Context: an optimization exercise on an open-source flow, tuned for small area. The choices shown serve that exercise and are no tape-out recipe.
At most, simulation tests tie the RTL to the original design; equivalence was not proved.
Not every run is shown, and edits may drop behaviour that the tests do not exercise.
The RTL of runs 3 to 5, 9 and 12 was laid out without a check of its function.
Power and IR drop assume default switching activity.

===== design/flow/config.mk =====
export PLATFORM = sky130hd
export DESIGN_NAME = misp_cpu_top
export DESIGN_NICKNAME = misp_cpu_top
export VERILOG_FILES = /design/flow/design.v
export SDC_FILE = /design/flow/constraint.sdc
export NUM_CORES = 8
export LEC_CHECK = 0
export CAP_MARGIN = 20
export CORE_MARGIN = 2
export CORE_UTILIZATION = 40
export SETUP_SLACK_MARGIN = 0.3
export SLEW_MARGIN = 20

===== design/flow/design.v =====
`timescale 1ns / 1ps
module controller (
    input     [31:0] IR,                 
    input            Overflow_out,       
    output           Jump,               
    output           Extend_sel,         
    output           Rd_addr_sel,        
    output           Rt_addr_sel,        
    output reg       ALU_Shift_sel,      
    output           Shift_amount_sel,   
    output     [1:0] B_in_sel,           
    output reg [3:0] ALU_op,             
    output reg [1:0] Shift_op,           
    output reg [2:0] condition,          
    output     [3:0] Rd_byte_w_en,       
    output           Rd_in_sel,           
    output           mem_w_en
);
wire [5:0] Op = IR[31:26];     
wire [5:0] Func = IR[5:0];   
parameter ALU   = 6'b000000;   
parameter BLG   = 6'b000001;   
parameter BEQ   = 6'b000100;   
parameter BNE   = 6'b000101;   
parameter BLE   = 6'b000110;   
parameter BGT   = 6'b000111;
parameter JMP   = 6'b000010;
parameter ADDI  = 6'b001000;   
parameter ADDIU = 6'b001001;   
parameter SLTI  = 6'b001010;   
parameter SLTIU = 6'b001011;   
parameter ANDI  = 6'b001100;   
parameter ORI   = 6'b001101;   
parameter XORI  = 6'b001110;   
parameter LUI   = 6'b001111;
parameter CLZ   = 6'b011100;   
parameter SE    = 6'b011111;   
parameter LW    = 6'b100011;
parameter SW    = 6'b101011;
parameter FUNC_ADD   = 6'b100000;
parameter FUNC_ADDU  = 6'b100001;
parameter FUNC_SUB   = 6'b100010;
parameter FUNC_SUBU  = 6'b100011;
parameter FUNC_AND   = 6'b100100;
parameter FUNC_OR    = 6'b100101;
parameter FUNC_XOR   = 6'b100110;
parameter FUNC_NOR   = 6'b100111;
parameter FUNC_SLT   = 6'b101010;
parameter FUNC_SLTU  = 6'b101011;
parameter FUNC_TLT   = 6'b110010;
parameter FUNC_TLTU  = 6'b110011;
parameter FUNC_CLZ   = 6'b100000;
parameter FUNC_CLO   = 6'b100001;
parameter FUNC_SEB   = 6'b100000;
parameter FUNC_SEH   = 6'b100000;
parameter FUNC_SLL   = 6'b000000;
parameter FUNC_SLLV  = 6'b000100;
parameter FUNC_SRA   = 6'b000011;
parameter FUNC_SRAV  = 6'b000111;
parameter FUNC_SRL   = 6'b000010;   
parameter FUNC_SRLV  = 6'b000110;   
parameter FUNC_ROTR  = 6'b000010;   
parameter FUNC_ROTRV = 6'b000110;   
wire [1:0] Rd_byte_en_sel;
assign Rd_byte_en_sel[1] = ((Op == ALU) && {Func[5:2], Func[0]})   
                           || (Op == LW)
                           || (Op == ADDI);   
assign Rd_byte_en_sel[0] = (Op[5:2] == 4'b0001)   
                           || (Op == BLG)         
                           || (Op == SW)
                           || (Op == JMP);        
assign Rd_byte_w_en = {4{Rd_byte_en_sel[1] & Overflow_out}}   
                    | {4{!Rd_byte_en_sel[1] & Rd_byte_en_sel[0]}};   
always @(Op, IR) begin
    case (Op)
    BLG: condition = {!IR[16], 1'b1, IR[16]};   
    BNE: condition = 3'b010;                    
    BEQ: condition = 3'b001;                    
    BLE: condition = 3'b101;                    
    BGT: condition = 3'b100;                    
    default: condition = 3'b000;                
    endcase
end
wire is_arith = !(|Op);
wire [5:0] arith_op_masked = is_arith ? Func : Op;
always @(arith_op_masked, IR[21], IR[6]) begin
    case (arith_op_masked)
    FUNC_SLL : Shift_op = 2'b00;
    FUNC_SLLV: Shift_op = 2'b00;
    FUNC_SRA : Shift_op = 2'b10;
    FUNC_SRAV: Shift_op = 2'b10;
    FUNC_SRL : Shift_op = {IR[21], 1'b1};   
    FUNC_SRLV: Shift_op = {IR[6],  1'b1};   
    default: Shift_op = 6'bxxxxxx;
    endcase
end
always @(*) begin
    case (arith_op_masked)
    FUNC_ADD:  ALU_op = 4'b1110;   
    FUNC_ADDU: ALU_op = 4'b0000;   
    FUNC_SUB:  ALU_op = 4'b1111;   
    FUNC_SUBU: ALU_op = (Op == LW) ? 4'b0000 : 4'b0001;   
    FUNC_AND:  ALU_op = 4'b0100;   
    FUNC_OR:   ALU_op = 4'b0110;   
    FUNC_XOR:  ALU_op = 4'b1001;   
    FUNC_NOR:  ALU_op = 4'b1000;   
    FUNC_SLT:  ALU_op = 4'b0101;   
    FUNC_SLTU: ALU_op = (Op == SW) ? 4'b0000 : 4'b0111;   
    FUNC_TLT:  ALU_op = 4'b0001;   
    FUNC_TLTU: ALU_op = 4'b0001;   
    BLG:       ALU_op = 4'b0001;   
    BEQ:       ALU_op = 4'b0001;   
    BNE:       ALU_op = 4'b0001;   
    BGT:       ALU_op = 4'b0001;   
    BLE:       ALU_op = 4'b0001;   
    ADDI:      ALU_op = 4'b1110;   
    ADDIU:     ALU_op = 4'b0000;   
    SLTI:      ALU_op = 4'b0101;   
    SLTIU:     ALU_op = 4'b0111;   
    ANDI:      ALU_op = 4'b0100;   
    ORI:       ALU_op = 4'b0110;   
    XORI:      ALU_op = 4'b1001;   
    LUI:       ALU_op = 4'b0000;   
    CLZ:       ALU_op = {3'b001, Func[0]};   
    SE:        ALU_op = {3'b101, IR[9]};     
    default:   ALU_op = 4'b0000;
    endcase
end
wire is_lui = &Op[2:0];   
assign B_in_sel = (Op == SW || Op == LW) ? 2'b01 :
                  (Op[5:3] != 3'b001) ? 2'b00 :   
                  (is_lui) ? 2'b10 :              
                  2'b01;                          
assign Shift_amount_sel = Func[2];
wire is_mem = Op == LW || Op == SW;
wire is_shift = !(|Func[5:3]);
wire is_arith_i = Op[5:3] == 3'b001;
wire is_alu = is_arith || is_arith_i || Op == CLZ || Op == SE || is_mem;
always @(*) begin
    case ({is_alu, is_shift & !is_arith_i & !is_mem})
    2'b00: ALU_Shift_sel = 1'bx;
    2'b01: ALU_Shift_sel = 1'bx;
    2'b10: ALU_Shift_sel = 1'b0;
    2'b11: ALU_Shift_sel = 1'b1;
    default: ALU_Shift_sel = 1'bx;
    endcase
end
assign Rt_addr_sel = (Op == BLG);   
assign Rd_addr_sel = (Op[4] || !Op[3]) && !is_mem;
assign Extend_sel = (Op[5:2] == 4'b0010) ||  
                    (Op[5:3] == 3'b001)  ||  
                    (Op == BLG)          ||  
                    (Op == SW)           ||  
                    (Op == LW);              
assign Jump = (Op[5:1] == 5'b00001);
assign Rd_in_sel = (Op == LW);
assign mem_w_en = (Op == SW);
endmodule
`timescale 1ns / 1ps
module mips32_adder #(parameter DATAWIDTH = 32) (
    input [DATAWIDTH - 1:0] A_in,
    input [DATAWIDTH - 1:0] B_in,
    input Cin,
    output Zero,
    output Carry,
    output Overflow,
    output Negative,
    output [DATAWIDTH - 1:0] O_out
);
reg [DATAWIDTH:0] result;
always @(A_in or B_in or Cin) begin
    result = {1'b0, A_in} + {1'b0, B_in} + Cin;
end
assign O_out = result[DATAWIDTH - 1:0];
assign Zero = ~(|O_out);
assign Carry = result[DATAWIDTH];
assign Overflow = ((~A_in[DATAWIDTH - 1]) & (~B_in[DATAWIDTH - 1]) & O_out[DATAWIDTH - 1])
                | (A_in[DATAWIDTH - 1] & B_in[DATAWIDTH - 1] & (~O_out[DATAWIDTH - 1]));
assign Negative = O_out[DATAWIDTH - 1];
endmodule
`timescale 1ns / 1ps
module clz #(parameter DATAWIDTH = 32, WIDTH = $clog2(DATAWIDTH)) (
    input [DATAWIDTH - 1:0] in,
    output [DATAWIDTH - 1:0] cnt
);
wire [WIDTH:0] count;
wire [DATAWIDTH - 1:0] x [WIDTH - 1:0];
wire [DATAWIDTH - 1:0] n [WIDTH - 1:0];
genvar i;
generate
    for (i = 0; i < WIDTH; i = i + 1) begin
        if (i == WIDTH - 1) begin
            assign x[i] = in[DATAWIDTH - 1 : 2**i];
            assign count[i] = (x[i] == 0);
            assign n[i-1] = (x[i] == 0) ? in[2**i - 1 : 0] : x[i]; 
        end
        else if (i == 0) begin
            assign x[i] = n[i][2**(i+1) - 1 : 2**i];
            assign count[i] = (x[i] == 0);
        end
        else begin
            assign x[i] = n[i][2**(i+1) - 1 : 2**i];
            assign count[i] = (x[i] == 0);
            assign n[i - 1] = (x[i] == 0) ? n[i][2**i - 1 : 0] : x[i];
        end
    end
endgenerate
assign count[WIDTH] = 1'b0;
assign cnt = (in == 0) ? 6'd32 : count;
endmodule
`timescale 1ns / 1ps
module mips32_alu_ctrl (
    input [3:0] ALU_op,
    output [2:0] ALU_ctr
);
assign ALU_ctr[2] = (!ALU_op[3] & !ALU_op[1]) | (!ALU_op[3] & ALU_op[2] & ALU_op[0]) | (ALU_op[3] & ALU_op[1]);
assign ALU_ctr[1] = (!ALU_op[3] & !ALU_op[2] & !ALU_op[1]) | (ALU_op[3] & !ALU_op[2] & !ALU_op[0]) | (ALU_op[2] & ALU_op[1] & !ALU_op[0]) | (ALU_op[3] & ALU_op[1]);
assign ALU_ctr[0] = (!ALU_op[2] & !ALU_op[1]) | (!ALU_op[3] & ALU_op[2] & ALU_op[0]) | (ALU_op[3] & ALU_op[2] & ALU_op[1]);
endmodule
`timescale 1ns / 1ps
module mips32_alu #(parameter DATAWIDTH = 32, SEB = 0, SEH = 1, WIDTH = $clog2(DATAWIDTH)) (
    input [3:0] ALU_op,
    input [DATAWIDTH - 1:0] A_in,
    input [DATAWIDTH - 1:0] B_in,
    output Zero,
    output Less,
    output Overflow_out,
    output reg [DATAWIDTH - 1:0] ALU_out
);
wire Negative, Overflow, Carry;
wire [DATAWIDTH - 1:0] Adder_out;
mips32_adder adder (
    .A_in(A_in),
    .B_in(B_in ^ {DATAWIDTH{ALU_op[0]}}),
    .Cin(ALU_op[0]),
    .Zero(Zero),
    .Negative(Negative),
    .Overflow(Overflow),
    .Carry(Carry),
    .O_out(Adder_out)
);
assign Overflow_out = &{ALU_op[3:1], Overflow};
wire less_out, less_sw;
assign less_sw = ~ALU_op[3] & ALU_op[2] & ALU_op[1] & ALU_op[0];
assign Less = less_sw ? ~Carry : (Overflow ^ Negative);
assign less_out = Less ? 32'd1 : 32'd0;
reg [DATAWIDTH - 1:0] sign_extend;
always @(ALU_op or B_in) begin
    case (ALU_op[0])
    SEB: sign_extend = {{(DATAWIDTH - DATAWIDTH / 4){B_in[DATAWIDTH / 4 - 1]}}, B_in[DATAWIDTH / 4 - 1:0]};
    SEH: sign_extend = {{(DATAWIDTH - DATAWIDTH / 2){B_in[DATAWIDTH / 2 - 1]}}, B_in[DATAWIDTH / 2 - 1:0]}; 
    endcase
end
wire [DATAWIDTH - 1:0] and_out, or_out, xor_out, nor_out;
assign and_out = A_in & B_in;
assign or_out = A_in | B_in;
assign xor_out = A_in ^ B_in;
assign nor_out = ~or_out;
wire [DATAWIDTH - 1:0] cntlz;
clz z0 (
    .in(A_in ^ {DATAWIDTH{ALU_op[0]}}),
    .cnt(cntlz)
);
wire [2:0] ALU_ctr;
mips32_alu_ctrl c0 (
    .ALU_op(ALU_op),
    .ALU_ctr(ALU_ctr)
);
always @(ALU_ctr or cntlz or and_out or or_out or xor_out or nor_out or Adder_out or sign_extend or less_out) begin
    case (ALU_ctr)
       3'd0: ALU_out = cntlz;
       3'd1: ALU_out = xor_out;
       3'd2: ALU_out = or_out;
       3'd3: ALU_out = nor_out;
       3'd4: ALU_out = and_out;
       3'd5: ALU_out = less_out;
       3'd6: ALU_out = sign_extend;
       3'd7: ALU_out = Adder_out;
    endcase
end
endmodule
`timescale 1ns / 1ps
module mips32_shift_mux #(parameter DATAWIDTH = 32) (
    input [1:0] switch,
    input [DATAWIDTH - 1:0] shift0,
    input [DATAWIDTH - 1:0] shift1,
    input [DATAWIDTH - 1:0] shift2,
    input [DATAWIDTH - 1:0] shift3,
    output reg [DATAWIDTH - 1:0] shift_out
);
always @(switch or shift0 or shift1 or shift2 or shift3)
begin
    case (switch)
        4'b00: 
            begin
                shift_out = shift0;
            end
        4'b01:
            begin
                shift_out = shift1;
            end
        4'b10:
            begin
                shift_out = shift2;
            end
        4'b11:
            begin
                shift_out = shift3;
            end
    endcase
end
endmodule
`timescale 1ns / 1ps
module mips32_shift (
    input [31:0] shift_in,
    input [4:0] shift_amount,
    input [1:0] shift_op,
    output [31:0] shift_out
);
wire [1:0] s [4:0];
wire [1:0] op;
wire [31:0] temp_result [5:0];
assign op = {shift_op[0] || shift_op[1], shift_op[0] ^~ shift_op[1]};
assign s[0]  = {op & {2{shift_amount[0]}}};
assign s[1]  = {op & {2{shift_amount[1]}}};
assign s[2]  = {op & {2{shift_amount[2]}}};
assign s[3]  = {op & {2{shift_amount[3]}}};
assign s[4] = {op & {2{shift_amount[4]}}};
reg sign;
always @(shift_op or shift_in)
begin
    case (shift_op)
        2'b10: sign = shift_in[31];
        default: sign = 1'b0;
    endcase
end
assign temp_result[0] = shift_in;
genvar i;
generate
    for (i = 0; i < 5; i = i + 1) begin
        mips32_shift_mux inst (
            .switch(s[i]),
            .shift0(temp_result[i]),
            .shift1({temp_result[i][32 - 1 - 2**i : 0], {2**i{1'b0}}}),
            .shift2({{2**i{sign}}, temp_result[i][32 - 1 : 2**i]}),
            .shift3({temp_result[i][2**i - 1 : 0], temp_result[i][32 - 1 : 2**i]}),
            .shift_out(temp_result[i + 1])
        );
    end
endgenerate
assign shift_out = temp_result[5];
endmodule
`timescale 1ns / 1ps
module register_mips32
#(parameter DATA_WIDTH=32, parameter ADDR_WIDTH=5)
(
    input [(ADDR_WIDTH-1):0] Rs_addr, Rt_addr, Rd_addr,
    input [(DATA_WIDTH-1):0] Rd_in,
    input [3:0] Rd_Byte_w_en,
    input clk,
    output [(DATA_WIDTH-1):0] Rs_out, Rt_out
);
    reg [DATA_WIDTH-1:0] register[2**ADDR_WIDTH-1:0];
    always @ (posedge clk) begin
        if (Rd_addr != 0) begin
            if (Rd_Byte_w_en[3] == 0) register[Rd_addr][31:24] <= Rd_in[31:24];
            if (Rd_Byte_w_en[2] == 0) register[Rd_addr][23:16] <= Rd_in[23:16];
            if (Rd_Byte_w_en[1] == 0) register[Rd_addr][15:8] <= Rd_in[15:8];
            if (Rd_Byte_w_en[0] == 0) register[Rd_addr][7:0] <= Rd_in[7:0];
        end
    end
    assign Rs_out = (Rs_addr == 0) ? {DATA_WIDTH{1'b0}} : register[Rs_addr];
    assign Rt_out = (Rt_addr == 0) ? {DATA_WIDTH{1'b0}} : register[Rt_addr];
endmodule
`timescale 1ns / 1ps
module misp_cpu_top (
    input clk,
    input reset,
    output [31:0] outp,
    output [31:0] pc_p,
    input  [31:0] instr,
    output [31:0] dmem_addr,
    output [31:0] dmem_wdata,
    output        dmem_we,
    input  [31:0] dmem_rdata
);
reg [31:0] PC;   
wire [31:0] PC_in;
always @(posedge clk or posedge reset)
    if (reset == 1)
        PC <= 32'd0;
    else
        PC <= PC_in;
assign pc_p = PC;
wire [31:0] IR = instr;    
wire [4:0] Rd_instr = IR[15:11];
wire [4:0] Rt_instr = IR[20:16];
wire [4:0] Rs_instr = IR[25:21];
wire Jump, Extend_sel, Rd_addr_sel, Rt_addr_sel, ALU_Shift_sel, Shift_amount_sel, Rd_in_sel, mem_w_en;
wire [1:0] B_in_sel, Shift_op;
wire [2:0] condition;
wire [3:0] ALU_op, Rd_byte_w_en;
wire Overflow_out;   
controller ctrl (
    .IR(IR),                               
    .Overflow_out(Overflow_out),           
    .Jump(Jump),                           
    .Extend_sel(Extend_sel),               
    .Rd_addr_sel(Rd_addr_sel),             
    .Rt_addr_sel(Rt_addr_sel),             
    .ALU_Shift_sel(ALU_Shift_sel),         
    .Shift_amount_sel(Shift_amount_sel),   
    .B_in_sel(B_in_sel),                   
    .ALU_op(ALU_op),                       
    .Shift_op(Shift_op),                   
    .condition(condition),                 
    .Rd_byte_w_en(Rd_byte_w_en),           
    .Rd_in_sel(Rd_in_sel),
    .mem_w_en(mem_w_en)
);
wire [4:0] Rt_real, Rd_real;
assign Rt_real = Rt_addr_sel ? 5'd0       
                             : Rt_instr;
assign Rd_real = Rd_addr_sel ? Rd_instr
                             : Rt_instr;  
wire [31:0] ALU_Shift_out,   
            Rs_out,
            Rt_out,
            mem_out,
            Rd_in;
assign Rd_in = Rd_in_sel ? mem_out : ALU_Shift_out;
register_mips32 regfile (
    .Rs_addr(Rs_instr),
    .Rt_addr(Rt_real),
    .Rd_addr(Rd_real),
    .Rd_in(Rd_in),   
    .Rd_Byte_w_en(Rd_byte_w_en),
    .clk(clk),
    .Rs_out(Rs_out),
    .Rt_out(Rt_out)
);
wire [31:0] Ex_offset = Extend_sel ? {{16{IR[15]}}, IR[15:0]}  
                                   : {16'd0, IR[15:0]};
wire [31:0] Imm_ex = {IR[15:0], 16'd0};   
reg [31:0] B_in;   
always @(B_in_sel, Rt_out, Ex_offset, Imm_ex) begin: select_b_in
    case (B_in_sel)
    2'd0: B_in = Rt_out;
    2'd1: B_in = Ex_offset;
    2'd2: B_in = Imm_ex;
    default: B_in = 32'dx;
    endcase
end
wire Less, Zero;
wire [31:0] ALU_out;
mips32_alu alu (
    .ALU_op(ALU_op),
    .A_in(Rs_out),
    .B_in(B_in),
    .Zero(Zero),
    .Less(Less),
    .Overflow_out(Overflow_out),
    .ALU_out(ALU_out)
);
wire [31:0] Shift_out;
wire [4:0] Shift_amount = Shift_amount_sel ? Rs_out[4:0]   
                                                          : IR[10:6];     
mips32_shift shifter (
    .shift_in(Rt_out),
    .shift_amount(Shift_amount),
    .shift_op(Shift_op),
    .shift_out(Shift_out)
);
assign ALU_Shift_out = ALU_Shift_sel ? Shift_out : ALU_out;   
reg cond_en;
always @(condition, Less, Zero) begin: select_condition
    case (condition)
    3'd0: cond_en = 1'b0;             
    3'd1: cond_en = Zero;             
    3'd2: cond_en = !Zero;            
    3'd3: cond_en = !Less;            
    3'd4: cond_en = !(Less || Zero);  
    3'd5: cond_en = Less || Zero;     
    3'd6: cond_en = Less;             
    3'd7: cond_en = 1'b1;             
    default: cond_en = 1'bx;
    endcase
end
wire [31:0] PC_normal = PC + 4;
wire [31:0] PC_branch = PC_normal + {Ex_offset[29:0], 2'd0};
wire [31:0] PC_jmp = {PC[31:28], IR[25:0], 2'd0};
assign PC_in = Jump ? PC_jmp                 
                    : cond_en ? PC_branch    
                              : PC_normal;   
assign outp = ALU_Shift_out;
assign dmem_addr = ALU_out;
assign dmem_wdata = Rt_out;
assign dmem_we = mem_w_en;
assign mem_out = dmem_rdata;
endmodule

===== design/flow/constraint.sdc =====
create_clock -name core_clock -period 11.0 [get_ports {clk}]
set_input_delay 2.2000 -clock core_clock [delete_from_list [all_inputs] [get_ports {clk}]]
set_output_delay 2.2000 -clock core_clock [all_outputs]
set_load 0.01 [all_outputs]

===== design/flow/run.sh =====
#!/bin/bash
# synth_recipe.tcl (not shown) runs the flow's synth.tcl, then flattens the netlist and writes it again
# the make line also repeats each setting of config.mk as NAME=value (left out here)
make -C /OpenROAD-flow-scripts/flow DESIGN_CONFIG=/design/flow/config.mk WORK_HOME=/design/flow/orfs CLKGATE_MAP_FILE= SYNTH_SCRIPT=/design/flow/synth_recipe.tcl finish

==> impl_metrics.toml, run 1 <==
[worst_setup_path]
rrSetupSlack_ns = 2.72
rr_worst_depth = 39
start_kind = "input port"
regToRegStartpoint = "regfile.register[11][1]"
critical-path-max-stage-delay_ns = 0.58
crit_buf_inv = 8

[clock_network]
cts_tree = "built"
root_buffer = "clkbuf_16"

[floorplan]
core_sq_um = 155700
floorplan.die_area_sq_um = 159300

[grt]
grt_pass1_vias = 50970

[synth]
ys_ff_latch = 1053
syn_area_sq_um = 62450
synth_cell_type_count = 97
yosysWarnings = 8
synth_top_cell_by_area = "edfxtp_1"
synthTopCellsByArea = "edfxtp_1 49%, mux4_2 13%, mux2i_1 3.8%"
synthArstFlopShare_pct = 2.849

[power]
leakagePower_nw = 28.97
ir_drop_v = 0.0001452

[job]
cap_violations = 0

[cells_and_area]
nets = 6114

[drt]
via_per_inst = 6.551
route.detailed.drc = 0

[status]
outcome = "finished clean"

[sta]
hold_viol = 0
setup_violations = 0
whs_ns = 0.4815
finalCriticalPeriod_ns = 10.62
[run 1: power by group]
group / internal, mW / total, mW / leakage, nW / switching, mW
sequential: 5.29 / 5.44 / 9.59 / 0.147
clock: 2.21 / 3.91 / 1.82 / 1.70
combinational: 2.19 / 5.56 / 17.6 / 3.37
[run 1: synth_stat cells (66+ instances only)]
cell type and instances:
a211oi_1 88, a21oi_1 280, a221oi_1 71, a2bb2oi_1 79
buf_2 102, clkbuf_1 222, edfxtp_1 1023, ha_1 128
inv_1 160, mux2_2 66, mux2i_1 238, mux4_2 356
nand2_1 413, nand3_1 83, nor2_1 325, nor3_1 70
o211ai_1 99, o21ai_0 195, o221ai_1 68, o22ai_1 81
xnor2_1 82
[run 1: metal layers]
metal | wire length, um | share of wire [%] | vias up | GRT usage (%)
met5 | 31 | 0.011 | - | 0
met4 | 20970 | 7.6 | 4 | 22.00
met3 | 30820 | 11 | 895 | 8.100
met2 | 123000 | 45 | 3688 | 52.26
met1 | 100800 | 37 | 26500 | 42.65
li1 | - | - | 21830 | -
[run 1: sequential cells by signal, summed over array words and instances, names as in the netlist]
name and flops:
PC 30, regfile.register 1023
[run 1: cell families after synthesis]
group           count (synthesis)  synth area share [%]
flops                        1053                 50.39
other cells                     1              0.006005
xor+xnor                      101                 1.416
fa+ha+maj                     131                 2.661
mux                           673                 18.37
buf+inv                       556                 3.747
simple gates                 1129                 8.186
compound gates               1359                 15.22
[run 1: worst min-delay path by stage]
stage,slack (ns),cells past startpoint,to
finish,0.48,1,PC[31]
global route,0.51,1,PC[31]
CTS,0.48,1,PC[31]
detailed placement,0.47,1,PC[31]
global placement,0.48,1,PC[31]
floorplan,0.51,1,PC[31]
[run 1: area by class of cell]
type                    count  share of cell area (%)
diodes                      6                 0.01886
clock buffers             129                   3.600
clock inverters            81                   1.147
inverters                 162                  0.7638
multi-input cells        3426                   37.66
flip-flops and latches   1053                   39.53
well taps                2058                   3.234
repair buffers           1162                   14.05
[run 1: timing repair]
action	CTS	global route
pin swaps	33	71
gates resized for setup	90	107
buffers inserted	34	27
endpoints found under the setup margin	62	67
gates cloned	2	2
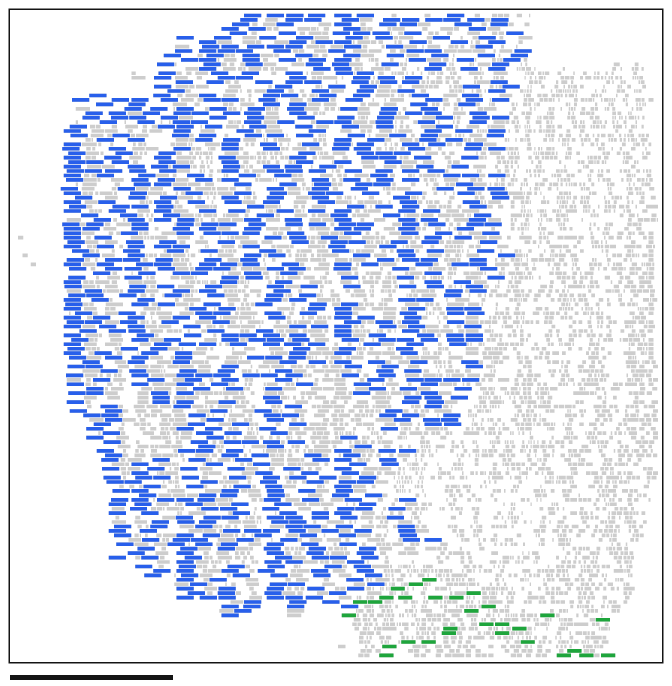
run_1/flops_by_reg.png
The bar under the picture is 100 um long. Other cells in gray.
PC -> green  # placed flops 30
regfile.register -> blue  # placed flops 1023
Register Area: 31470 sq um
Final Util: 51.15%
P_seq: 5.44 mW
sequential cell area share: 39.53%

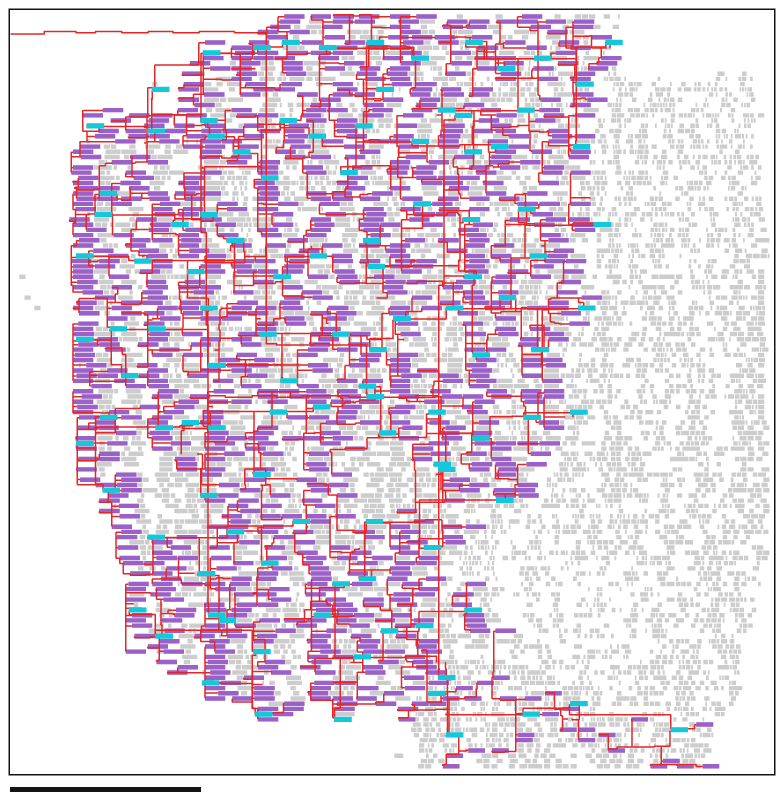
run_1/clk_routes.png
The bar under the picture is 100 um long.
flip-flops -> purple  # count 1053
clock wires -> red  # length 13300 um
clock drivers -> cyan  # count 112
routed clock nets = 113
clock share of power: 26.2%
Final Skew: 0.07981 ns
clk latency of the worst-skew pair: 0.77 ns
Clock group: 3.91 mW

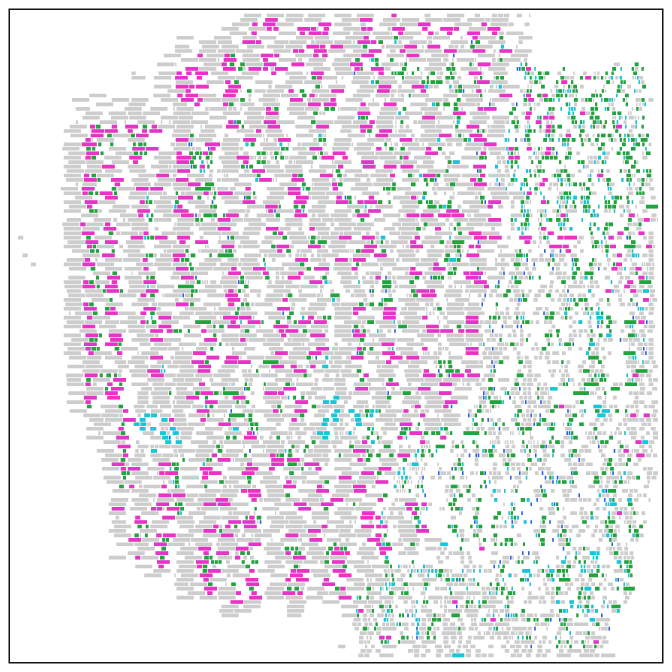
run_1/logic_types.png
mux cells -> magenta  # cells 673, most used mux4_2
aoi and oai cells -> green  # cells 1166, most used a21oi_1, where widely spread
nor cells -> cyan  # cells 475, most used nor2_1
inv cells -> blue  # cells 162, most used inv_1
fraction of area in multi-input gates: 37.66%
Cell Count, Final, Fillers Out: 8077
commonest non-fill, non-tap cell in the layout: edfxtp_1

==> run 2: a larger rewrite; changed files in full <==
==> design/flow/design.v <==
`timescale 1ns / 1ps
module controller (
    input  [31:0] IR,
    output        b_rt,
    output        b_imm,
    output        b_lui,
    output        inv,        
    output        uns,        
    output        k_sum,
    output        k_log,
    output        k_slt,
    output        k_sh,
    output        k_clz,
    output        k_ld,
    output [1:0]  lf,         
    output        lf_nor,
    output        wen_base,
    output        ovf_chk,
    output        wa_rd,
    output        sh_var,
    output        left,
    output        arith,
    output        rotf,
    output        is_se,
    output        is_j,
    output        is_br,
    output        mem_we
);
wire [5:0] op = IR[31:26];
wire [5:0] fn = IR[5:0];
wire op_R   = ~op[5] & ~op[3] & ~op[2] & ~op[1] & ~op[0];    
wire op_imm = ~op[5] & ~op[4] & op[3];                       
wire op_clz = op[4] & ~op[0];                                
assign is_se = op[4] & op[0];                                
wire op_lui = op_imm & op[2] & op[1] & op[0];                
wire r_sum = fn[5] & ~fn[3] & ~fn[2];     
wire r_log = fn[5] & ~fn[3] &  fn[2];     
wire r_slt = fn[5] &  fn[3];              
assign b_rt  = ~op[3] & ~op[5];
assign b_imm = (op_imm & ~op_lui) | op[5];
assign b_lui = op_lui;
assign inv = op_R   ? (fn[1] & ~fn[2]) :
             op_imm ? (op[1] & ~op[2]) :
             (op_clz & fn[0]);
assign uns = op_R ? fn[0] : op[0];
assign k_sum = (op_R & r_sum) | (op_imm & ~op[2] & ~op[1]);
assign k_slt = (op_R & r_slt) | (op_imm & ~op[2] &  op[1]);
assign k_log = (op_R & r_log) | (op_imm & op[2]);
assign k_sh  = (op_R & ~fn[5]) | is_se;
assign k_clz = op_clz;
assign k_ld  = op[5];
assign lf     = op_R ? fn[1:0] : op[1:0];
assign lf_nor = op_R;
assign wen_base = op[5] ? ~op[3] : (op[3] | (op[2:0] == 3'b000));
assign ovf_chk  = (op_R & fn[5] & ~fn[3] & ~fn[2] & ~fn[0]) |
                  (op_imm & ~op[2] & ~op[1] & ~op[0]);
assign wa_rd    = op[4] | ~(op[3] | op[5]);
assign sh_var = fn[2];
assign left   = ~fn[1] & ~op[4];
assign arith  = fn[0];
assign rotf   = fn[1] & ~fn[0] & (fn[2] ? IR[6] : IR[21]);
assign is_j   = ~op[5] & ~op[3] & ~op[2] & op[1];
assign is_br  = ~op[5] & ~op[3] & (op[2] | op[0]);
assign mem_we = op[5] & op[3];
endmodule
`timescale 1ns / 1ps
module mips32_adder (
    input  [31:0] g,
    input  [31:0] p,
    input         cin,
    output [32:0] c
);
assign c[0] = cin;
genvar i;
generate
    for (i = 0; i < 32; i = i + 1) begin : ch
        assign c[i+1] = g[i] | (p[i] & c[i]);
    end
endgenerate
endmodule
`timescale 1ns / 1ps
module clz (
    input  [31:0] in,
    output [5:0]  cnt
);
wire [15:0] z1;
wire [15:0] c1;
genvar i;
generate
    for (i = 0; i < 16; i = i + 1) begin : l1
        assign z1[i] = ~in[2*i+1] & ~in[2*i];
        assign c1[i] = ~in[2*i+1];
    end
endgenerate
wire [7:0] z2;
wire [15:0] c2;
generate
    for (i = 0; i < 8; i = i + 1) begin : l2
        assign z2[i] = z1[2*i+1] & z1[2*i];
        assign c2[2*i+1:2*i] = z1[2*i+1] ? {1'b1, c1[2*i]} : {1'b0, c1[2*i+1]};
    end
endgenerate
wire [3:0] z3;
wire [11:0] c3;
generate
    for (i = 0; i < 4; i = i + 1) begin : l3
        assign z3[i] = z2[2*i+1] & z2[2*i];
        assign c3[3*i+2:3*i] = z2[2*i+1] ? {1'b1, c2[4*i+1:4*i]} : {1'b0, c2[4*i+3:4*i+2]};
    end
endgenerate
wire [1:0] z4;
wire [7:0] c4;
generate
    for (i = 0; i < 2; i = i + 1) begin : l4
        assign z4[i] = z3[2*i+1] & z3[2*i];
        assign c4[4*i+3:4*i] = z3[2*i+1] ? {1'b1, c3[6*i+2:6*i]} : {1'b0, c3[6*i+5:6*i+3]};
    end
endgenerate
wire z5 = z4[1] & z4[0];
wire [4:0] c5 = z4[1] ? {1'b1, c4[3:0]} : {1'b0, c4[7:4]};
assign cnt = {z5, c5 & {5{~z5}}};
endmodule
`timescale 1ns / 1ps
`timescale 1ns / 1ps
module mips32_alu (
    input  [31:0] A,
    input  [31:0] B,
    input         inv,
    input         uns,
    input  [1:0]  lf,
    input         lf_nor,
    output [31:0] sum,
    output [31:0] logic_out,
    output        less,
    output        ovf,
    output [5:0]  cnt,
    output        eq
);
wire [31:0] Bx = B ^ {32{inv}};
wire [31:0] p = A ^ Bx;
wire [31:0] g = A & Bx;
wire [32:0] c;
mips32_adder add (
    .g(g),
    .p(p),
    .cin(inv),
    .c(c)
);
assign sum = p ^ c[31:0];
wire [31:0] o = p | g;
assign logic_out = (lf == 2'b00) ? g :
                   (lf == 2'b10) ? p :
                   (o ^ {32{lf[1] & lf[0] & lf_nor}});
assign less = p[31] ? ~c[31] : (A[31] ^ uns);
assign ovf  = ~p[31] & (c[31] ^ A[31]);
clz z (
    .in(p),
    .cnt(cnt)
);
assign eq = cnt[5];
endmodule
`timescale 1ns / 1ps
`timescale 1ns / 1ps
module mips32_shift (
    input  [31:0] shift_in,
    input  [4:0]  rot_amt,
    input  [4:0]  mask_t,
    input         left,
    input         keep_all,
    input         fill,
    output [31:0] shift_out
);
wire [31:0] s0 = rot_amt[0] ? {shift_in[0],    shift_in[31:1]}  : shift_in;
wire [31:0] s1 = rot_amt[1] ? {s0[1:0],   s0[31:2]}  : s0;
wire [31:0] s2 = rot_amt[2] ? {s1[3:0],   s1[31:4]}  : s1;
wire [31:0] s3 = rot_amt[3] ? {s2[7:0],   s2[31:8]}  : s2;
wire [31:0] s4 = rot_amt[4] ? {s3[15:0],  s3[31:16]} : s3;
wire [31:0] t;
genvar i;
generate
    for (i = 0; i < 32; i = i + 1) begin : m
        assign t[i] = (i <= mask_t);
    end
endgenerate
generate
    for (i = 0; i < 32; i = i + 1) begin : o
        wire keep = keep_all | (left ? t[31-i] : t[i]);
        assign shift_out[i] = keep ? s4[i] : fill;
    end
endgenerate
endmodule
`timescale 1ns / 1ps
module regfile_aoi3 (
    input  [2:0] s,
    input  [2:0] d,
    output       y
);
assign y = ~|(s & d);
endmodule
module regfile_rbit (
    input  [31:1] sel,
    input  [31:1] d,
    output        y
);
wire [10:0] n;
genvar j;
generate
    for (j = 0; j < 10; j = j + 1) begin : g
        regfile_aoi3 a (.s(sel[3*j+3:3*j+1]), .d(d[3*j+3:3*j+1]), .y(n[j]));
    end
endgenerate
assign n[10] = ~(sel[31] & d[31]);
assign y = ~&n;
endmodule
module register_mips32 (
    input         clk,
    input  [4:0]  ra1,
    input  [4:0]  ra2,
    input  [4:0]  wa,
    input         we,
    input  [31:0] wd,
    output [31:0] rd1,
    output [31:0] rd2
);
reg  [31:0] data [31:1];
wire [31:1] s1, s2;
genvar k, b;
generate
    for (k = 1; k < 32; k = k + 1) begin : r
        always @(posedge clk)
            if (we && wa == k)
                data[k] <= wd;
        assign s1[k] = (ra1 == k);
        assign s2[k] = (ra2 == k);
    end
    for (b = 0; b < 32; b = b + 1) begin : c
        wire [31:1] col;
        for (k = 1; k < 32; k = k + 1) begin : e
            assign col[k] = data[k][b];
        end
        regfile_rbit p1 (.sel(s1), .d(col), .y(rd1[b]));
        regfile_rbit p2 (.sel(s2), .d(col), .y(rd2[b]));
    end
endgenerate
endmodule
`timescale 1ns / 1ps
module misp_cpu_top (
    input clk,
    input reset,
    output [31:0] outp,
    output [31:0] pc_p,
    input  [31:0] instr,
    output [31:0] dmem_addr,
    output [31:0] dmem_wdata,
    output        dmem_we,
    input  [31:0] dmem_rdata
);
wire [31:0] IR = instr;
reg  [29:0] W;
wire [29:0] W_next;
always @(posedge clk or posedge reset)
    if (reset)
        W <= 30'd0;
    else
        W <= W_next;
assign pc_p = {W, 2'b00};
wire b_rt, b_imm, b_lui, inv, uns, k_sum, k_log, k_slt, k_sh, k_clz, k_ld;
wire [1:0] lf;
wire lf_nor, wen_base, ovf_chk, wa_rd, sh_var, left, arith, rotf, is_se;
wire is_j, is_br, mem_we;
controller ctrl (
    .IR(IR), .b_rt(b_rt), .b_imm(b_imm), .b_lui(b_lui), .inv(inv), .uns(uns),
    .k_sum(k_sum), .k_log(k_log), .k_slt(k_slt), .k_sh(k_sh), .k_clz(k_clz),
    .k_ld(k_ld), .lf(lf), .lf_nor(lf_nor), .wen_base(wen_base), .ovf_chk(ovf_chk),
    .wa_rd(wa_rd), .sh_var(sh_var), .left(left), .arith(arith), .rotf(rotf),
    .is_se(is_se), .is_j(is_j), .is_br(is_br), .mem_we(mem_we)
);
wire [31:0] A, T, res;
wire ovf;
wire [4:0] wa = wa_rd ? IR[15:11] : IR[20:16];
register_mips32 regfile (
    .clk(clk),
    .ra1(IR[25:21]),
    .ra2(IR[20:16]),
    .wa(wa),
    .we(wen_base & ~(ovf_chk & ovf)),
    .wd(res),
    .rd1(A),
    .rd2(T)
);
wire [31:0] B = ({32{b_rt}} & T) |
                ({32{b_imm}} & {{16{IR[15]}}, IR[15:0]}) |
                ({32{b_lui}} & {IR[15:0], 16'd0});
wire [31:0] sum, logic_out;
wire less, eq;
wire [5:0] cnt;
mips32_alu alu (
    .A(A), .B(B), .inv(inv), .uns(uns), .lf(lf), .lf_nor(lf_nor),
    .sum(sum), .logic_out(logic_out), .less(less), .ovf(ovf), .cnt(cnt), .eq(eq)
);
wire [4:0] sh = sh_var ? A[4:0] : IR[10:6];
wire [4:0] sh_r = left ? (5'd0 - sh) : sh;
wire [4:0] rot_amt = is_se ? 5'd0 : sh_r;
wire [4:0] mask_t = ~(sh ^ {1'b0, is_se, 3'b000});
wire fill = arith ? T[31] : is_se & (IR[9] ? T[15] : T[7]);
wire [31:0] sh_out;
mips32_shift shifter (
    .shift_in(T),
    .rot_amt(rot_amt),
    .mask_t(mask_t),
    .left(left),
    .keep_all(rotf),
    .fill(fill),
    .shift_out(sh_out)
);
assign res = ({32{k_sum}} & sum) |
             ({32{k_log}} & logic_out) |
             ({32{k_sh}}  & sh_out) |
             ({32{k_ld}}  & dmem_rdata) |
             {26'd0, {6{k_clz}} & cnt} |
             {31'd0, k_slt & less};
wire sign = A[31];
wire cond = IR[28] ? ((IR[27] ? (sign | eq) : eq) ^ IR[26]) : (sign ^ IR[16]);
wire taken = is_br & cond;
wire [29:0] inc = W + 30'd1;
wire [29:0] off = {{14{~IR[28] & IR[15]}}, IR[15:0]};
wire [29:0] tgt = W + off + 30'd1;
assign W_next = is_j  ? {W[29:26], IR[25:0]} :
                taken ? tgt : inc;
assign outp = res;
assign dmem_addr = sum;
assign dmem_wdata = T;
assign dmem_we = mem_we;
endmodule
==> design/flow/config.mk <==
export PLATFORM = sky130hd
export DESIGN_NAME = misp_cpu_top
export DESIGN_NICKNAME = misp_cpu_top
export VERILOG_FILES = /design/flow/design.v
export SDC_FILE = /design/flow/constraint.sdc
export NUM_CORES = 8
export LEC_CHECK = 0
export CAP_MARGIN = 20
export CORE_MARGIN = 2
export CORE_UTILIZATION = 40
export SETUP_SLACK_MARGIN = 0.3
export SLEW_MARGIN = 20
export SYNTH_HIERARCHICAL = 1
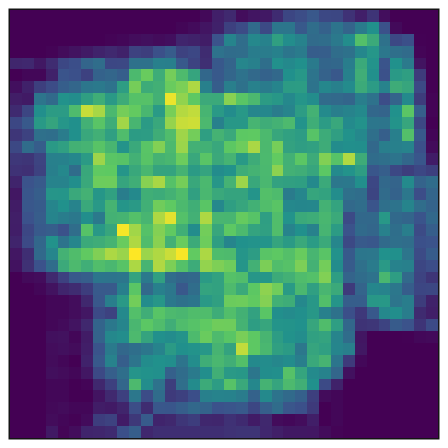
run_2/metal_density.png
The die is cut into 36 by 36 equal tiles; dark purple is low, yellow is high, scaled to the fullest tile. Values are wire area over tile area, all layers added.
nearly empty tiles = 15%
mean over tiles = 0.32
fullest tile = 0.83
emptiest ninth of the die = south-west
densest ninth of the die = center
tiles over half the peak = 37%
gr usage total: 33.18%
Via Count: 44100
WL final: 224500 um

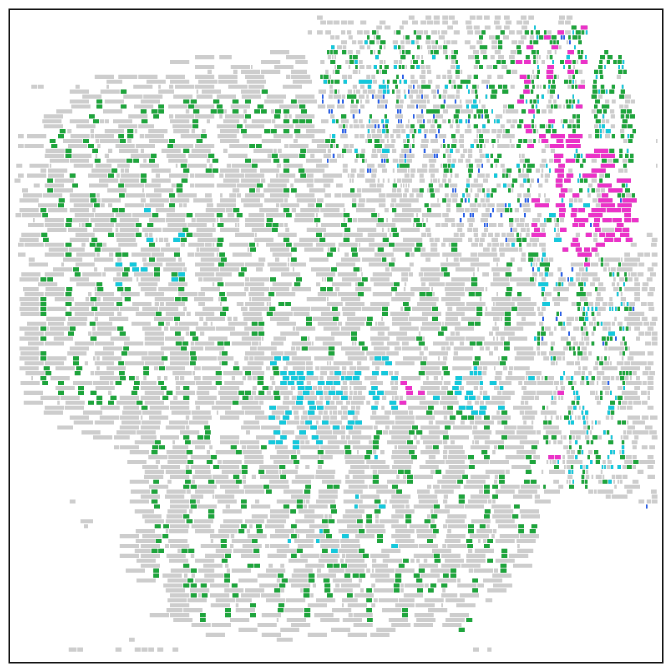
run_2/logic_types.png
inv cells -> blue  # cells 93, most used inv_1
nor cells -> cyan  # cells 310, most used nor2_1
mux cells -> magenta  # cells 114, most used mux2_2
aoi and oai cells -> green  # cells 1125, most used a222oi_1, where widely spread
fraction of area in multi-input gates: 31.72%
Cell Count, Final, Fillers Out: 6117

==> impl_metrics.toml, run 2 <==
[status]
outcome = "finished clean"

[power]
clkPwrFrac_pct = 31.1
switching_share_pct = 31.94
seq_power_share_pct = 40.4
power.internal_mw = 7.845
leakagePower_nw = 22.02
ir_drop_v = 0.0001435
p_switching_mw = 3.681
pwr-share-comb_pct = 28.5

[grt]
grt_max_degree = 86
grt_first_pass_wirelength_um = 308200
grt_overflow = 0
grt_pass1_vias = 41030

[cells_and_area]
final_common_cell = "edfxtp_1"
top_regs = "regfile.data (992), W (30)"
final_design_area_no_fill_sq_um = 63240
nets = 4520
largest_reg_flops = 992
largest-register = "regfile.data"
fin_util_pct = 50.43

[worst_setup_path]
start_kind = "input port"
cp.required_ns = 8.80
crit_arrival_ns = 8.37
rr_worst_depth = 25
crit_type = "input port to output pin"

[floorplan]
core_sq_um = 125400
floorplan.die_area_sq_um = 129000
die_h_um = 359.2
rows = 130

[clock_network]
hold_buffers = 0
root_buffer = "clkbuf_16"
cts_tree = "built"
cts_resized = 43
post-cts-setup-buffers = 55
insertion_delay_ns = 0.75

[job]
cap_violations = 0

[min_path]
hold_depth = 1

[sta]
whs_ns = 0.5511
hold_viol = 0
finalCriticalPeriod_ns = 10.57
skew_ns = 0.07879
worstMarginPinSlew_ns = 1.177
setup_violations = 0

[drt]
via_per_inst = 7.209
avgRoutedWirePerCell_um = 36.70
route.detailed.drc = 0

[placement]
place_congestion = 0.9695
pre_cts_ws_ns = -0.5391

[synth]
syn_area_sq_um = 50450
yosysWarnings = 9
run 2: cell types whose count changed in the layout (fill, tap and decap cells not counted), sizes merged, moves of 70 or more:
| cell | previous run | this run |
|---|---|---|
| mux2i | 238 | 24 |
| a21oi | 282 | 85 |
| inv | 165 | 95 |
| o211ai | 99 | 2 |
| nor2 | 326 | 224 |
| a2bb2oi | 79 | 3 |
| o21ai | 209 | 131 |
| a222oi | 2 | 645 |
| mux4 | 368 | 23 |
| buf | 977 | 509 |
| nand2 | 413 | 240 |
| nand4 | 19 | 143 |
run 2: path summary, 6_finish.rpt:
kind                                      start                   to  slack [ns]
setup / recovery                      instr[22]             outp[25]        0.43
hold / removal                            W[28]                W[28]        0.55
setup reg to reg           regfile.data[25][19]  regfile.data[5][16]        3.80
hold reg to reg                           W[28]                W[28]        0.55
max in group asynchronous                 reset                 W[4]        8.76
min in group asynchronous                 reset                W[27]        1.88
run 2: final cells by class:
type / count / area [sq um]
Inverter: 93 / 349.1
Antenna cell: 7 / 17.52
Clock inverter: 68 / 760.7
Multi-Input combinational cell: 2451 / 20060
Fill cell: 10710 / 62160
Tap cell: 1650 / 2064
Clock buffer: 127 / 2689
Sequential cell: 1022 / 30540
Timing Repair Buffer: 699 / 6765
run 2: worst max-delay path, cell delays in order:
cell	delay [ns]
clkdlybuf4s50_1	0.40
buf_4	0.18
nand3b_1	0.14
buf_12	0.16
nor2_4	0.06
buf_4	0.26
a222oi_1	0.61
nand4_1	0.16
buf_4	0.20
a2111o_1	0.47
mux2i_2	0.21
buf_4	0.32
nand3_1	0.11
nand2_1	0.09
xnor2_1	0.11
nor2_1	0.05
buf_4	0.21
or2_2	0.44
o22ai_1	0.21
a211oi_1	0.09
mux2_2	0.32
a22oi_1	0.39
nand2_1	0.20
buf_4	0.24
clkdlybuf4s50_1	0.49
run 2: power groups by stage:
stage                     sequential, mW  combinational [mW]  clock [mW]
after floorplan                     4.71                1.57           0
after global placement              4.73                3.08           0
after detailed placement            4.74                3.10           0
after CTS                           4.65                3.15        3.60
after global routing                4.67                3.43        3.75
final                               4.66                3.28        3.59
run 2: layer usage:
layer / share of wire, % / wire length (um) / up-vias / track usage [%]
li1: - / - / 17900 / -
met5: 0.021 / 47 / - / 0
met4: 7.1 / 15990 / 8 / 20.80
met3: 15 / 33690 / 639 / 10.40
met2: 43 / 95760 / 3941 / 48.63
met1: 35 / 78990 / 21610 / 42.68
--- run 3 (changed files replaced; the others as in run 2) ---
removed: design/flow/run.sh
==> design/flow/design.v <==
`timescale 1ns / 1ps
`timescale 1ns / 1ps
module mips32_adder (
    input  [31:0] g,
    input  [31:0] p,
    input         cin,
    output [32:0] c
);
assign c[0] = cin;
genvar i;
generate
    for (i = 0; i < 32; i = i + 1) begin : ch
        assign c[i+1] = g[i] | (p[i] & c[i]);
    end
endgenerate
endmodule
`timescale 1ns / 1ps
`timescale 1ns / 1ps
`timescale 1ns / 1ps
`timescale 1ns / 1ps
`timescale 1ns / 1ps
`timescale 1ns / 1ps
module regfile_aoi3 (
    input  [2:0] s,
    input  [2:0] d,
    output       y
);
assign y = ~|(s & d);
endmodule
module regfile_rbit (
    input  [31:1] sel,
    input  [31:1] d,
    output        y
);
wire [10:0] n;
genvar j;
generate
    for (j = 0; j < 10; j = j + 1) begin : g
        regfile_aoi3 a (.s(sel[3*j+3:3*j+1]), .d(d[3*j+3:3*j+1]), .y(n[j]));
    end
endgenerate
assign n[10] = ~(sel[31] & d[31]);
assign y = ~&n;
endmodule
module register_mips32 (
    input         clk,
    input  [4:0]  ra1,
    input  [4:0]  ra2,
    input  [4:0]  wa,
    input         we,
    input  [31:0] wd,
    output [31:0] rd1,
    output [31:0] rd2
);
reg  [31:0] data [31:1];
wire [31:1] s1, s2;
genvar k, b;
generate
    for (k = 1; k < 32; k = k + 1) begin : r
        always @(posedge clk)
            if (we && wa == k)
                data[k] <= wd;
        assign s1[k] = (ra1 == k);
        assign s2[k] = (ra2 == k);
    end
    for (b = 0; b < 32; b = b + 1) begin : c
        wire [31:1] col;
        for (k = 1; k < 32; k = k + 1) begin : e
            assign col[k] = data[k][b];
        end
        regfile_rbit p1 (.sel(s1), .d(col), .y(rd1[b]));
        regfile_rbit p2 (.sel(s2), .d(col), .y(rd2[b]));
    end
endgenerate
endmodule
`timescale 1ns / 1ps
module misp_cpu_top (
    input clk,
    input reset,
    output [31:0] outp,
    output [31:0] pc_p,
    input  [31:0] instr,
    output [31:0] dmem_addr,
    output [31:0] dmem_wdata,
    output        dmem_we,
    input  [31:0] dmem_rdata
);
wire [31:0] IR = instr;
wire [5:0] op = IR[31:26];
wire [5:0] fn = IR[5:0];
reg  [29:0] W;
wire [29:0] W_next;
always @(posedge clk or posedge reset)
    if (reset)
        W <= 30'd0;
    else
        W <= W_next;
assign pc_p = {W, 2'b00};
wire op_R   = ~op[5] & ~op[3] & ~op[2] & ~op[1] & ~op[0];    
wire op_imm = ~op[5] & ~op[4] & op[3];                       
wire op_clz = op[4] & ~op[0];                                
wire is_se  = op[4] & op[0];                                 
wire op_lui = op_imm & op[2] & op[1] & op[0];                
wire r_sum = fn[5] & ~fn[3] & ~fn[2];     
wire r_log = fn[5] & ~fn[3] &  fn[2];     
wire r_slt = fn[5] &  fn[3];              
wire b_rt  = ~op[3] & ~op[5];
wire b_imm = (op_imm & ~op_lui) | op[5];
wire b_lui = op_lui;
wire inv = op_R   ? (fn[1] & ~fn[2]) :
           op_imm ? (op[1] & ~op[2]) :
           (op_clz & fn[0]);
wire uns = op_R ? fn[0] : op[0];
wire k_sum = (op_R & r_sum) | (op_imm & ~op[2] & ~op[1]);
wire k_slt = (op_R & r_slt) | (op_imm & ~op[2] &  op[1]);
wire k_log = (op_R & r_log) | (op_imm & op[2]);
wire k_sh  = (op_R & ~fn[5]) | is_se;
wire k_clz = op_clz;
wire k_ld  = op[5];
wire [1:0] lf = op_R ? fn[1:0] : op[1:0];
wire lf_nor = op_R & lf[1] & lf[0];
wire wen_base = op[5] ? ~op[3] : (op[3] | (op[2:0] == 3'b000));
wire ovf_chk  = (op_R & fn[5] & ~fn[3] & ~fn[2] & ~fn[0]) |
                (op_imm & ~op[2] & ~op[1] & ~op[0]);
wire wa_rd    = op[4] | ~(op[3] | op[5]);
wire is_j  = ~op[5] & ~op[3] & ~op[2] & op[1];
wire is_br = ~op[5] & ~op[3] & (op[2] | op[0]);
wire [31:0] A, T, res;
wire ovf;
register_mips32 regfile (
    .clk(clk),
    .ra1(IR[25:21]),
    .ra2(IR[20:16]),
    .wa(wa_rd ? IR[15:11] : IR[20:16]),
    .we(wen_base & ~(ovf_chk & ovf)),
    .wd(res),
    .rd1(A),
    .rd2(T)
);
wire [31:0] B = ({32{b_rt}} & T) |
                ({32{b_imm}} & {{16{IR[15]}}, IR[15:0]}) |
                ({32{b_lui}} & {IR[15:0], 16'd0});
wire [31:0] Bx = B ^ {32{inv}};
wire [31:0] p = A ^ Bx;
wire [31:0] g = A & Bx;
genvar i;
wire [32:0] c;
mips32_adder add (
    .g(g),
    .p(p),
    .cin(inv),
    .c(c)
);
wire [31:0] sum = p ^ c[31:0];
wire [31:0] o = p | g;
wire [31:0] logic_out = (lf == 2'b00) ? g :
                        (lf == 2'b10) ? p :
                        (o ^ {32{lf_nor}});
wire less = p[31] ? ~c[31] : (A[31] ^ uns);
assign ovf = ~p[31] & (c[31] ^ A[31]);
wire [15:0] z1, c1;
generate
    for (i = 0; i < 16; i = i + 1) begin : lz1
        assign z1[i] = ~p[2*i+1] & ~p[2*i];
        assign c1[i] = ~p[2*i+1];
    end
endgenerate
wire [7:0] z2;
wire [15:0] c2;
generate
    for (i = 0; i < 8; i = i + 1) begin : lz2
        assign z2[i] = z1[2*i+1] & z1[2*i];
        assign c2[2*i+1:2*i] = z1[2*i+1] ? {1'b1, c1[2*i]} : {1'b0, c1[2*i+1]};
    end
endgenerate
wire [3:0] z3;
wire [11:0] c3;
generate
    for (i = 0; i < 4; i = i + 1) begin : lz3
        assign z3[i] = z2[2*i+1] & z2[2*i];
        assign c3[3*i+2:3*i] = z2[2*i+1] ? {1'b1, c2[4*i+1:4*i]} : {1'b0, c2[4*i+3:4*i+2]};
    end
endgenerate
wire [1:0] z4;
wire [7:0] c4;
generate
    for (i = 0; i < 2; i = i + 1) begin : lz4
        assign z4[i] = z3[2*i+1] & z3[2*i];
        assign c4[4*i+3:4*i] = z3[2*i+1] ? {1'b1, c3[6*i+2:6*i]} : {1'b0, c3[6*i+5:6*i+3]};
    end
endgenerate
wire z5 = z4[1] & z4[0];
wire [4:0] c5 = z4[1] ? {1'b1, c4[3:0]} : {1'b0, c4[7:4]};
wire [5:0] cnt = {z5, c5 & {5{~z5}}};
wire eq = z5;
wire sh_var = fn[2];
wire left   = ~fn[1] & ~op[4];
wire arith  = fn[0];
wire rotf   = fn[1] & ~fn[0] & (fn[2] ? IR[6] : IR[21]);
wire [4:0] sh = sh_var ? A[4:0] : IR[10:6];
wire [4:0] sh_r = left ? (5'd0 - sh) : sh;
wire [4:0] ra = is_se ? 5'd0 : sh_r;
wire [4:0] mask_t = ~(sh ^ {1'b0, is_se, 3'b000});
wire fill = arith ? T[31] : is_se & (IR[9] ? T[15] : T[7]);
wire [31:0] s0 = ra[0] ? {T[0],     T[31:1]}   : T;
wire [31:0] s1 = ra[1] ? {s0[1:0],  s0[31:2]}  : s0;
wire [31:0] s2 = ra[2] ? {s1[3:0],  s1[31:4]}  : s1;
wire [31:0] s3 = ra[3] ? {s2[7:0],  s2[31:8]}  : s2;
wire [31:0] s4 = ra[4] ? {s3[15:0], s3[31:16]} : s3;
wire [31:0] tm, sh_out;
generate
    for (i = 0; i < 32; i = i + 1) begin : msk
        assign tm[i] = (i <= mask_t);
    end
    for (i = 0; i < 32; i = i + 1) begin : sho
        wire keep = rotf | (left ? tm[31-i] : tm[i]);
        assign sh_out[i] = keep ? s4[i] : fill;
    end
endgenerate
assign res = ({32{k_sum}} & sum) |
             ({32{k_log}} & logic_out) |
             ({32{k_sh}}  & sh_out) |
             ({32{k_ld}}  & dmem_rdata) |
             {26'd0, {6{k_clz}} & cnt} |
             {31'd0, k_slt & less};
wire sign = A[31];
wire cond = op[2] ? ((op[1] ? (sign | eq) : eq) ^ op[0]) : (sign ^ IR[16]);
wire taken = is_br & cond;
wire sx = ~op[2] & IR[15];
wire [16:0] inc_lo = {1'b0, W[15:0]} + 17'd1;
wire [16:0] tgt_lo = {1'b0, W[15:0]} + {1'b0, IR[15:0]} + 17'd1;
wire [13:0] w_hi = W[29:16];
wire [13:0] w_up = w_hi + 14'd1;
wire [13:0] w_dn = w_hi - 14'd1;
wire up = taken ? (tgt_lo[16] & ~sx) : inc_lo[16];
wire dn = taken & ~tgt_lo[16] & sx;
assign W_next = is_j  ? {W[29:26], IR[25:0]} :
                {up ? w_up : dn ? w_dn : w_hi, taken ? tgt_lo[15:0] : inc_lo[15:0]};
assign outp = res;
assign dmem_addr = sum;
assign dmem_wdata = T;
assign dmem_we = op[5] & op[3];
endmodule
==> design/flow/flow/run.sh <==
#!/bin/bash
# Standard layout, with plain buffers on the ports instead of the delay cells
# buffer_ports picks by default. Every port still gets its own buffer.
set -e
export BUFFER_PORTS_ARGS="-buffer_cell sky130_fd_sc_hd__buf_2"
bash standard.sh > standard.log 2>&1
==> design/flow/standard.sh <==
#!/bin/bash
# synth_recipe.tcl (not shown) runs the flow's synth.tcl, then flattens the netlist and writes it again
# the make line also repeats each setting of config.mk as NAME=value (left out here)
make -C /OpenROAD-flow-scripts/flow DESIGN_CONFIG=/design/flow/config.mk WORK_HOME=/design/flow/orfs CLKGATE_MAP_FILE= SYNTH_SCRIPT=/design/flow/synth_recipe.tcl "${@:-finish}"
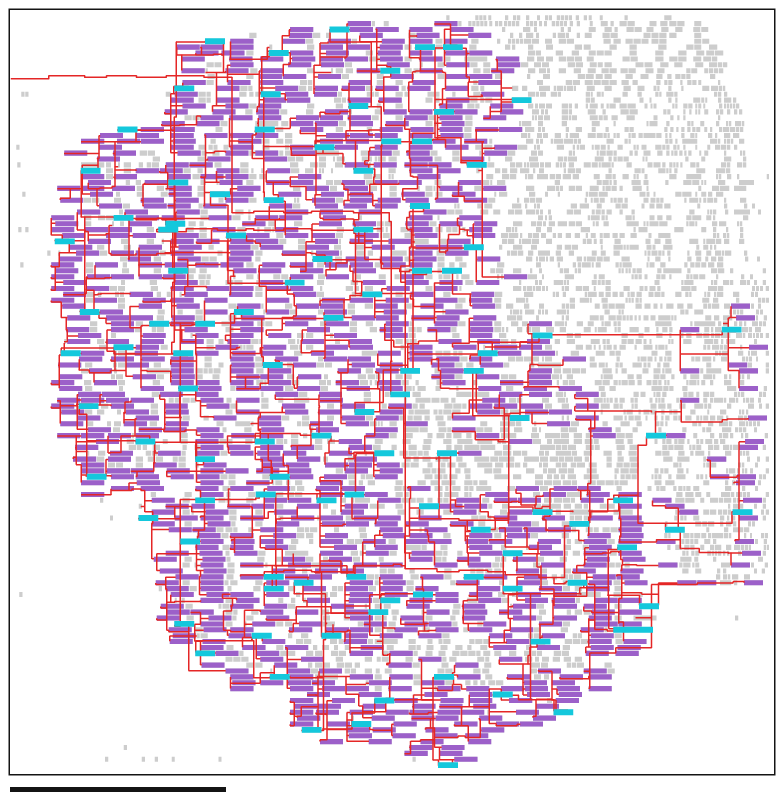
run_3/clk_routes.png
The bar under the picture is 100 um long.
clock drivers -> cyan  # count 105
clock wires -> red  # length 12000 um
flip-flops -> purple  # count 1022
routed clock nets = 106
Clock group: 3.58 mW
clock share of power: 32.8%
Final Skew: 0.05356 ns
clk latency of the worst-skew pair: 0.73 ns

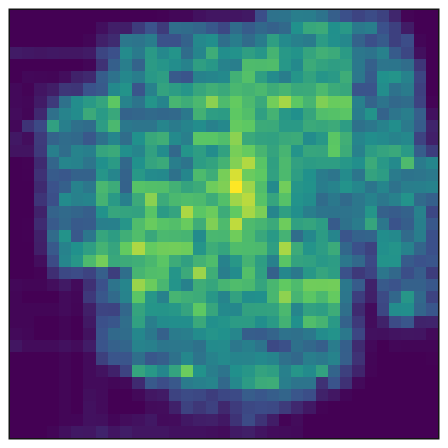
run_3/metal_density.png
The die is cut into 35 by 35 equal tiles; dark purple is low, yellow is high, scaled to the fullest tile. Values are wire area over tile area, all layers added.
Routed WL per cell: 37.32 um
WL final: 211700 um
gr usage total: 32.58%

==> impl_metrics.toml, run 3 <==
[status]
outcome = "finished clean"

[worst_setup_path]
cpMaxStageDelayCell = "a2111o_2"
reg2reg_to = "regfile.data[16][9]"
crit_arrival_ns = 8.59
critical-path-max-stage-delay_ns = 0.61
rr_worst_depth = 22
cp.required_ns = 8.80
cp_top_family = "compound AO/OA/AOI/OAI gates"

[drt]
route.detailed.drc = 0
vias = 41160

[min_path]
hold_depth = 1
min_to = "W[29]"

[floorplan]
floorplan.die_area_sq_um = 124700
core_sq_um = 121400

[cells_and_area]
fillers = 10580
regArea_sq_um = 30540
final_design_area_no_fill_sq_um = 58270
fin_cells = 5671

[grt]
grt_pass1_vias = 38090
gr-usage-met2_pct = 47.62
busiest_layer = "met2"
gr-usage-met1_pct = 41.89
grt_max_degree = 67

[power]
leakagePower_nw = 20.20
p_switching_mw = 3.454

[sta]
worstMarginPinSlew_ns = 1.325

[clock_network]
hold_buffers = 0
cts_tree = "built"

[placement]
place_congestion = 1.020

[job]
cap_violations = 0
-- run 3: routing by layer --
metal  wire length [um]  part of all wire (%)
met1              73870                    35
met2              89440                    42
met3              32060                    15
met4              16240                   7.7
met5                 47                 0.022
-- run 3: through the flow --
step	util [%]	hold slack [ns]
detailed placement	44.95	0.4697
global placement	44.95	0.4552
finish	48.00	0.4713
CTS	47.79	0.4796
floorplan	-	0.5066
global route	47.99	0.4994
-- run 3: cell type report --
class                           count  share of cell area (%)
Sequential cell                  1022                   52.41
Multi-Input combinational cell   2237                   31.35
Timing Repair Buffer              496                   6.257
Clock buffer                      130                   4.795
Tap cell                         1625                   3.489
Clock inverter                     67                   1.110
Inverter                           87                  0.5647
Antenna cell                        7                 0.03006
-- run 3: power by group through the flow --
stage          Clock, mW  Combinational [mW]  Sequential (mW)
5_1_grt             3.75                2.77             4.70
2_1_floorplan          0                1.37             4.76
3_3_place_gp           0                2.53             4.76
3_5_place_dp           0                2.54             4.76
4_1_cts             3.60                2.56             4.68
6_report            3.58                2.65             4.69
-- run 3: worst max-delay path by stage --
stage | from | endpoint | slack [ns] | depth (start not counted)
CTS | instr[18] | outp[19] | 0.23 | 24
floorplan | instr[16] | outp[31] | 1.02 | 20
finish | instr[18] | outp[19] | 0.21 | 24
detailed placement | instr[18] | outp[19] | 0.06 | 24
global route | instr[16] | outp[19] | 0.26 | 23
global placement | instr[18] | outp[19] | 0.11 | 24
-- run 3: timing repair --
item,CTS,global route
gates resized for setup,4,19
gates cloned,0,1
setup endpoints to repair,3,5
pin swaps,0,18
setup buffers,0,15
-- run 3: worst reg2reg max path, cell delays in order (launching register included) --
cell and delay [ns]:
edfxtp_1 0.39, a222oi_1 0.37, nand4_1 0.39, a2111o_1 0.51
a221o_1 0.35, xnor2_1 0.20, inv_1 0.08, ha_1 0.39
a21o_1 0.23, a221oi_1 0.30, a22o_1 0.19, o211ai_2 0.10
a41o_2 0.32, a221o_1 0.36, a31o_1 0.25, a21o_1 0.23
xnor2_1 0.14, nor3_1 0.08, nor3_1 0.23, buf_4 0.19
nand4bb_1 0.55, nor2_4 0.82, buf_4 0.39
## Run 4: what changed since run 3
==> design/flow/flow/run.sh (replaced) <==
#!/bin/bash
# Standard layout with: plain buffers on the ports (every port still gets its
# own buffer), and a clock tree with larger sink clusters and no dummy loads.
set -e
export BUFFER_PORTS_ARGS="-buffer_cell sky130_fd_sc_hd__buf_2"
export CTS_ARGS="-sink_clustering_enable -repair_clock_nets -sink_clustering_size 30 -sink_clustering_max_diameter 100 -sink_buffer_max_cap_derate 1.0 -buf_list sky130_fd_sc_hd__clkbuf_16 -dont_use_dummy_load"
bash standard.sh > standard.log 2>&1
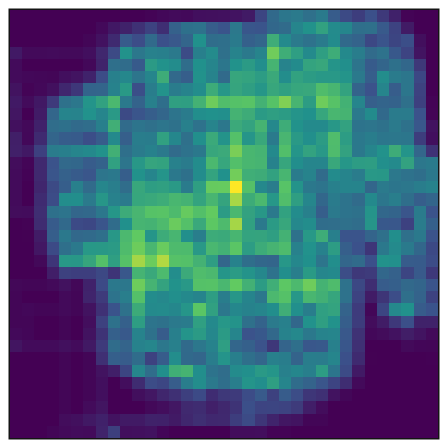
run_4/metal_density.png
The die is cut into 35 by 35 equal tiles; dark purple is low, yellow is high, scaled to the fullest tile. Values are wire area over tile area, all layers added.
mean over tiles = 0.31
fullest tile = 0.95
emptiest ninth of the die = south-west
nearly empty tiles = 17%
Via Count: 40340
gr usage total: 32.14%
WL final: 209200 um
Routed WL per cell: 37.90 um

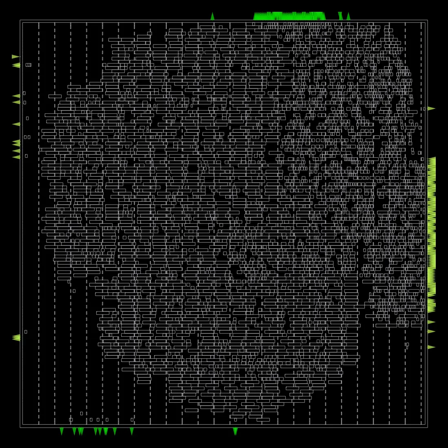
run_4/placement.png
TAP cells: 1625
Final Util: 46.05%
sequential cell area share: 54.63%
Seq cells: 1022
Core ar.: 121400 sq um

==> impl_metrics.toml, run 4 <==
[grt]
gr-usage-met1_pct = 41.37
grt_use_met3_pct = 9.953
grt_pass1_vias = 37290
grt_first_pass_wirelength_um = 286900
busiest_layer = "met2"
grt_max_degree = 67
gr-usage-met2_pct = 47.56

[cells_and_area]
final_common_cell = "edfxtp_1"
largest_reg_flops = 992
fillers = 10760
largest-register = "regfile.data"
top_regs = "regfile.data (992), W (30)"
nets = 4038

[floorplan]
floorplan.die_area_sq_um = 124700

[job]
cap_violations = 0

[synth]
syn_area_sq_um = 48750

[power]
ir_drop_v = 0.0001137
leakagePower_nw = 19.04

[drt]
route.detailed.drc = 0

[status]
outcome = "finished clean"

[sta]
hold_viol = 0
skew_ns = 0.1025

[worst_setup_path]
crit_arrival_ns = 8.51
cp.required_ns = 8.80
start_kind = "input port"
-- run 4: final cells by class --
class,instances,area (sq um),share of cell area [%]
inverters,87,329.1,0.5886
multi-input cells,2237,18250,32.65
repair buffers,494,3643,6.517
well taps,1625,2033,3.637
clock buffers,43,1076,1.925
flip-flops and latches,1022,30540,54.63
diodes,12,30.03,0.05371
-- run 4: report_power, final --
part           switching, mW  leakage [nW]  internal, mW  total (mW)
Sequential             0.114          9.39          4.56        4.68
Clock                   1.17         0.530         0.705        1.87
Combinational           1.77          9.12         0.874        2.64
-- run 4: what timing repair did --
action,CTS,global route
gates cloned,0,1
endpoints found under the setup margin,3,6
pin swaps,0,17
setup buffers,0,13
gates resized for setup,3,17
hold buffers,0,0
-- run 4: critical path, delay by kind of cell --
family | cells | cell delay [ns]
xor gates and xnor gates | 2 | 0.34
and+or+nand+nor | 4 | 1.92
buffers and inverters | 5 | 0.90
AOI/OAI and AO/OA | 11 | 2.75
adders and majority gates | 1 | 0.37
-- run 4: routing by layer --
metal,share of wire [%],vias to the layer above
met5,0.037,-
met4,7.4,4
met3,15,553
met2,43,3471
met1,35,20020
li1,-,16290
-- run 4: per-stage QoR --
step                      setup slack (ns)  hold slack (ns)  cells
after floorplan                      1.024           0.5066   3451
after global placement              0.1119           0.4552   5451
after detailed placement           0.06444           0.4697   5451
after CTS                           0.2266           0.4848   5494
after global routing                0.2418           0.5067   5511
final                               0.2948           0.4776   5520
-- run 4: worst paths after layout --
check                      slack (ns)  depth (start not counted)                    to                 from
max in group asynchronous        9.01                          3                 W[13]                reset
min in group asynchronous        1.65                          3                 W[29]                reset
setup reg to reg                 3.64                         22  regfile.data[16][16]  regfile.data[13][4]
hold / removal                   0.48                          1                 W[29]                W[29]
hold reg to reg                  0.48                          1                 W[29]                W[29]
setup / recovery                 0.29                         23              outp[19]            instr[16]
## Run 5: what changed since run 4
==> design/flow/flow/run.sh (replaced) <==
#!/bin/bash
# Standard layout with: plain buffers on the ports (every port still gets its
# own buffer), and a clock tree with larger sink clusters and no dummy loads.
set -e
export BUFFER_PORTS_ARGS="-buffer_cell sky130_fd_sc_hd__buf_2"
export CTS_ARGS="-sink_clustering_enable -repair_clock_nets -sink_clustering_size 26 -sink_clustering_max_diameter 100 -sink_buffer_max_cap_derate 1.0 -buf_list sky130_fd_sc_hd__clkbuf_16 -dont_use_dummy_load"
bash standard.sh > standard.log 2>&1
--- a/design/flow/config.mk
+++ b/design/flow/config.mk
@@ -9,4 +9,4 @@
 export CORE_MARGIN = 2
-export CORE_UTILIZATION = 40
-export SETUP_SLACK_MARGIN = 0.3
+export CORE_UTILIZATION = 55
+export SETUP_SLACK_MARGIN = 0.1
 export SLEW_MARGIN = 20
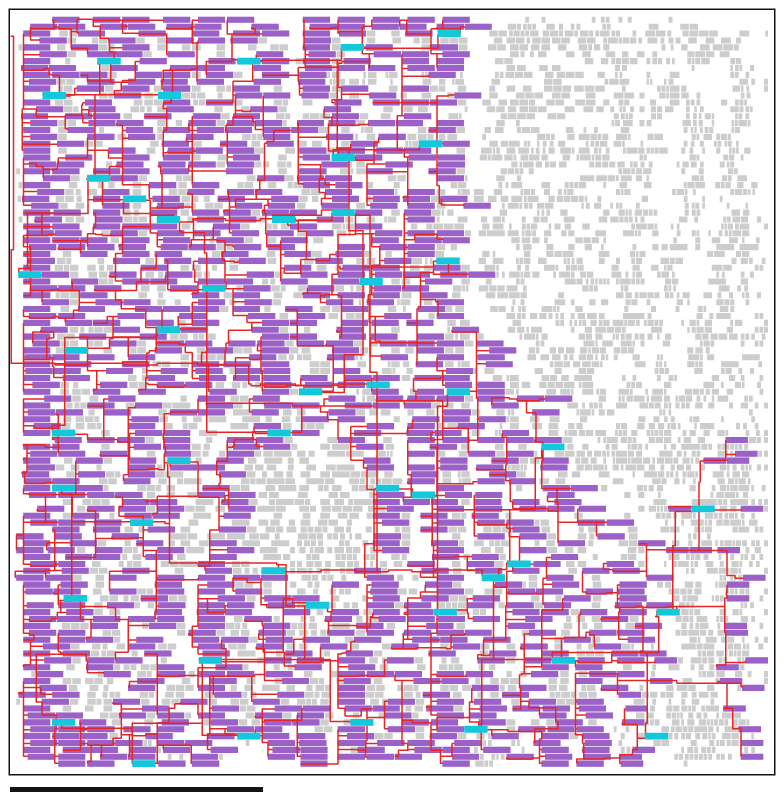
run_5/clk_routes.png
The bar under the picture is 100 um long.
Final Skew: 0.07389 ns
Clock group: 1.90 mW
clock share of power: 20.6%
clk latency of the worst-skew pair: 0.66 ns

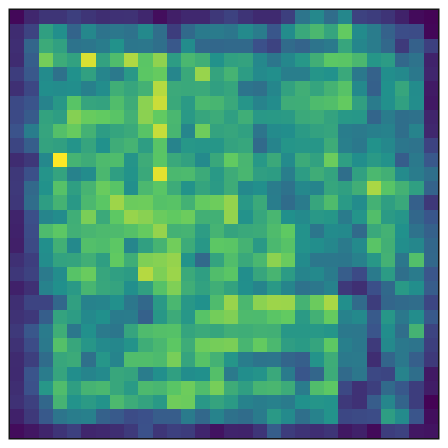
run_5/metal_density.png
The die is cut into 30 by 30 equal tiles; dark purple is low, yellow is high, scaled to the fullest tile. Values are wire area over tile area, all layers added.
nearly empty tiles = 0.30%
densest ninth of the die = center
fullest tile = 0.87
tiles over half the peak = 51%
mean over tiles = 0.42
WL final: 206000 um
Routed WL per cell: 40.86 um
gr usage total: 43.87%
Via Count: 41270

==> impl_metrics.toml, run 5 <==
[cells_and_area]
fin_util_pct = 62.78
fin_cells = 5043
largest_reg_flops = 992
final_common_cell = "edfxtp_1"
top_regs = "regfile.data (992), W (30)"
nets = 4030
largest-register = "regfile.data"

[floorplan]
die_h_um = 301.7
floorplan.die_area_sq_um = 91030
rows = 109

[worst_setup_path]
crit_type = "input port to output pin"
cp.required_ns = 8.80
startpoint = "instr[20]"
rrSetupSlack_ns = 3.84
crit_arrival_ns = 8.60
start_kind = "input port"

[synth]
yosysWarnings = 9

[power]
leakagePower_nw = 19.04
ir_drop_v = 0.0001838

[drt]
route.detailed.drc = 0
via_per_inst = 8.184

[grt]
busiest_layer = "met2"
grt_use_met3_pct = 13.98
grt_overflow = 0
gr-usage-met2_pct = 63.63
grt_pass1_vias = 38200

[clock_network]
cts_tree = "built"
root_buffer = "clkbuf_16"
hold_buffers = 0

[sta]
worstMarginPinSlew_ns = 1.322
whs_ns = 0.4968
finalCriticalPeriod_ns = 10.80
setup_violations = 0
hold_viol = 0

[placement]
place_congestion = 1.079
dp.cells = 4992

[job]
cap_violations = 0

[min_path]
hold_start = "W[29]"

[status]
outcome = "finished clean"
## run 5: cell type report
cell class / instances / area (sq um)
Fill cell: 6714 / 32790
Sequential cell: 1022 / 30540
Multi-Input combinational cell: 2236 / 18110
Timing Repair Buffer: 484 / 3714
Tap cell: 1165 / 1458
Clock buffer: 46 / 1151
Inverter: 87 / 329.1
Antenna cell: 3 / 7.507
## run 5: final timing paths
kind	endpoint	depth (start not counted)
setup / recovery	outp[19]	24
hold / removal	W[29]	1
setup reg to reg	regfile.data[22][16]	22
hold reg to reg	W[29]	1
max in group asynchronous	W[1]	3
min in group asynchronous	W[29]	3
## run 5: critical path, stage by stage
cell and delay (ns):
clkbuf_4 0.22, nand2b_2 0.22, buf_4 0.23, nor2_4 0.17
buf_4 0.28, a222oi_1 0.35, nand4_1 0.48, a2111o_1 0.61
a22o_1 0.25, xnor2_1 0.23, inv_1 0.09, ha_1 0.39
o21ai_1 0.15, o21ai_1 0.15, a21oi_2 0.28, o31ai_1 0.15
a21o_1 0.22, a21o_1 0.22, a221o_1 0.39, a21o_1 0.21
xor2_1 0.15, a221oi_1 0.32, nand3_2 0.32, buf_2 0.28
## run 5: routing by layer
layer	routed length, um	share of wire (%)	vias up
met1	69920	34	20170
met4	16080	7.8	14
met3	33730	16	693
met5	98	0.048	-
met2	86210	42	4148
li1	-	-	16250
## run 5: per-stage QoR
| stage | setup slack (ns) | area (sq um) |
|---|---|---|
| 5_1_grt | 0.07947 | 55300 |
| 2_1_floorplan | 1.024 | 48750 |
| 4_1_cts | 0.3567 | 55220 |
| 6_report | 0.2010 | 55310 |
| 3_5_place_dp | 0.3650 | 54070 |
| 3_3_place_gp | 0.4531 | 54060 |
## run 5: repair_timing
item / 4_1_cts / 5_1_grt
hold endpoints to repair: 0 / 0
setup endpoints to repair: 0 / 7
resized for setup: 0 / 12
setup buffers: 0 / 2
## run 5: power by group
group | switching (mW) | total [mW] | internal (mW)
logic | 1.78 | 2.64 | 0.863
registers | 0.118 | 4.68 | 4.56
clock network | 1.15 | 1.90 | 0.750
total | 3.05 | 9.22 | 6.18
## Run 6: what changed since run 5
--- a/design/flow/design.v
+++ b/design/flow/design.v
@@ -231,9 +231,15 @@
 wire [16:0] tgt_lo = {1'b0, W[15:0]} + {1'b0, IR[15:0]} + 17'd1;
-wire [13:0] w_hi = W[29:16];
-wire [13:0] w_up = w_hi + 14'd1;
-wire [13:0] w_dn = w_hi - 14'd1;
 wire up = taken ? (tgt_lo[16] & ~sx) : inc_lo[16];
 wire dn = taken & ~tgt_lo[16] & sx;
+wire [13:0] w_hi = W[29:16];
+wire [14:0] hc;
+assign hc[0] = up | dn;
+generate
+    for (i = 0; i < 14; i = i + 1) begin : hic
+        assign hc[i+1] = (w_hi[i] ^ dn) & hc[i];
+    end
+endgenerate
+wire [13:0] n_hi = w_hi ^ hc[13:0];
 assign W_next = is_j  ? {W[29:26], IR[25:0]} :
-                {up ? w_up : dn ? w_dn : w_hi, taken ? tgt_lo[15:0] : inc_lo[15:0]};
+                {n_hi, taken ? tgt_lo[15:0] : inc_lo[15:0]};
 assign outp = res;
--- a/design/flow/flow/run.sh
+++ b/design/flow/flow/run.sh
@@ -6,2 +6,3 @@
 export CTS_ARGS="-sink_clustering_enable -repair_clock_nets -sink_clustering_size 26 -sink_clustering_max_diameter 100 -sink_buffer_max_cap_derate 1.0 -buf_list sky130_fd_sc_hd__clkbuf_16 -dont_use_dummy_load"
+export RECOVER_POWER=50
 bash standard.sh > standard.log 2>&1
--- a/design/flow/config.mk
+++ b/design/flow/config.mk
@@ -10,3 +10,3 @@
 export CORE_UTILIZATION = 55
-export SETUP_SLACK_MARGIN = 0.1
+export SETUP_SLACK_MARGIN = 0.2
 export SLEW_MARGIN = 20
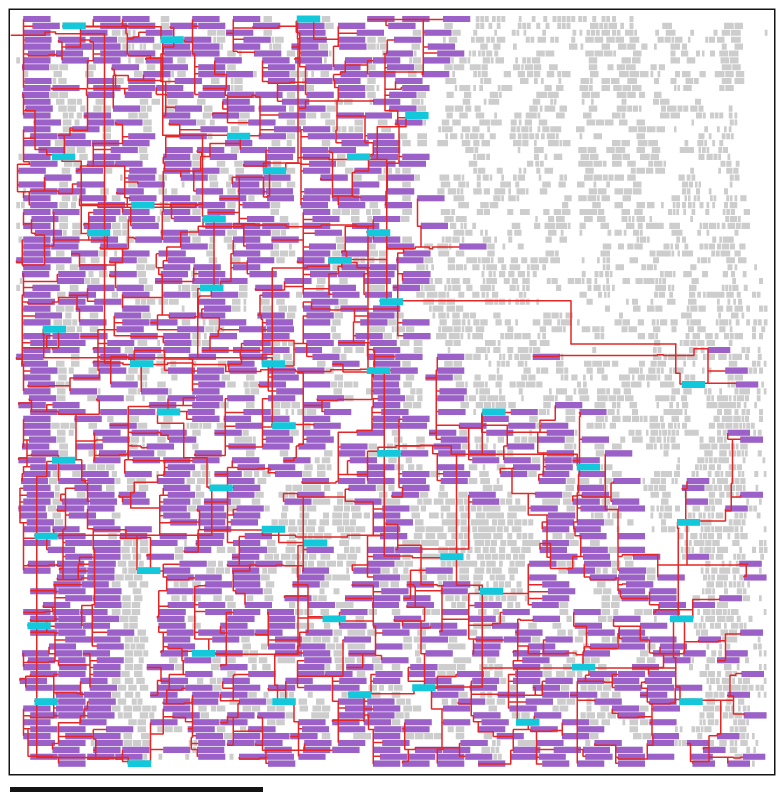
run_6/clk_routes.png
The bar under the picture is 100 um long.
clock wires -> red  # length 10000 um
clock drivers -> cyan  # count 46
flip-flops -> purple  # count 1022
routed clock nets = 47
flops lie = widely spread
clk latency of the worst-skew pair: 0.65 ns
clock share of power: 21.0%

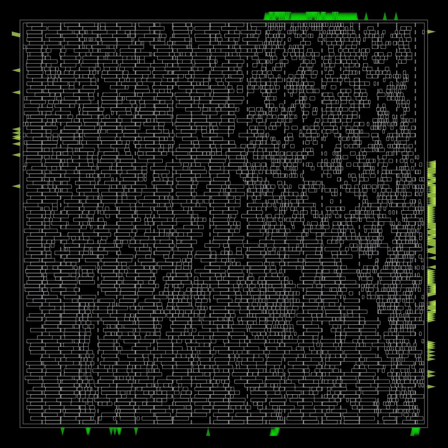
run_6/placement.png
sequential cell area share: 55.99%
TAP cells: 1165
Core ar.: 87970 sq um
Rows: 109

==> impl_metrics.toml, run 6 <==
[worst_setup_path]
reg2reg_to = "regfile.data[3][16]"
rrSetupSlack_ns = 3.37
crit_type = "input port to output pin"
start_kind = "input port"
cpMaxStageDelayCell = "a2111o_2"
cp.required_ns = 8.80

[cells_and_area]
final_design_area_no_fill_sq_um = 54550
regArea_sq_um = 30540
nets = 3934
multi_input_area_sq_um = 17990
largest-register = "regfile.data"
largest_reg_flops = 992

[status]
violations = "max-capacitance violations, max-slew violations"
outcome = "complete, but fails checks"

[power]
ir_drop_v = 0.0001720
p_switching_mw = 2.968
power.internal_mw = 6.115

[sta]
finalCriticalPeriod_ns = 10.87
setup_violations = 0
finalMaxSlewViolations = 448

[drt]
route.detailed.drc = 0
via_per_inst = 8.170
avgRoutedWirePerCell_um = 42.12

[floorplan]
floorplan.die_area_sq_um = 90840

[synth]
yosysWarnings = 9

[clock_network]
cts_tree = "built"

[placement]
dpl_cell_area_sq_um = 53470
pre_cts_ws_ns = 0.2396

[job]
cap_violations = 14
run 6: repair_timing:
| item | CTS | global route |
|---|---|---|
| buffers inserted | 0 | 10 |
| endpoints found under the setup margin | 0 | 12 |
| hold endpoints to repair | 0 | 0 |
| resized for setup | 0 | 13 |
run 6: per-layer routing:
layer	share of wire, %	vias to the layer above	global-route usage, %
met5	0.088	-	0
met4	9.4	12	32.28
met3	16	878	13.48
met2	42	4114	65.45
met1	32	19510	56.90
li1	-	15930	-
run 6: power groups by stage:
stage	sequential (mW)	clock [mW]	combinational [mW]
after CTS	4.64	1.91	2.48
final	4.66	1.90	2.52
after global placement	4.72	0	2.44
after floorplan	4.74	0	1.36
after global routing	4.67	2.02	2.64
after detailed placement	4.72	0	2.47
run 6: how the worst max path moves through the flow:
stage	depth (start not counted)	to	startpoint	slack (ns)
2_1_floorplan	20	outp[31]	instr[16]	0.96
3_5_place_dp	24	outp[31]	instr[18]	0.24
4_1_cts	24	outp[31]	instr[19]	0.20
6_report	25	outp[31]	instr[17]	0.13
5_1_grt	26	outp[0]	instr[17]	0.12
3_3_place_gp	24	outp[31]	instr[18]	0.19
run 6: cell type report:
| cell class | count | area share (%) |
|---|---|---|
| antenna | 5 | 0.02294 |
| clock buffer | 46 | 2.110 |
| inverter | 87 | 0.5987 |
| multi-input combinational | 2184 | 32.98 |
| sequential | 1022 | 55.99 |
| tap | 1165 | 2.672 |
| timing repair buffer | 442 | 5.627 |
run 6: worst max-delay path, delay by kind of cell:
kind | cells | cell delay, ns
AOI/OAI and AO/OA | 13 | 3.96
xor gates and xnor gates | 2 | 0.40
and+or+nand+nor | 3 | 0.65
buffers and inverters | 6 | 1.14
adders and majority gates | 1 | 0.29
run 6: metrics by stage:
| step | cells | power, mW | hold WS [ns] | util, % |
|---|---|---|---|---|
| after global placement | 4884 | 7.157 | 0.4555 | 60.78 |
| after global routing | 4946 | 9.337 | 0.5122 | 62.00 |
| after CTS | 4930 | 9.020 | 0.4918 | 62.10 |
| after floorplan | 3394 | 6.092 | 0.5073 | - |
| final | 4951 | 9.083 | 0.4876 | 62.01 |
| after detailed placement | 4884 | 7.192 | 0.4741 | 60.79 |
## Run 7: what changed since run 6
--- a/design/flow/flow/run.sh
+++ b/design/flow/flow/run.sh
@@ -6,3 +6,2 @@
 export CTS_ARGS="-sink_clustering_enable -repair_clock_nets -sink_clustering_size 26 -sink_clustering_max_diameter 100 -sink_buffer_max_cap_derate 1.0 -buf_list sky130_fd_sc_hd__clkbuf_16 -dont_use_dummy_load"
-export RECOVER_POWER=50
 bash standard.sh > standard.log 2>&1
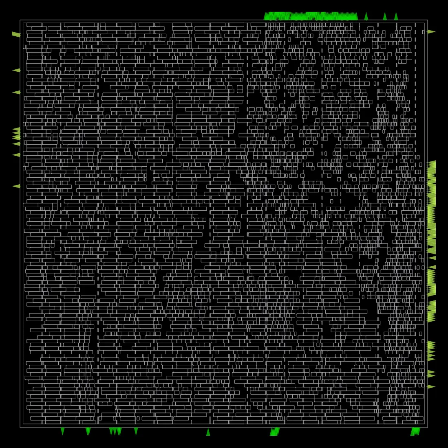
run_7/placement.png
# fillers: 6571
Final Util: 62.37%
Cell Count, Final, Fillers Out: 4952

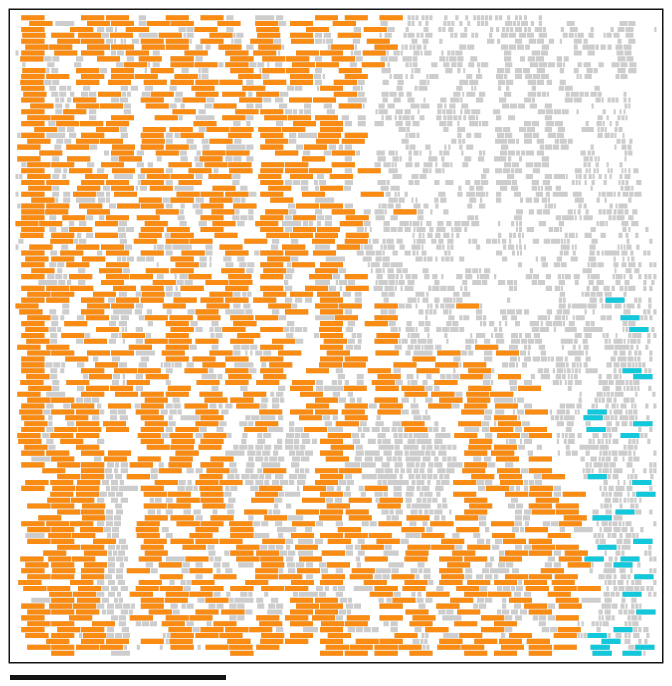
run_7/flops_by_reg.png
The bar under the picture is 100 um long. Other cells in gray.
W -> cyan  # placed flops 30
regfile.data -> orange  # placed flops 992, where widely spread
Register Area: 30540 sq um
P_seq: 4.64 mW

==> impl_metrics.toml, run 7 <==
[status]
outcome = "finished clean"

[cells_and_area]
syn_to_final_growth_pct = 12.78
largest-register = "regfile.data"
top_regs = "regfile.data (992), W (30)"
largest_reg_flops = 992

[power]
ir_drop_v = 0.0001703
finalPower_mw = 9.126
leakagePower_nw = 18.88

[clock_network]
hold_buffers = 0
root_buffer = "clkbuf_16"
cts_tree = "built"
insertion_delay_ns = 0.65

[placement]
place_congestion = 1.025

[sta]
finalCriticalPeriod_ns = 10.80
setup_violations = 0
hold_viol = 0
worstMarginPinSlew_ns = 1.268
skew_ns = 0.08084

[grt]
grt_first_pass_wirelength_um = 287300
grt_pass1_vias = 38270
grt_overflow = 0
globalRouteTotalUtil_pct = 44.79

[worst_setup_path]
rr_worst_depth = 22
crit_arrival_ns = 8.60
start_kind = "input port"
cp.required_ns = 8.80
crit_type = "input port to output pin"

[floorplan]
core_sq_um = 87970
floorplan.die_area_sq_um = 90840
die_h_um = 301.4
rows = 109

[synth]
syn_area_sq_um = 48640

[drt]
wirelength_um = 209100
via_per_inst = 8.202

[min_path]
hold_depth = 1
## run 7: metrics by stage
stage / hold WS, ns / area, sq um / std cells / setup slack [ns]
floorplan: 0.5073 / 48650 / 3394 / 0.9550
global placement: 0.4555 / 53470 / 4884 / 0.1885
detailed placement: 0.4741 / 53470 / 4884 / 0.2396
CTS: 0.4918 / 54620 / 4930 / 0.2013
global route: 0.5103 / 54850 / 4946 / 0.1889
finish: 0.4867 / 54860 / 4952 / 0.1997
## run 7: repair_timing
item,CTS,global route
endpoints found under the setup margin,0,12
endpoints found under the hold margin,0,0
resized for setup,0,13
buffers inserted,0,10
## run 7: layer usage
metal	routed length, um	up-vias	GRT usage, %
met1	68070	19580	56.90
met2	88370	4182	65.45
met4	19100	10	32.28
met3	33480	913	13.48
li1	-	15940	-
met5	62	-	0
## run 7: where the power goes
part / leakage [nW] / switching [mW] / internal (mW)
combinational: 8.92 / 1.72 / 0.861
clock: 0.567 / 1.15 / 0.750
sequential: 9.39 / 0.101 / 4.54
## run 7: path summary, 6_finish.rpt
path | slack, ns | from | endpoint
worst max-delay path | 0.20 | instr[19] | outp[31]
worst min-delay path | 0.49 | W[29] | W[29]
worst max register to register | 3.40 | regfile.data[28][16] | regfile.data[3][16]
worst min register to register | 0.49 | W[29] | W[29]
max in group asynchronous | 8.96 | reset | W[2]
min in group asynchronous | 1.65 | reset | W[27]
## run 7: cell type report
| class | count | area (sq um) |
|---|---|---|
| Inverter | 87 | 326.6 |
| Tap cell | 1165 | 1458 |
| Sequential cell | 1022 | 30540 |
| Timing Repair Buffer | 442 | 3331 |
| Antenna cell | 6 | 15.01 |
| Multi-Input combinational cell | 2184 | 18040 |
| Clock buffer | 46 | 1151 |
| Fill cell | 6571 | 33100 |
## run 7: critical path: stages
cell	delay [ns]
buf_2	0.25
nand3b_1	0.28
buf_4	0.23
nor2_4	0.86
a222oi_1	0.21
nand4_1	0.39
a2111o_1	0.23
a221o_1	0.19
xnor2_1	0.16
inv_1	0.07
ha_1	0.35
a21o_1	0.21
a221oi_1	0.35
a22o_1	0.21
o211ai_2	0.12
a41o_1	0.26
a221o_1	0.38
a31o_1	0.28
a21o_1	0.27
xor2_1	0.19
a222oi_1	0.31
o211ai_1	0.19
buf_4	0.22
buf_2	0.15
## Run 8: what changed since run 7
--- a/design/flow/config.mk
+++ b/design/flow/config.mk
@@ -7,3 +7,3 @@
 export LEC_CHECK = 0
-export CAP_MARGIN = 20
+export CAP_MARGIN = 5
 export CORE_MARGIN = 2
@@ -11,3 +11,3 @@
 export SETUP_SLACK_MARGIN = 0.2
-export SLEW_MARGIN = 20
+export SLEW_MARGIN = 5
 export SYNTH_HIERARCHICAL = 1
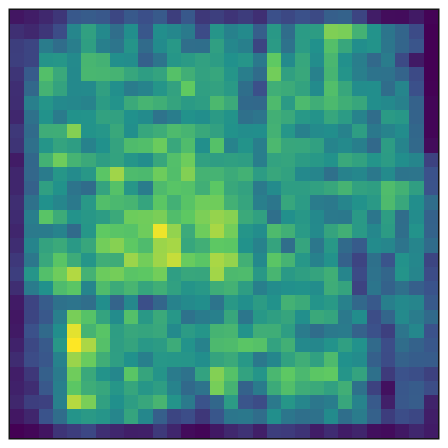
run_8/metal_density.png
The die is cut into 30 by 30 equal tiles; dark purple is low, yellow is high, scaled to the fullest tile. Values are wire area over tile area, all layers added.
Via Count: 40610
WL final: 209600 um

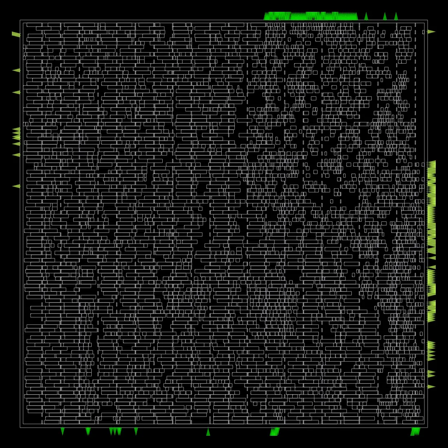
run_8/placement.png
Final Util: 62.33%
sequential cell area share: 55.70%

==> impl_metrics.toml, run 8 <==
[status]
outcome = "finished clean"

[cells_and_area]
nets = 3930
top_regs = "regfile.data (992), W (30)"
final_common_cell = "edfxtp_1"
regArea_sq_um = 30540

[power]
pwr-share-comb_pct = 28.3
power.internal_mw = 6.151
clkPwrFrac_pct = 20.9
leakagePower_nw = 18.84
switching_share_pct = 32.64

[drt]
route.detailed.drc = 0
avgRoutedWirePerCell_um = 42.39
via_per_inst = 8.213

[worst_setup_path]
reg2reg_to = "regfile.data[3][23]"
cp.required_ns = 8.80
rr_worst_depth = 22
rrSetupSlack_ns = 3.47
crit_type = "input port to output pin"
cp_top_family = "compound AO/OA/AOI/OAI gates"
critical-path-max-stage-delay_ns = 0.61
start_kind = "input port"
worstSetupPathDepth = 25

[job]
cap_violations = 0

[clock_network]
root_buffer = "clkbuf_16"

[sta]
skew_ns = 0.08857
finalMaxSlewViolations = 0
worstMarginPinSlew_ns = 1.288
setup_violations = 0

[grt]
globalRouteTotalUtil_pct = 44.70
grt_max_degree = 39
grt_overflow = 0
grt_first_pass_wirelength_um = 286400

[min_path]
min_to = "W[29]"
hold_start = "W[29]"

[floorplan]
die_h_um = 301.4
core_sq_um = 87970

[placement]
pre_cts_ws_ns = 0.06695

[synth]
syn_area_sq_um = 48640
==> run 8: changes by cell type in the layout (fill, tap and decap cells not counted), sizes merged <==
| cell | change |
|---|---|
| buf | -6 |
| diode | -3 |
| nor2 | +2 |
==> run 8: worst max-delay path by stage <==
stage | startpoint | to | slack, ns
after floorplan | instr[16] | outp[31] | 0.96
after global placement | instr[18] | outp[31] | 0.19
after detailed placement | instr[18] | outp[31] | 0.07
after CTS | instr[19] | outp[31] | 0.24
after global routing | instr[19] | outp[27] | 0.19
final | instr[17] | outp[31] | 0.17
==> run 8: final cells by class <==
class | count | share of cell area, %
clock buffer | 46 | 2.099
tap | 1165 | 2.658
timing repair buffer | 436 | 5.949
multi-input combinational | 2186 | 32.99
inverter | 87 | 0.5956
sequential | 1022 | 55.70
antenna | 3 | 0.01369
==> run 8: timing repair <==
item | in CTS | in global routing
hold buffers | 0 | 0
buffers inserted | 0 | 8
gates resized for setup | 3 | 21
cloned | 0 | 4
pin swaps | 0 | 29
setup endpoints to repair | 2 | 7
==> run 8: metal layers <==
layer / vias up / track usage (%) / routed length, um
met4: 6 / 31.85 / 19400
met5: - / 0 / 42
li1: 15930 / - / -
met2: 4199 / 65.60 / 88130
met3: 857 / 14.04 / 34400
met1: 19620 / 56.28 / 67670
==> run 8: power groups by stage <==
stage          Combinational (mW)  Clock [mW]  Sequential (mW)
2_1_floorplan                1.36           0             4.74
3_3_place_gp                 2.44           0             4.72
3_5_place_dp                 2.47           0             4.73
4_1_cts                      2.48        1.90             4.64
5_1_grt                      2.69        2.03             4.65
6_report                     2.58        1.91             4.64
==> run 8: per-stage QoR <==
stage	std cells	power [mW]	hold WS, ns
floorplan	3394	6.092	0.5073
global placement	4884	7.157	0.4555
detailed placement	4884	7.192	0.4660
CTS	4930	9.010	0.4839
global route	4942	9.375	0.4971
finish	4945	9.132	0.4857
## Run 9: what changed since run 8
--- a/design/flow/design.v
+++ b/design/flow/design.v
@@ -231,15 +231,9 @@
 wire [16:0] tgt_lo = {1'b0, W[15:0]} + {1'b0, IR[15:0]} + 17'd1;
+wire [13:0] w_hi = W[29:16];
+wire [13:0] w_up = w_hi + 14'd1;
+wire [13:0] w_dn = w_hi - 14'd1;
 wire up = taken ? (tgt_lo[16] & ~sx) : inc_lo[16];
 wire dn = taken & ~tgt_lo[16] & sx;
-wire [13:0] w_hi = W[29:16];
-wire [14:0] hc;
-assign hc[0] = up | dn;
-generate
-    for (i = 0; i < 14; i = i + 1) begin : hic
-        assign hc[i+1] = (w_hi[i] ^ dn) & hc[i];
-    end
-endgenerate
-wire [13:0] n_hi = w_hi ^ hc[13:0];
 assign W_next = is_j  ? {W[29:26], IR[25:0]} :
-                {n_hi, taken ? tgt_lo[15:0] : inc_lo[15:0]};
+                {up ? w_up : dn ? w_dn : w_hi, taken ? tgt_lo[15:0] : inc_lo[15:0]};
 assign outp = res;
==> design/flow/flow/run.sh (replaced) <==
#!/bin/bash
set -e
export BUFFER_PORTS_ARGS="-buffer_cell sky130_fd_sc_hd__buf_1"
export CTS_ARGS="-sink_clustering_enable -repair_clock_nets -sink_clustering_size 16 -sink_clustering_max_diameter 60 -sink_buffer_max_cap_derate 1.0 -buf_list sky130_fd_sc_hd__clkbuf_8 -dont_use_dummy_load"
bash standard.sh > standard.log 2>&1
--- a/design/flow/config.mk
+++ b/design/flow/config.mk
@@ -7,7 +7,7 @@
 export LEC_CHECK = 0
-export CAP_MARGIN = 5
+export CAP_MARGIN = 20
 export CORE_MARGIN = 2
-export CORE_UTILIZATION = 55
-export SETUP_SLACK_MARGIN = 0.2
-export SLEW_MARGIN = 5
+export CORE_UTILIZATION = 40
+export SETUP_SLACK_MARGIN = 0.3
+export SLEW_MARGIN = 20
 export SYNTH_HIERARCHICAL = 1
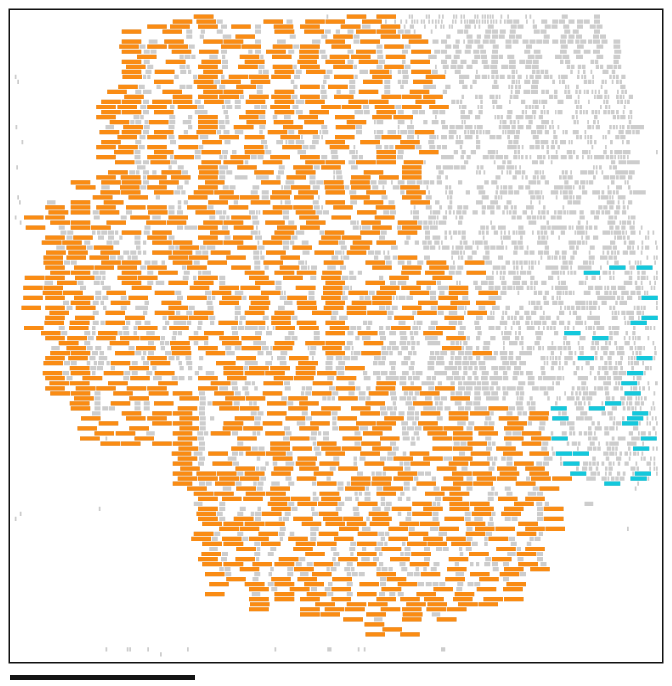
run_9/flops_by_reg.png
The bar under the picture is 100 um long. Other cells in gray.
regfile.data -> orange  # placed flops 992
W -> cyan  # placed flops 30
sequential cell area share: 54.43%
Final Util: 46.22%
P_seq: 4.68 mW

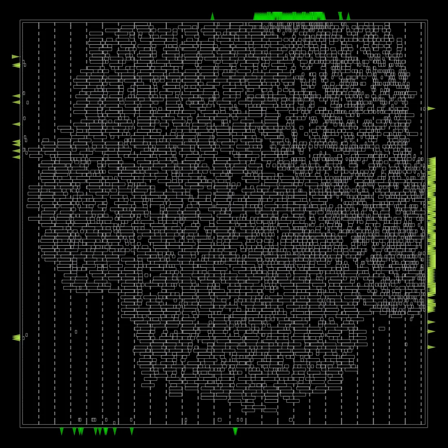
run_9/placement.png
Core ar.: 121400 sq um
Rows: 128
# fillers: 10920
Cell Count, Final, Fillers Out: 5606
TAP cells: 1625

==> impl_metrics.toml, run 9 <==
[power]
p_per_area_nw_per_um2 = 165.4
finalPower_mw = 9.277
ir_drop_v = 0.0001030
leakagePower_nw = 18.77

[worst_setup_path]
path_max_fanout = 11
crit_type = "input port to output pin"
cp-end-kind = "output pin"
start_kind = "input port"
cp.required_ns = 8.80
crit_arrival_ns = 8.51

[sta]
skew_ns = 0.1334
finalCriticalPeriod_ns = 10.71
hold_viol = 0
worstMarginPinSlew_ns = 1.288
finalMaxSlewViolations = 0
fmax_ghz = 0.09334
worst_slack_ns = 0.2863
setup_violations = 0

[job]
cap_violations = 0

[drt]
via_per_inst = 7.372
route.detailed.drc = 0
vias = 41330
wirelength_um = 215600
avgRoutedWirePerCell_um = 38.46

[clock_network]
cts.sinks = 1022
cts_buffers = 88
cts_tree = "built"
hold_buffers = 0
root_buffer = "clkbuf_8"
htreeDepth = 3
insertion_delay_ns = 0.80

[placement]
dp.cells = 5464
place_congestion = 1.032
pre_cts_ws_ns = 0.1696

[status]
outcome = "finished clean"

[floorplan]
die_w_um = 353.1
die_h_um = 353.1
floorplan.die_area_sq_um = 124700

[cells_and_area]
final_cell_mix = "992 x edfxtp_1, 643 x a222oi_1, 299 x buf_4"
final_common_cell = "edfxtp_1"
syn_to_final_growth_pct = 15.10
largest_reg_flops = 992
nets = 4122
top_regs = "regfile.data (992), W (30)"
largest-register = "regfile.data"

[grt]
grt_overflow = 0
grt_max_degree = 67
grt_pass1_vias = 37070
globalRouteTotalUtil_pct = 32.36
grt_first_pass_wirelength_um = 287800

[synth]
yosysWarnings = 9
syn_area_sq_um = 48750

[min_path]
hold_class = "flop to flop"
## run 9: final cells by class
class                   count  area (sq um)
fillers                 10920         65290
flip-flops and latches   1022         30540
multi-input cells        2248         18350
repair buffers            522          3606
well taps                1625          2033
clock buffers              88          1211
inverters                  87         329.1
diodes                     14         35.03
## run 9: routing by layer
metal | GRT usage (%) | up-vias | part of all wire, %
met5 | 0 | - | 0.024
met4 | 19.22 | 8 | 7.4
met3 | 9.700 | 607 | 15
met2 | 47.05 | 3777 | 42
met1 | 42.74 | 20470 | 35
li1 | - | 16460 | -
## run 9: where the power goes
part	leakage [nW]	internal [mW]	total, mW	switching [mW]
sequential	9.39	4.56	4.68	0.118
clock	0.633	0.712	1.93	1.22
combinational	8.75	0.846	2.66	1.81
total	18.8	6.12	9.28	3.15
## run 9: timing repair
| item | 4_1_cts | 5_1_grt |
|---|---|---|
| setup endpoints to repair | 3 | 14 |
| hold endpoints to repair | 0 | 0 |
| pin swaps | 9 | 41 |
| setup buffers | 4 | 24 |
| cloned | 2 | 10 |
| resized for setup | 7 | 39 |
## run 9: worst max-delay path, stage by stage
cell	delay [ns]
buf_1	0.36
nand2b_2	0.50
nor2_4	0.23
buf_4	0.25
a222oi_1	0.38
nand4_1	0.48
a2111o_1	0.71
inv_1	0.12
ha_2	0.32
a21oi_1	0.21
o21ai_1	0.09
a21oi_2	0.22
o211ai_2	0.15
a41o_1	0.33
a221o_1	0.40
a31o_1	0.26
a21o_1	0.23
xor2_1	0.17
a221oi_1	0.28
nand3_1	0.22
buf_12	0.22
buf_1	0.13
## run 9: stage by stage
step	util [%]	hold slack [ns]	area, sq um
floorplan	-	0.5066	48750
detailed placement	44.79	0.4636	54380
global placement	44.79	0.4579	54380
finish	46.22	0.4685	56100
global route	46.20	0.4838	56080
CTS	45.84	0.4717	55650
## run 9: final timing paths
| check | to | start | depth (start not counted) | slack [ns] |
|---|---|---|---|---|
| max | outp[31] | instr[24] | 22 | 0.29 |
| min | W[29] | W[29] | 1 | 0.47 |
| max reg2reg | regfile.data[18][3] | regfile.data[28][9] | 22 | 3.34 |
| min reg2reg | W[29] | W[29] | 1 | 0.47 |
| max in group asynchronous | W[8] | reset | 3 | 9.08 |
| min in group asynchronous | W[17] | reset | 3 | 1.56 |
## Run 10: what changed since run 9
--- a/design/flow/design.v
+++ b/design/flow/design.v
@@ -231,9 +231,15 @@
 wire [16:0] tgt_lo = {1'b0, W[15:0]} + {1'b0, IR[15:0]} + 17'd1;
-wire [13:0] w_hi = W[29:16];
-wire [13:0] w_up = w_hi + 14'd1;
-wire [13:0] w_dn = w_hi - 14'd1;
 wire up = taken ? (tgt_lo[16] & ~sx) : inc_lo[16];
 wire dn = taken & ~tgt_lo[16] & sx;
+wire [13:0] w_hi = W[29:16];
+wire [14:0] hc;
+assign hc[0] = up | dn;
+generate
+    for (i = 0; i < 14; i = i + 1) begin : hic
+        assign hc[i+1] = (w_hi[i] ^ dn) & hc[i];
+    end
+endgenerate
+wire [13:0] n_hi = w_hi ^ hc[13:0];
 assign W_next = is_j  ? {W[29:26], IR[25:0]} :
-                {up ? w_up : dn ? w_dn : w_hi, taken ? tgt_lo[15:0] : inc_lo[15:0]};
+                {n_hi, taken ? tgt_lo[15:0] : inc_lo[15:0]};
 assign outp = res;
==> design/flow/flow/run.sh (replaced) <==
#!/bin/bash
# Standard layout with: plain buffers on the ports (every port still gets its
# own buffer), a clock tree with larger sink clusters and no dummy loads,
# and abc run with
# flow/abc.script (see flow/synth.tcl).
set -e
export BUFFER_PORTS_ARGS="-buffer_cell sky130_fd_sc_hd__buf_2"
export CTS_ARGS="-sink_clustering_enable -repair_clock_nets -sink_clustering_size 26 -sink_clustering_max_diameter 100 -sink_buffer_max_cap_derate 1.0 -buf_list sky130_fd_sc_hd__clkbuf_16 -dont_use_dummy_load"
export FLOW_ABC_SCRIPT=$PWD/flow/abc.script
bash standard.sh SYNTH_SCRIPT=$PWD/flow/synth.tcl finish > standard.log 2>&1
==> design/flow/flow/abc.script (new file) <==
&get -n
&st
&dch
&nf 
&st
&syn2
&if -g -K 6
&synch2
&nf 
&st
&syn2
&if -g -K 6
&synch2
&nf 
&st
&syn2
&if -g -K 6
&synch2
&nf 
&st
&syn2
&if -g -K 6
&synch2
&nf 
&st
&syn2
&if -g -K 6
&synch2
&nf 
&put
topo
stime -c
==> design/flow/flow/synth.tcl (new file) <==
# The standard synthesis (synth_recipe.tcl), with one change: abc maps
# with flow/abc.script instead of ORFS's speed script. Registers are mapped
# before abc, so they are the same as the standard synthesis's.
proc synth {args} { yosys synth -nofsm -noshare {*}$args }
proc abc {args} {
  set i [lsearch -exact $args -script]
  if {$i >= 0} { set args [lreplace $args [expr {$i+1}] [expr {$i+1}] $::env(FLOW_ABC_SCRIPT)] }
  yosys abc {*}$args
}
source $::env(SCRIPTS_DIR)/synth.tcl
# left out here: clear keep_hierarchy, flatten, clean up, hide names made inside functions, write 1_2_yosys.v
--- a/design/flow/config.mk
+++ b/design/flow/config.mk
@@ -9,4 +9,4 @@
 export CORE_MARGIN = 2
-export CORE_UTILIZATION = 40
-export SETUP_SLACK_MARGIN = 0.3
+export CORE_UTILIZATION = 55
+export SETUP_SLACK_MARGIN = 0.2
 export SLEW_MARGIN = 20
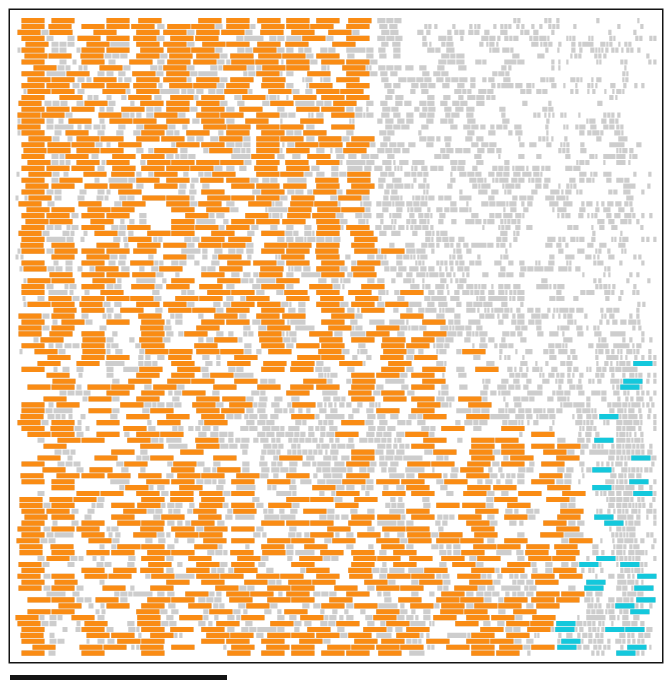
run_10/flops_by_reg.png
The bar under the picture is 100 um long. Other cells in gray.
W -> cyan  # placed flops 30, where south-east
regfile.data -> orange  # placed flops 992, where widely spread
sequential cell area share: 54.73%
Final Util: 64.32%

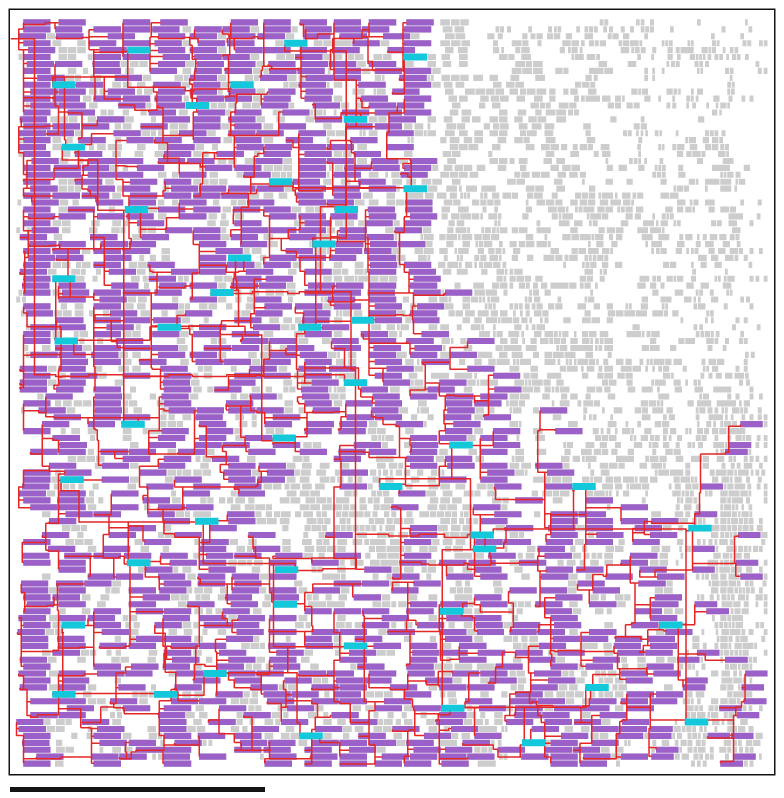
run_10/clk_routes.png
The bar under the picture is 100 um long.
clock drivers -> cyan  # count 46
flip-flops -> purple  # count 1022
clock wires -> red  # length 9550 um
flops lie = widely spread
routed clock nets = 47
Final Skew: 0.1355 ns
clock share of power: 20.4%
Clock group: 1.89 mW

==> impl_metrics.toml, run 10 <==
[floorplan]
core_sq_um = 86750
die_h_um = 300.0
rows = 108
die_w_um = 300.0

[clock_network]
cts.sinks = 1022
cts_buffers = 46
hold_buffers = 0
htreeDepth = 2
cts_tree = "built"

[synth]
syn_area_sq_um = 48190

[sta]
fmax_ghz = 0.09284
setup_violations = 0
finalMaxSlewViolations = 0
worstMarginPinSlew_ns = 1.256
worst_slack_ns = 0.2293
whs_ns = 0.5206

[worst_setup_path]
startpoint = "instr[16]"
path_max_fanout = 13
rrSetupSlack_ns = 3.49
rr_worst_depth = 23
regToRegStartpoint = "regfile.data[13][9]"
crit_end = "outp[0]"
crit_type = "input port to output pin"
cp.required_ns = 8.80

[grt]
gr-usage-met2_pct = 66.71
grt_max_degree = 39
globalRouteTotalUtil_pct = 45.54
gr-usage-met1_pct = 60.17
grt_overflow = 0
grt_first_pass_wirelength_um = 289600
grt_use_met3_pct = 14.19

[job]
cap_violations = 0

[drt]
route.detailed.drc = 0
avgRoutedWirePerCell_um = 41.89
wirelength_um = 212700
via_per_inst = 8.192
vias = 41610

[power]
leakagePower_nw = 19.26
p_per_area_nw_per_um2 = 165.9
ir_drop_v = 0.0001307

[status]
outcome = "finished clean"

[cells_and_area]
final_common_cell = "edfxtp_1"
syn_to_final_growth_pct = 15.80
top_regs = "regfile.data (992), W (30)"
largest-register = "regfile.data"

[min_path]
hold_class = "flop to flop"
run 10: metrics by stage:
step / cells / util [%] / power [mW] / cell area, sq um
2_1_floorplan: 3294 / - / 6.055 / 48210
3_3_place_gp: 4994 / 62.51 / 7.259 / 54230
3_5_place_dp: 4995 / 62.54 / 7.308 / 54260
4_1_cts: 5043 / 63.89 / 9.110 / 55430
5_1_grt: 5070 / 64.30 / 9.473 / 55780
6_report: 5079 / 64.32 / 9.257 / 55800
run 10: how the worst min path moves through the flow:
stage / startpoint / endpoint / slack [ns] / depth (start not counted)
detailed placement: W[29] / W[29] / 0.50 / 1
global route: W[29] / W[29] / 0.55 / 1
finish: W[29] / W[29] / 0.52 / 1
floorplan: W[29] / W[29] / 0.51 / 1
global placement: W[29] / W[29] / 0.46 / 1
CTS: W[29] / W[29] / 0.52 / 1
run 10: report_power, final:
group | total [mW] | switching, mW | internal, mW
combinational | 2.73 | 1.82 | 0.908
sequential | 4.64 | 0.0948 | 4.54
clock | 1.89 | 1.14 | 0.750
total | 9.26 | 3.06 | 6.20
run 10: metal layers:
metal / up-vias / wire length [um]
li1: 16220 / -
met1: 20340 / 71510
met2: 4247 / 88760
met3: 792 / 35200
met4: 14 / 17160
met5: - / 101
run 10: area by class of cell:
class | instances | area [sq um]
inverter | 87 | 327.8
clock buffer | 46 | 1151
antenna | 10 | 25.02
fill | 6363 | 30950
timing repair buffer | 571 | 4195
tap | 1155 | 1445
sequential | 1022 | 30540
multi-input combinational | 2188 | 18120
run 10: repair_timing:
action,CTS,global route
gates resized for setup,2,35
pin swaps,2,26
gates cloned,2,4
setup buffers,0,20
setup endpoints to repair,1,12
run 10: critical path, stage by stage:
cell and delay (ns):
clkbuf_4 0.21, nand3b_1 0.28, buf_4 0.20, buf_4 0.16, nor2_2 0.97, a222oi_1 0.25, nand4_1 0.28, a2111o_1 0.27
a22o_1 0.20, xnor2_1 0.14, clkinv_1 0.10, ha_1 0.44, nand2_1 0.12, or4_1 0.50, o211ai_1 0.27, a41o_1 0.29
a221o_1 0.20, a31o_1 0.21, a21o_1 0.18, nand2_1 0.06, o21ai_0 0.10, o221ai_1 0.17, a311o_1 0.45, buf_12 0.17
buf_2 0.13
## Run 11: what changed since run 10
==> design/flow/flow/abc.script (replaced) <==
&get -n
&st
&dch
&nf -R 1000
&st
&syn2
&if -g -K 6
&synch2
&nf -R 1000
&st
&syn2
&if -g -K 6
&synch2
&nf -R 1000
&st
&syn2
&if -g -K 6
&synch2
&nf -R 1000
&st
&syn2
&if -g -K 6
&synch2
&nf -R 1000
&st
&syn2
&if -g -K 6
&synch2
&nf -R 1000
&put
topo
stime -c
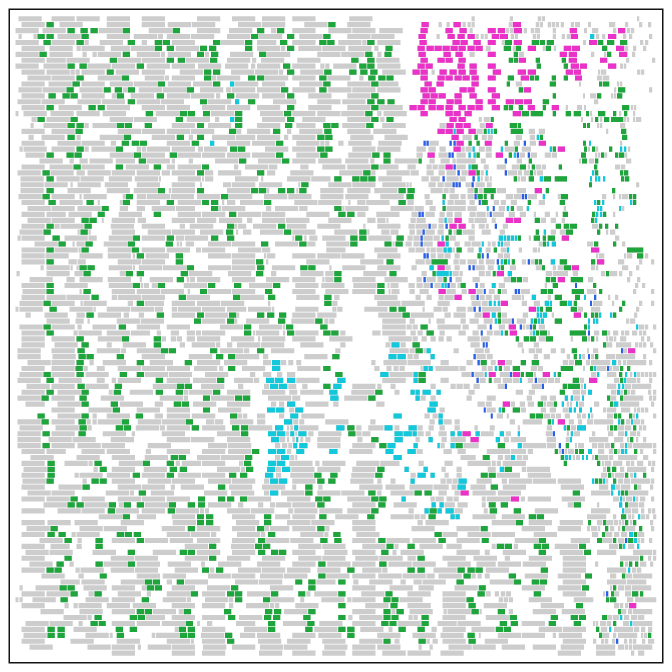
run_11/logic_types.png
Cell Count, Final, Fillers Out: 4973
fraction of area in multi-input gates: 32.69%

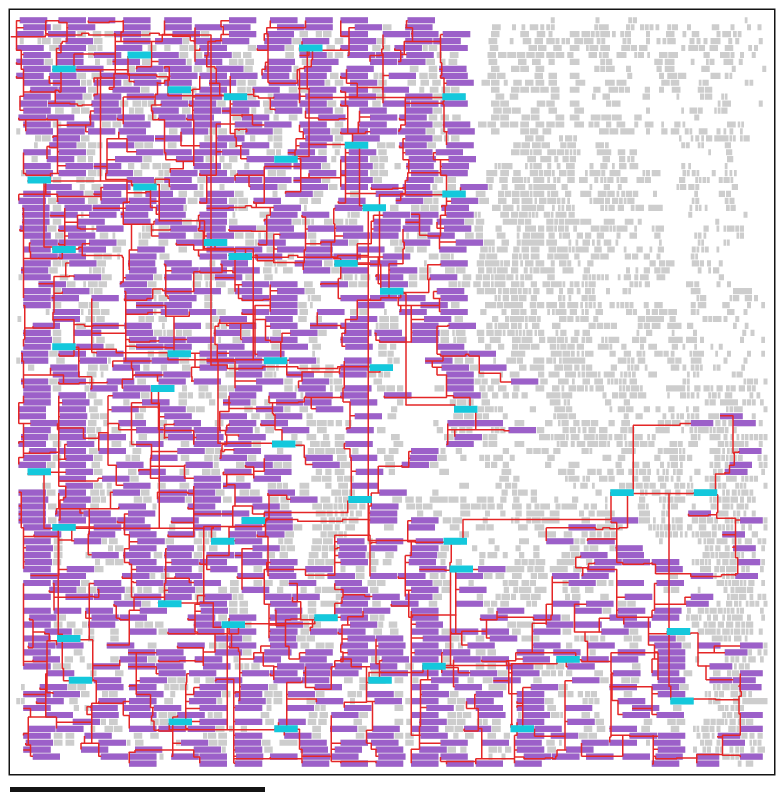
run_11/clk_routes.png
The bar under the picture is 100 um long.
Final Skew: 0.1104 ns
clock share of power: 20.7%
clk latency of the worst-skew pair: 0.67 ns

==> impl_metrics.toml, run 11 <==
[status]
outcome = "finished clean"

[drt]
via_per_inst = 8.172
route.detailed.drc = 0
avgRoutedWirePerCell_um = 42.18

[grt]
globalRouteTotalUtil_pct = 45.35
grt_overflow = 0
grt_pass1_vias = 37590
grt_first_pass_wirelength_um = 287100

[cells_and_area]
fillers = 6383
top_regs = "regfile.data (992), W (30)"
nets = 3960
largest_reg_flops = 992
final_cell_mix = "992 x edfxtp_1, 670 x a222oi_1, 257 x buf_4"
syn_to_final_growth_pct = 14.32
final_common_cell = "edfxtp_1"

[clock_network]
cts.sinks = 1022
cts_buffers = 46
htreeDepth = 2
cts_tree = "built"
root_buffer = "clkbuf_16"

[sta]
finalCriticalPeriod_ns = 10.84
whs_ns = 0.4967
fmax_ghz = 0.09221
setup_violations = 0

[power]
leakagePower_nw = 18.74
p_per_area_nw_per_um2 = 167.2

[worst_setup_path]
crit_arrival_ns = 8.64
cpMaxStageDelayCell = "a2111o_1"
crit_type = "input port to output pin"
cp_top_family = "compound AO/OA/AOI/OAI gates"
crit_buf_inv = 7
critical-path-max-stage-delay_ns = 0.74
cp.required_ns = 8.80
cp-end-kind = "output pin"

[floorplan]
floorplan.die_area_sq_um = 89480

[job]
cap_violations = 0

[synth]
syn_area_sq_um = 47910
-- run 11: metal layers --
layer  share of wire (%)  track usage, %  vias to the layer above  wire length (um)
met4                 7.6           26.05                        4             16010
met5              0.0086               0                        -                18
met1                  33           58.15                    19690             68190
met3                  17           15.92                      712             36040
li1                    -               -                    15920                 -
met2                  43           67.22                     4308             89480
-- run 11: timing repair --
action                                  4_1_cts  5_1_grt
buffers inserted                             10       27
hold buffers                                  0        0
resized for setup                            19       66
endpoints found under the setup margin        7       11
gates cloned                                  4        1
pin swaps                                    13       56
-- run 11: worst paths after layout --
path	from	endpoint	slack [ns]	cells past startpoint
worst max register to register	regfile.data[21][18]	regfile.data[12][11]	3.29	27
max in group asynchronous	reset	W[0]	8.97	3
worst min-delay path	W[29]	W[29]	0.50	1
worst max-delay path	instr[17]	outp[27]	0.16	28
min in group asynchronous	reset	W[18]	1.54	2
worst min register to register	W[29]	W[29]	0.50	1
-- run 11: final cells by class --
class                   instances  area (sq um)  area share (%)
flip-flops and latches       1022         30540           55.76
multi-input cells            2181         17900           32.69
repair buffers                476          3392           6.194
well taps                    1155          1445           2.639
clock buffers                  46          1151           2.102
inverters                      82         307.8          0.5620
diodes                         11         27.53         0.05026
-- run 11: metrics by stage --
stage | cells | worst slack (ns) | instance area (sq um) | power (mW) | utilization, %
after global routing | 4966 | 0.1715 | 54750 | 9.375 | 63.31
after CTS | 4933 | 0.2624 | 54260 | 8.983 | 62.74
after floorplan | 3284 | 0.2486 | 47940 | 6.017 | -
after global placement | 4872 | -0.09411 | 52900 | 7.121 | 61.17
after detailed placement | 4873 | -0.2073 | 52930 | 7.171 | 61.21
final | 4973 | 0.1557 | 54770 | 9.157 | 63.33
-- run 11: report_power, final --
| group | switching (mW) | total [mW] | internal (mW) |
|---|---|---|---|
| clock network | 1.14 | 1.89 | 0.750 |
| registers | 0.103 | 4.66 | 4.55 |
| logic | 1.79 | 2.61 | 0.819 |
## Run 12: what changed since run 11
--- a/design/flow/design.v
+++ b/design/flow/design.v
@@ -43,2 +43,23 @@
 assign y = ~&n;
+endmodule
+module regfile_rgroup (
+    input  [3:0]   hn,
+    input  [7:0]   ln,
+    input  [247:0] d,       
+    output [7:0]   y
+);
+wire [31:1] sel;
+genvar k, b;
+generate
+    for (k = 1; k < 32; k = k + 1) begin : s
+        assign sel[k] = ~(hn[k/8] | ln[k%8]);
+    end
+    for (b = 0; b < 8; b = b + 1) begin : c
+        wire [31:1] col;
+        for (k = 1; k < 32; k = k + 1) begin : e
+            assign col[k] = d[8*(k-1)+b];
+        end
+        regfile_rbit r (.sel(sel), .d(col), .y(y[b]));
+    end
+endgenerate
 endmodule
@@ -55,4 +76,3 @@
 reg  [31:0] data [31:1];
-wire [31:1] s1, s2;
-genvar k, b;
+genvar k, q, j;
 generate
@@ -62,12 +82,22 @@
                 data[k] <= wd;
-        assign s1[k] = (ra1 == k);
-        assign s2[k] = (ra2 == k);
-    end
-    for (b = 0; b < 32; b = b + 1) begin : c
-        wire [31:1] col;
+    end
+endgenerate
+wire [3:0] hn1, hn2;
+wire [7:0] ln1, ln2;
+generate
+    for (j = 0; j < 4; j = j + 1) begin : ph
+        assign hn1[j] = ~(ra1[4:3] == j);
+        assign hn2[j] = ~(ra2[4:3] == j);
+    end
+    for (j = 0; j < 8; j = j + 1) begin : pl
+        assign ln1[j] = ~(ra1[2:0] == j);
+        assign ln2[j] = ~(ra2[2:0] == j);
+    end
+    for (q = 0; q < 4; q = q + 1) begin : grp
+        wire [247:0] dq;
         for (k = 1; k < 32; k = k + 1) begin : e
-            assign col[k] = data[k][b];
+            assign dq[8*(k-1)+7:8*(k-1)] = data[k][8*q+7:8*q];
         end
-        regfile_rbit p1 (.sel(s1), .d(col), .y(rd1[b]));
-        regfile_rbit p2 (.sel(s2), .d(col), .y(rd2[b]));
+        regfile_rgroup p1 (.hn(hn1), .ln(ln1), .d(dq), .y(rd1[8*q+7:8*q]));
+        regfile_rgroup p2 (.hn(hn2), .ln(ln2), .d(dq), .y(rd2[8*q+7:8*q]));
     end
==> design/flow/flow/run.sh (replaced) <==
#!/bin/bash
# Standard layout with: plain buffers on the ports (every port still gets its
# own buffer), and a clock tree with larger sink clusters and no dummy loads.
set -e
export BUFFER_PORTS_ARGS="-buffer_cell sky130_fd_sc_hd__buf_2"
export CTS_ARGS="-sink_clustering_enable -repair_clock_nets -sink_clustering_size 26 -sink_clustering_max_diameter 100 -sink_buffer_max_cap_derate 1.0 -buf_list sky130_fd_sc_hd__clkbuf_16 -dont_use_dummy_load"
bash standard.sh > standard.log 2>&1
removed: design/flow/flow/abc.script
removed: design/flow/flow/synth.tcl
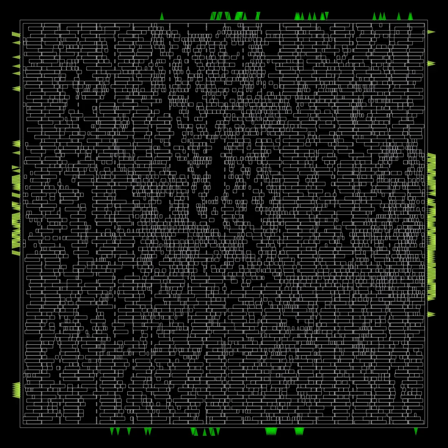
run_12/placement.png
Rows: 111
TAP cells: 1186
# fillers: 6988
Final Util: 60.93%

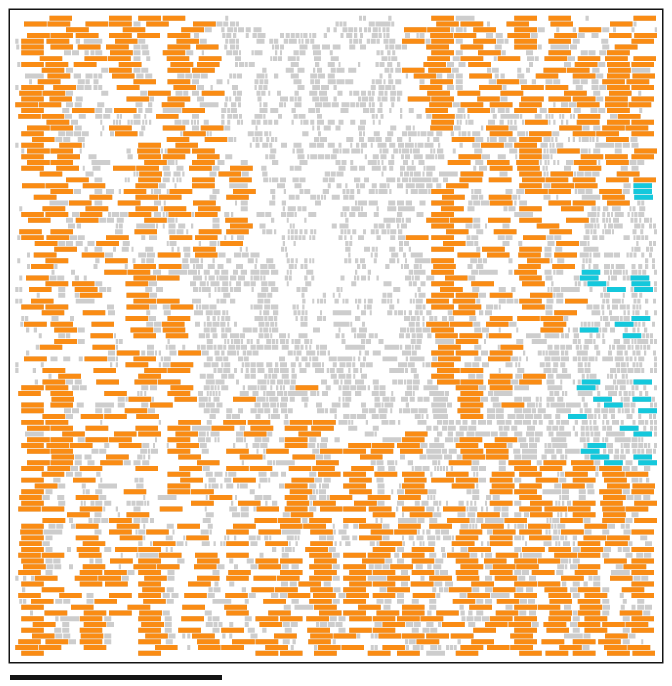
run_12/flops_by_reg.png
The bar under the picture is 100 um long. Other cells in gray.
W -> cyan  # placed flops 30, where east
regfile.data -> orange  # placed flops 992, where widely spread
P_seq: 4.65 mW
sequential cell area share: 54.85%

==> impl_metrics.toml, run 12 <==
[clock_network]
cts_tree = "built"
root_buffer = "clkbuf_16"
insertion_delay_ns = 0.70
cts.sinks = 1022

[drt]
vias = 43470
avgRoutedWirePerCell_um = 40.78
wirelength_um = 214600
route.detailed.drc = 0
via_per_inst = 8.263

[cells_and_area]
largest-register = "regfile.data"
syn_to_final_growth_pct = 10.16

[floorplan]
die_w_um = 307.2
floorplan.die_area_sq_um = 94340

[placement]
dp.cells = 5208
place_congestion = 1.062

[min_path]
hold_class = "flop to flop"

[worst_setup_path]
start_kind = "input port"
crit_chain = "buf_2, or3b_1, buf_12, nor2_1, a222oi_1, nand4_1, a2111o_1, a22o_1, xnor2_1, inv_1, ha_1, o21a_1, o2111a_1, a21oi_2, o211ai_2, a41o_1, a221o_1, a31o_1, a21o_1, xor2_1, a222oi_1, o211ai_1, buf_2"
cpMaxStageDelayCell = "a222oi_1"
path_max_fanout = 16

[status]
outcome = "finished clean"

[power]
leakagePower_nw = 18.84
switching_share_pct = 33.76
p_per_area_nw_per_um2 = 166.6
pwr-share-comb_pct = 29.2

[synth]
yosysWarnings = 9
syn_area_sq_um = 50540

[sta]
whs_ns = 0.4804
skew_ns = 0.09493
finalMaxSlewViolations = 0
finalCriticalPeriod_ns = 10.83
run 12: through the flow:
stage | utilization [%] | setup WS [ns]
3_5_place_dp | 59.56 | 0.1338
3_3_place_gp | 59.56 | 0.2395
2_1_floorplan | - | 0.7225
4_1_cts | 60.83 | 0.2588
5_1_grt | 60.92 | 0.2126
6_report | 60.93 | 0.1701
run 12: area by class of cell:
cell class                      instances  area [sq um]  area share [%]
Antenna cell                            4         10.01         0.01798
Clock buffer                           46          1151           2.067
Inverter                              121         454.2          0.8157
Multi-Input combinational cell       2489         19150           34.40
Sequential cell                      1022         30540           54.85
Tap cell                             1186          1484           2.665
Timing Repair Buffer                  393          2888           5.186
run 12: repair_timing:
action / in CTS / in global routing
buffers inserted: 0 / 2
cloned: 0 / 0
resized for setup: 1 / 9
endpoints found under the setup margin: 1 / 2
pin swaps: 0 / 12
run 12: final timing paths:
kind | start | endpoint | slack (ns)
max | instr[16] | outp[31] | 0.17
min | W[29] | W[29] | 0.48
max reg2reg | regfile.data[25][3] | regfile.data[2][19] | 3.36
min reg2reg | W[29] | W[29] | 0.48
max in group asynchronous | reset | W[25] | 9.11
min in group asynchronous | reset | W[9] | 1.58
run 12: power groups by stage:
stage	logic (mW)	clock network, mW	registers [mW]
3_5_place_dp	2.58	0	4.73
4_1_cts	2.59	1.91	4.64
3_3_place_gp	2.54	0	4.72
2_1_floorplan	1.40	0	4.73
6_report	2.70	1.92	4.65
5_1_grt	2.81	2.03	4.66
run 12: metal layers:
metal  vias to the layer above  global-route usage [%]  share of wire (%)
met1                     21170                   57.02                 34
met4                        12                   27.36                8.0
met3                       810                   14.51                 16
met5                         -                       0              0.030
met2                      4367                   64.76                 42
li1                      17120                       -                  -
run 12: worst max-delay path, delay by kind of cell:
kind	cells	cell delay [ns]
XOR/XNOR	2	0.39
AO/OA/AOI/OAI	13	4.26
buffers and inverters	4	0.82
adder cells (fa/ha/maj)	1	0.39
AND/OR/NAND/NOR	3	0.57

==> separate check: timing with driven ports <==
Ports are ideal in the flow. The routed layouts listed here were re-timed in OpenROAD.
Step 1 sets driving cells, clkbuf_16 on the clock port and buf_2 on the other inputs (assumed; they add their load-dependent delay and slew).
Step 2 also shifts input and output timing later by t, the mid clock arrival at the registers, as if the neighbouring blocks saw the same clock.
Three values: no drivers, after step 1, after step 2; two values: the first two.
run | t (ns) | setup WS [ns] | worst setup path after step 2 | worst register clock-pin slew, ns | cell pins on the clock port's net
run 1 | 0.819 | 0.376 / 0.348 / -0.068 | input to register | 0.07 / 0.07 | 1
run 2 | 0.783 | 0.435 / 0.406 / 0.406 | input to output | 0.07 / 0.07 | 1
run 3 | 0.783 | 0.213 / 0.188 / 0.188 | input to output | 0.07 / 0.07 | 1
run 4 | 0.717 | 0.295 / 0.264 / 0.264 | input to output | 0.12 / 0.12 | 1
run 5 | 0.686 | 0.201 / 0.174 / 0.174 | input to output | 0.11 / 0.11 | 1
run 6 | 0.685 | 0.125 / 0.104 / 0.104 | input to output | 0.11 / 0.11 | 1
run 7 | 0.689 | 0.200 / 0.154 / 0.154 | input to output | 0.11 / 0.11 | 1
run 8 | 0.698 | 0.174 / 0.152 / 0.152 | input to output | 0.11 / 0.11 | 1
run 9 | 0.799 | 0.286 / 0.225 / 0.225 | input to output | 0.11 / 0.11 | 1
run 10 | 0.680 | 0.229 / 0.196 / 0.196 | input to output | 0.11 / 0.11 | 1
run 11 | 0.688 | 0.156 / 0.114 / 0.114 | input to output | 0.11 / 0.11 | 1
run 12 | 0.722 | 0.170 / 0.107 / 0.107 | input to output | 0.11 / 0.11 | 1
With both steps, setup timing fails in run 1, where it was met with ideal ports. For run 1, which loses most, drivers alone change the setup slack by -0.028 ns; drivers and shift together by -0.444 ns.
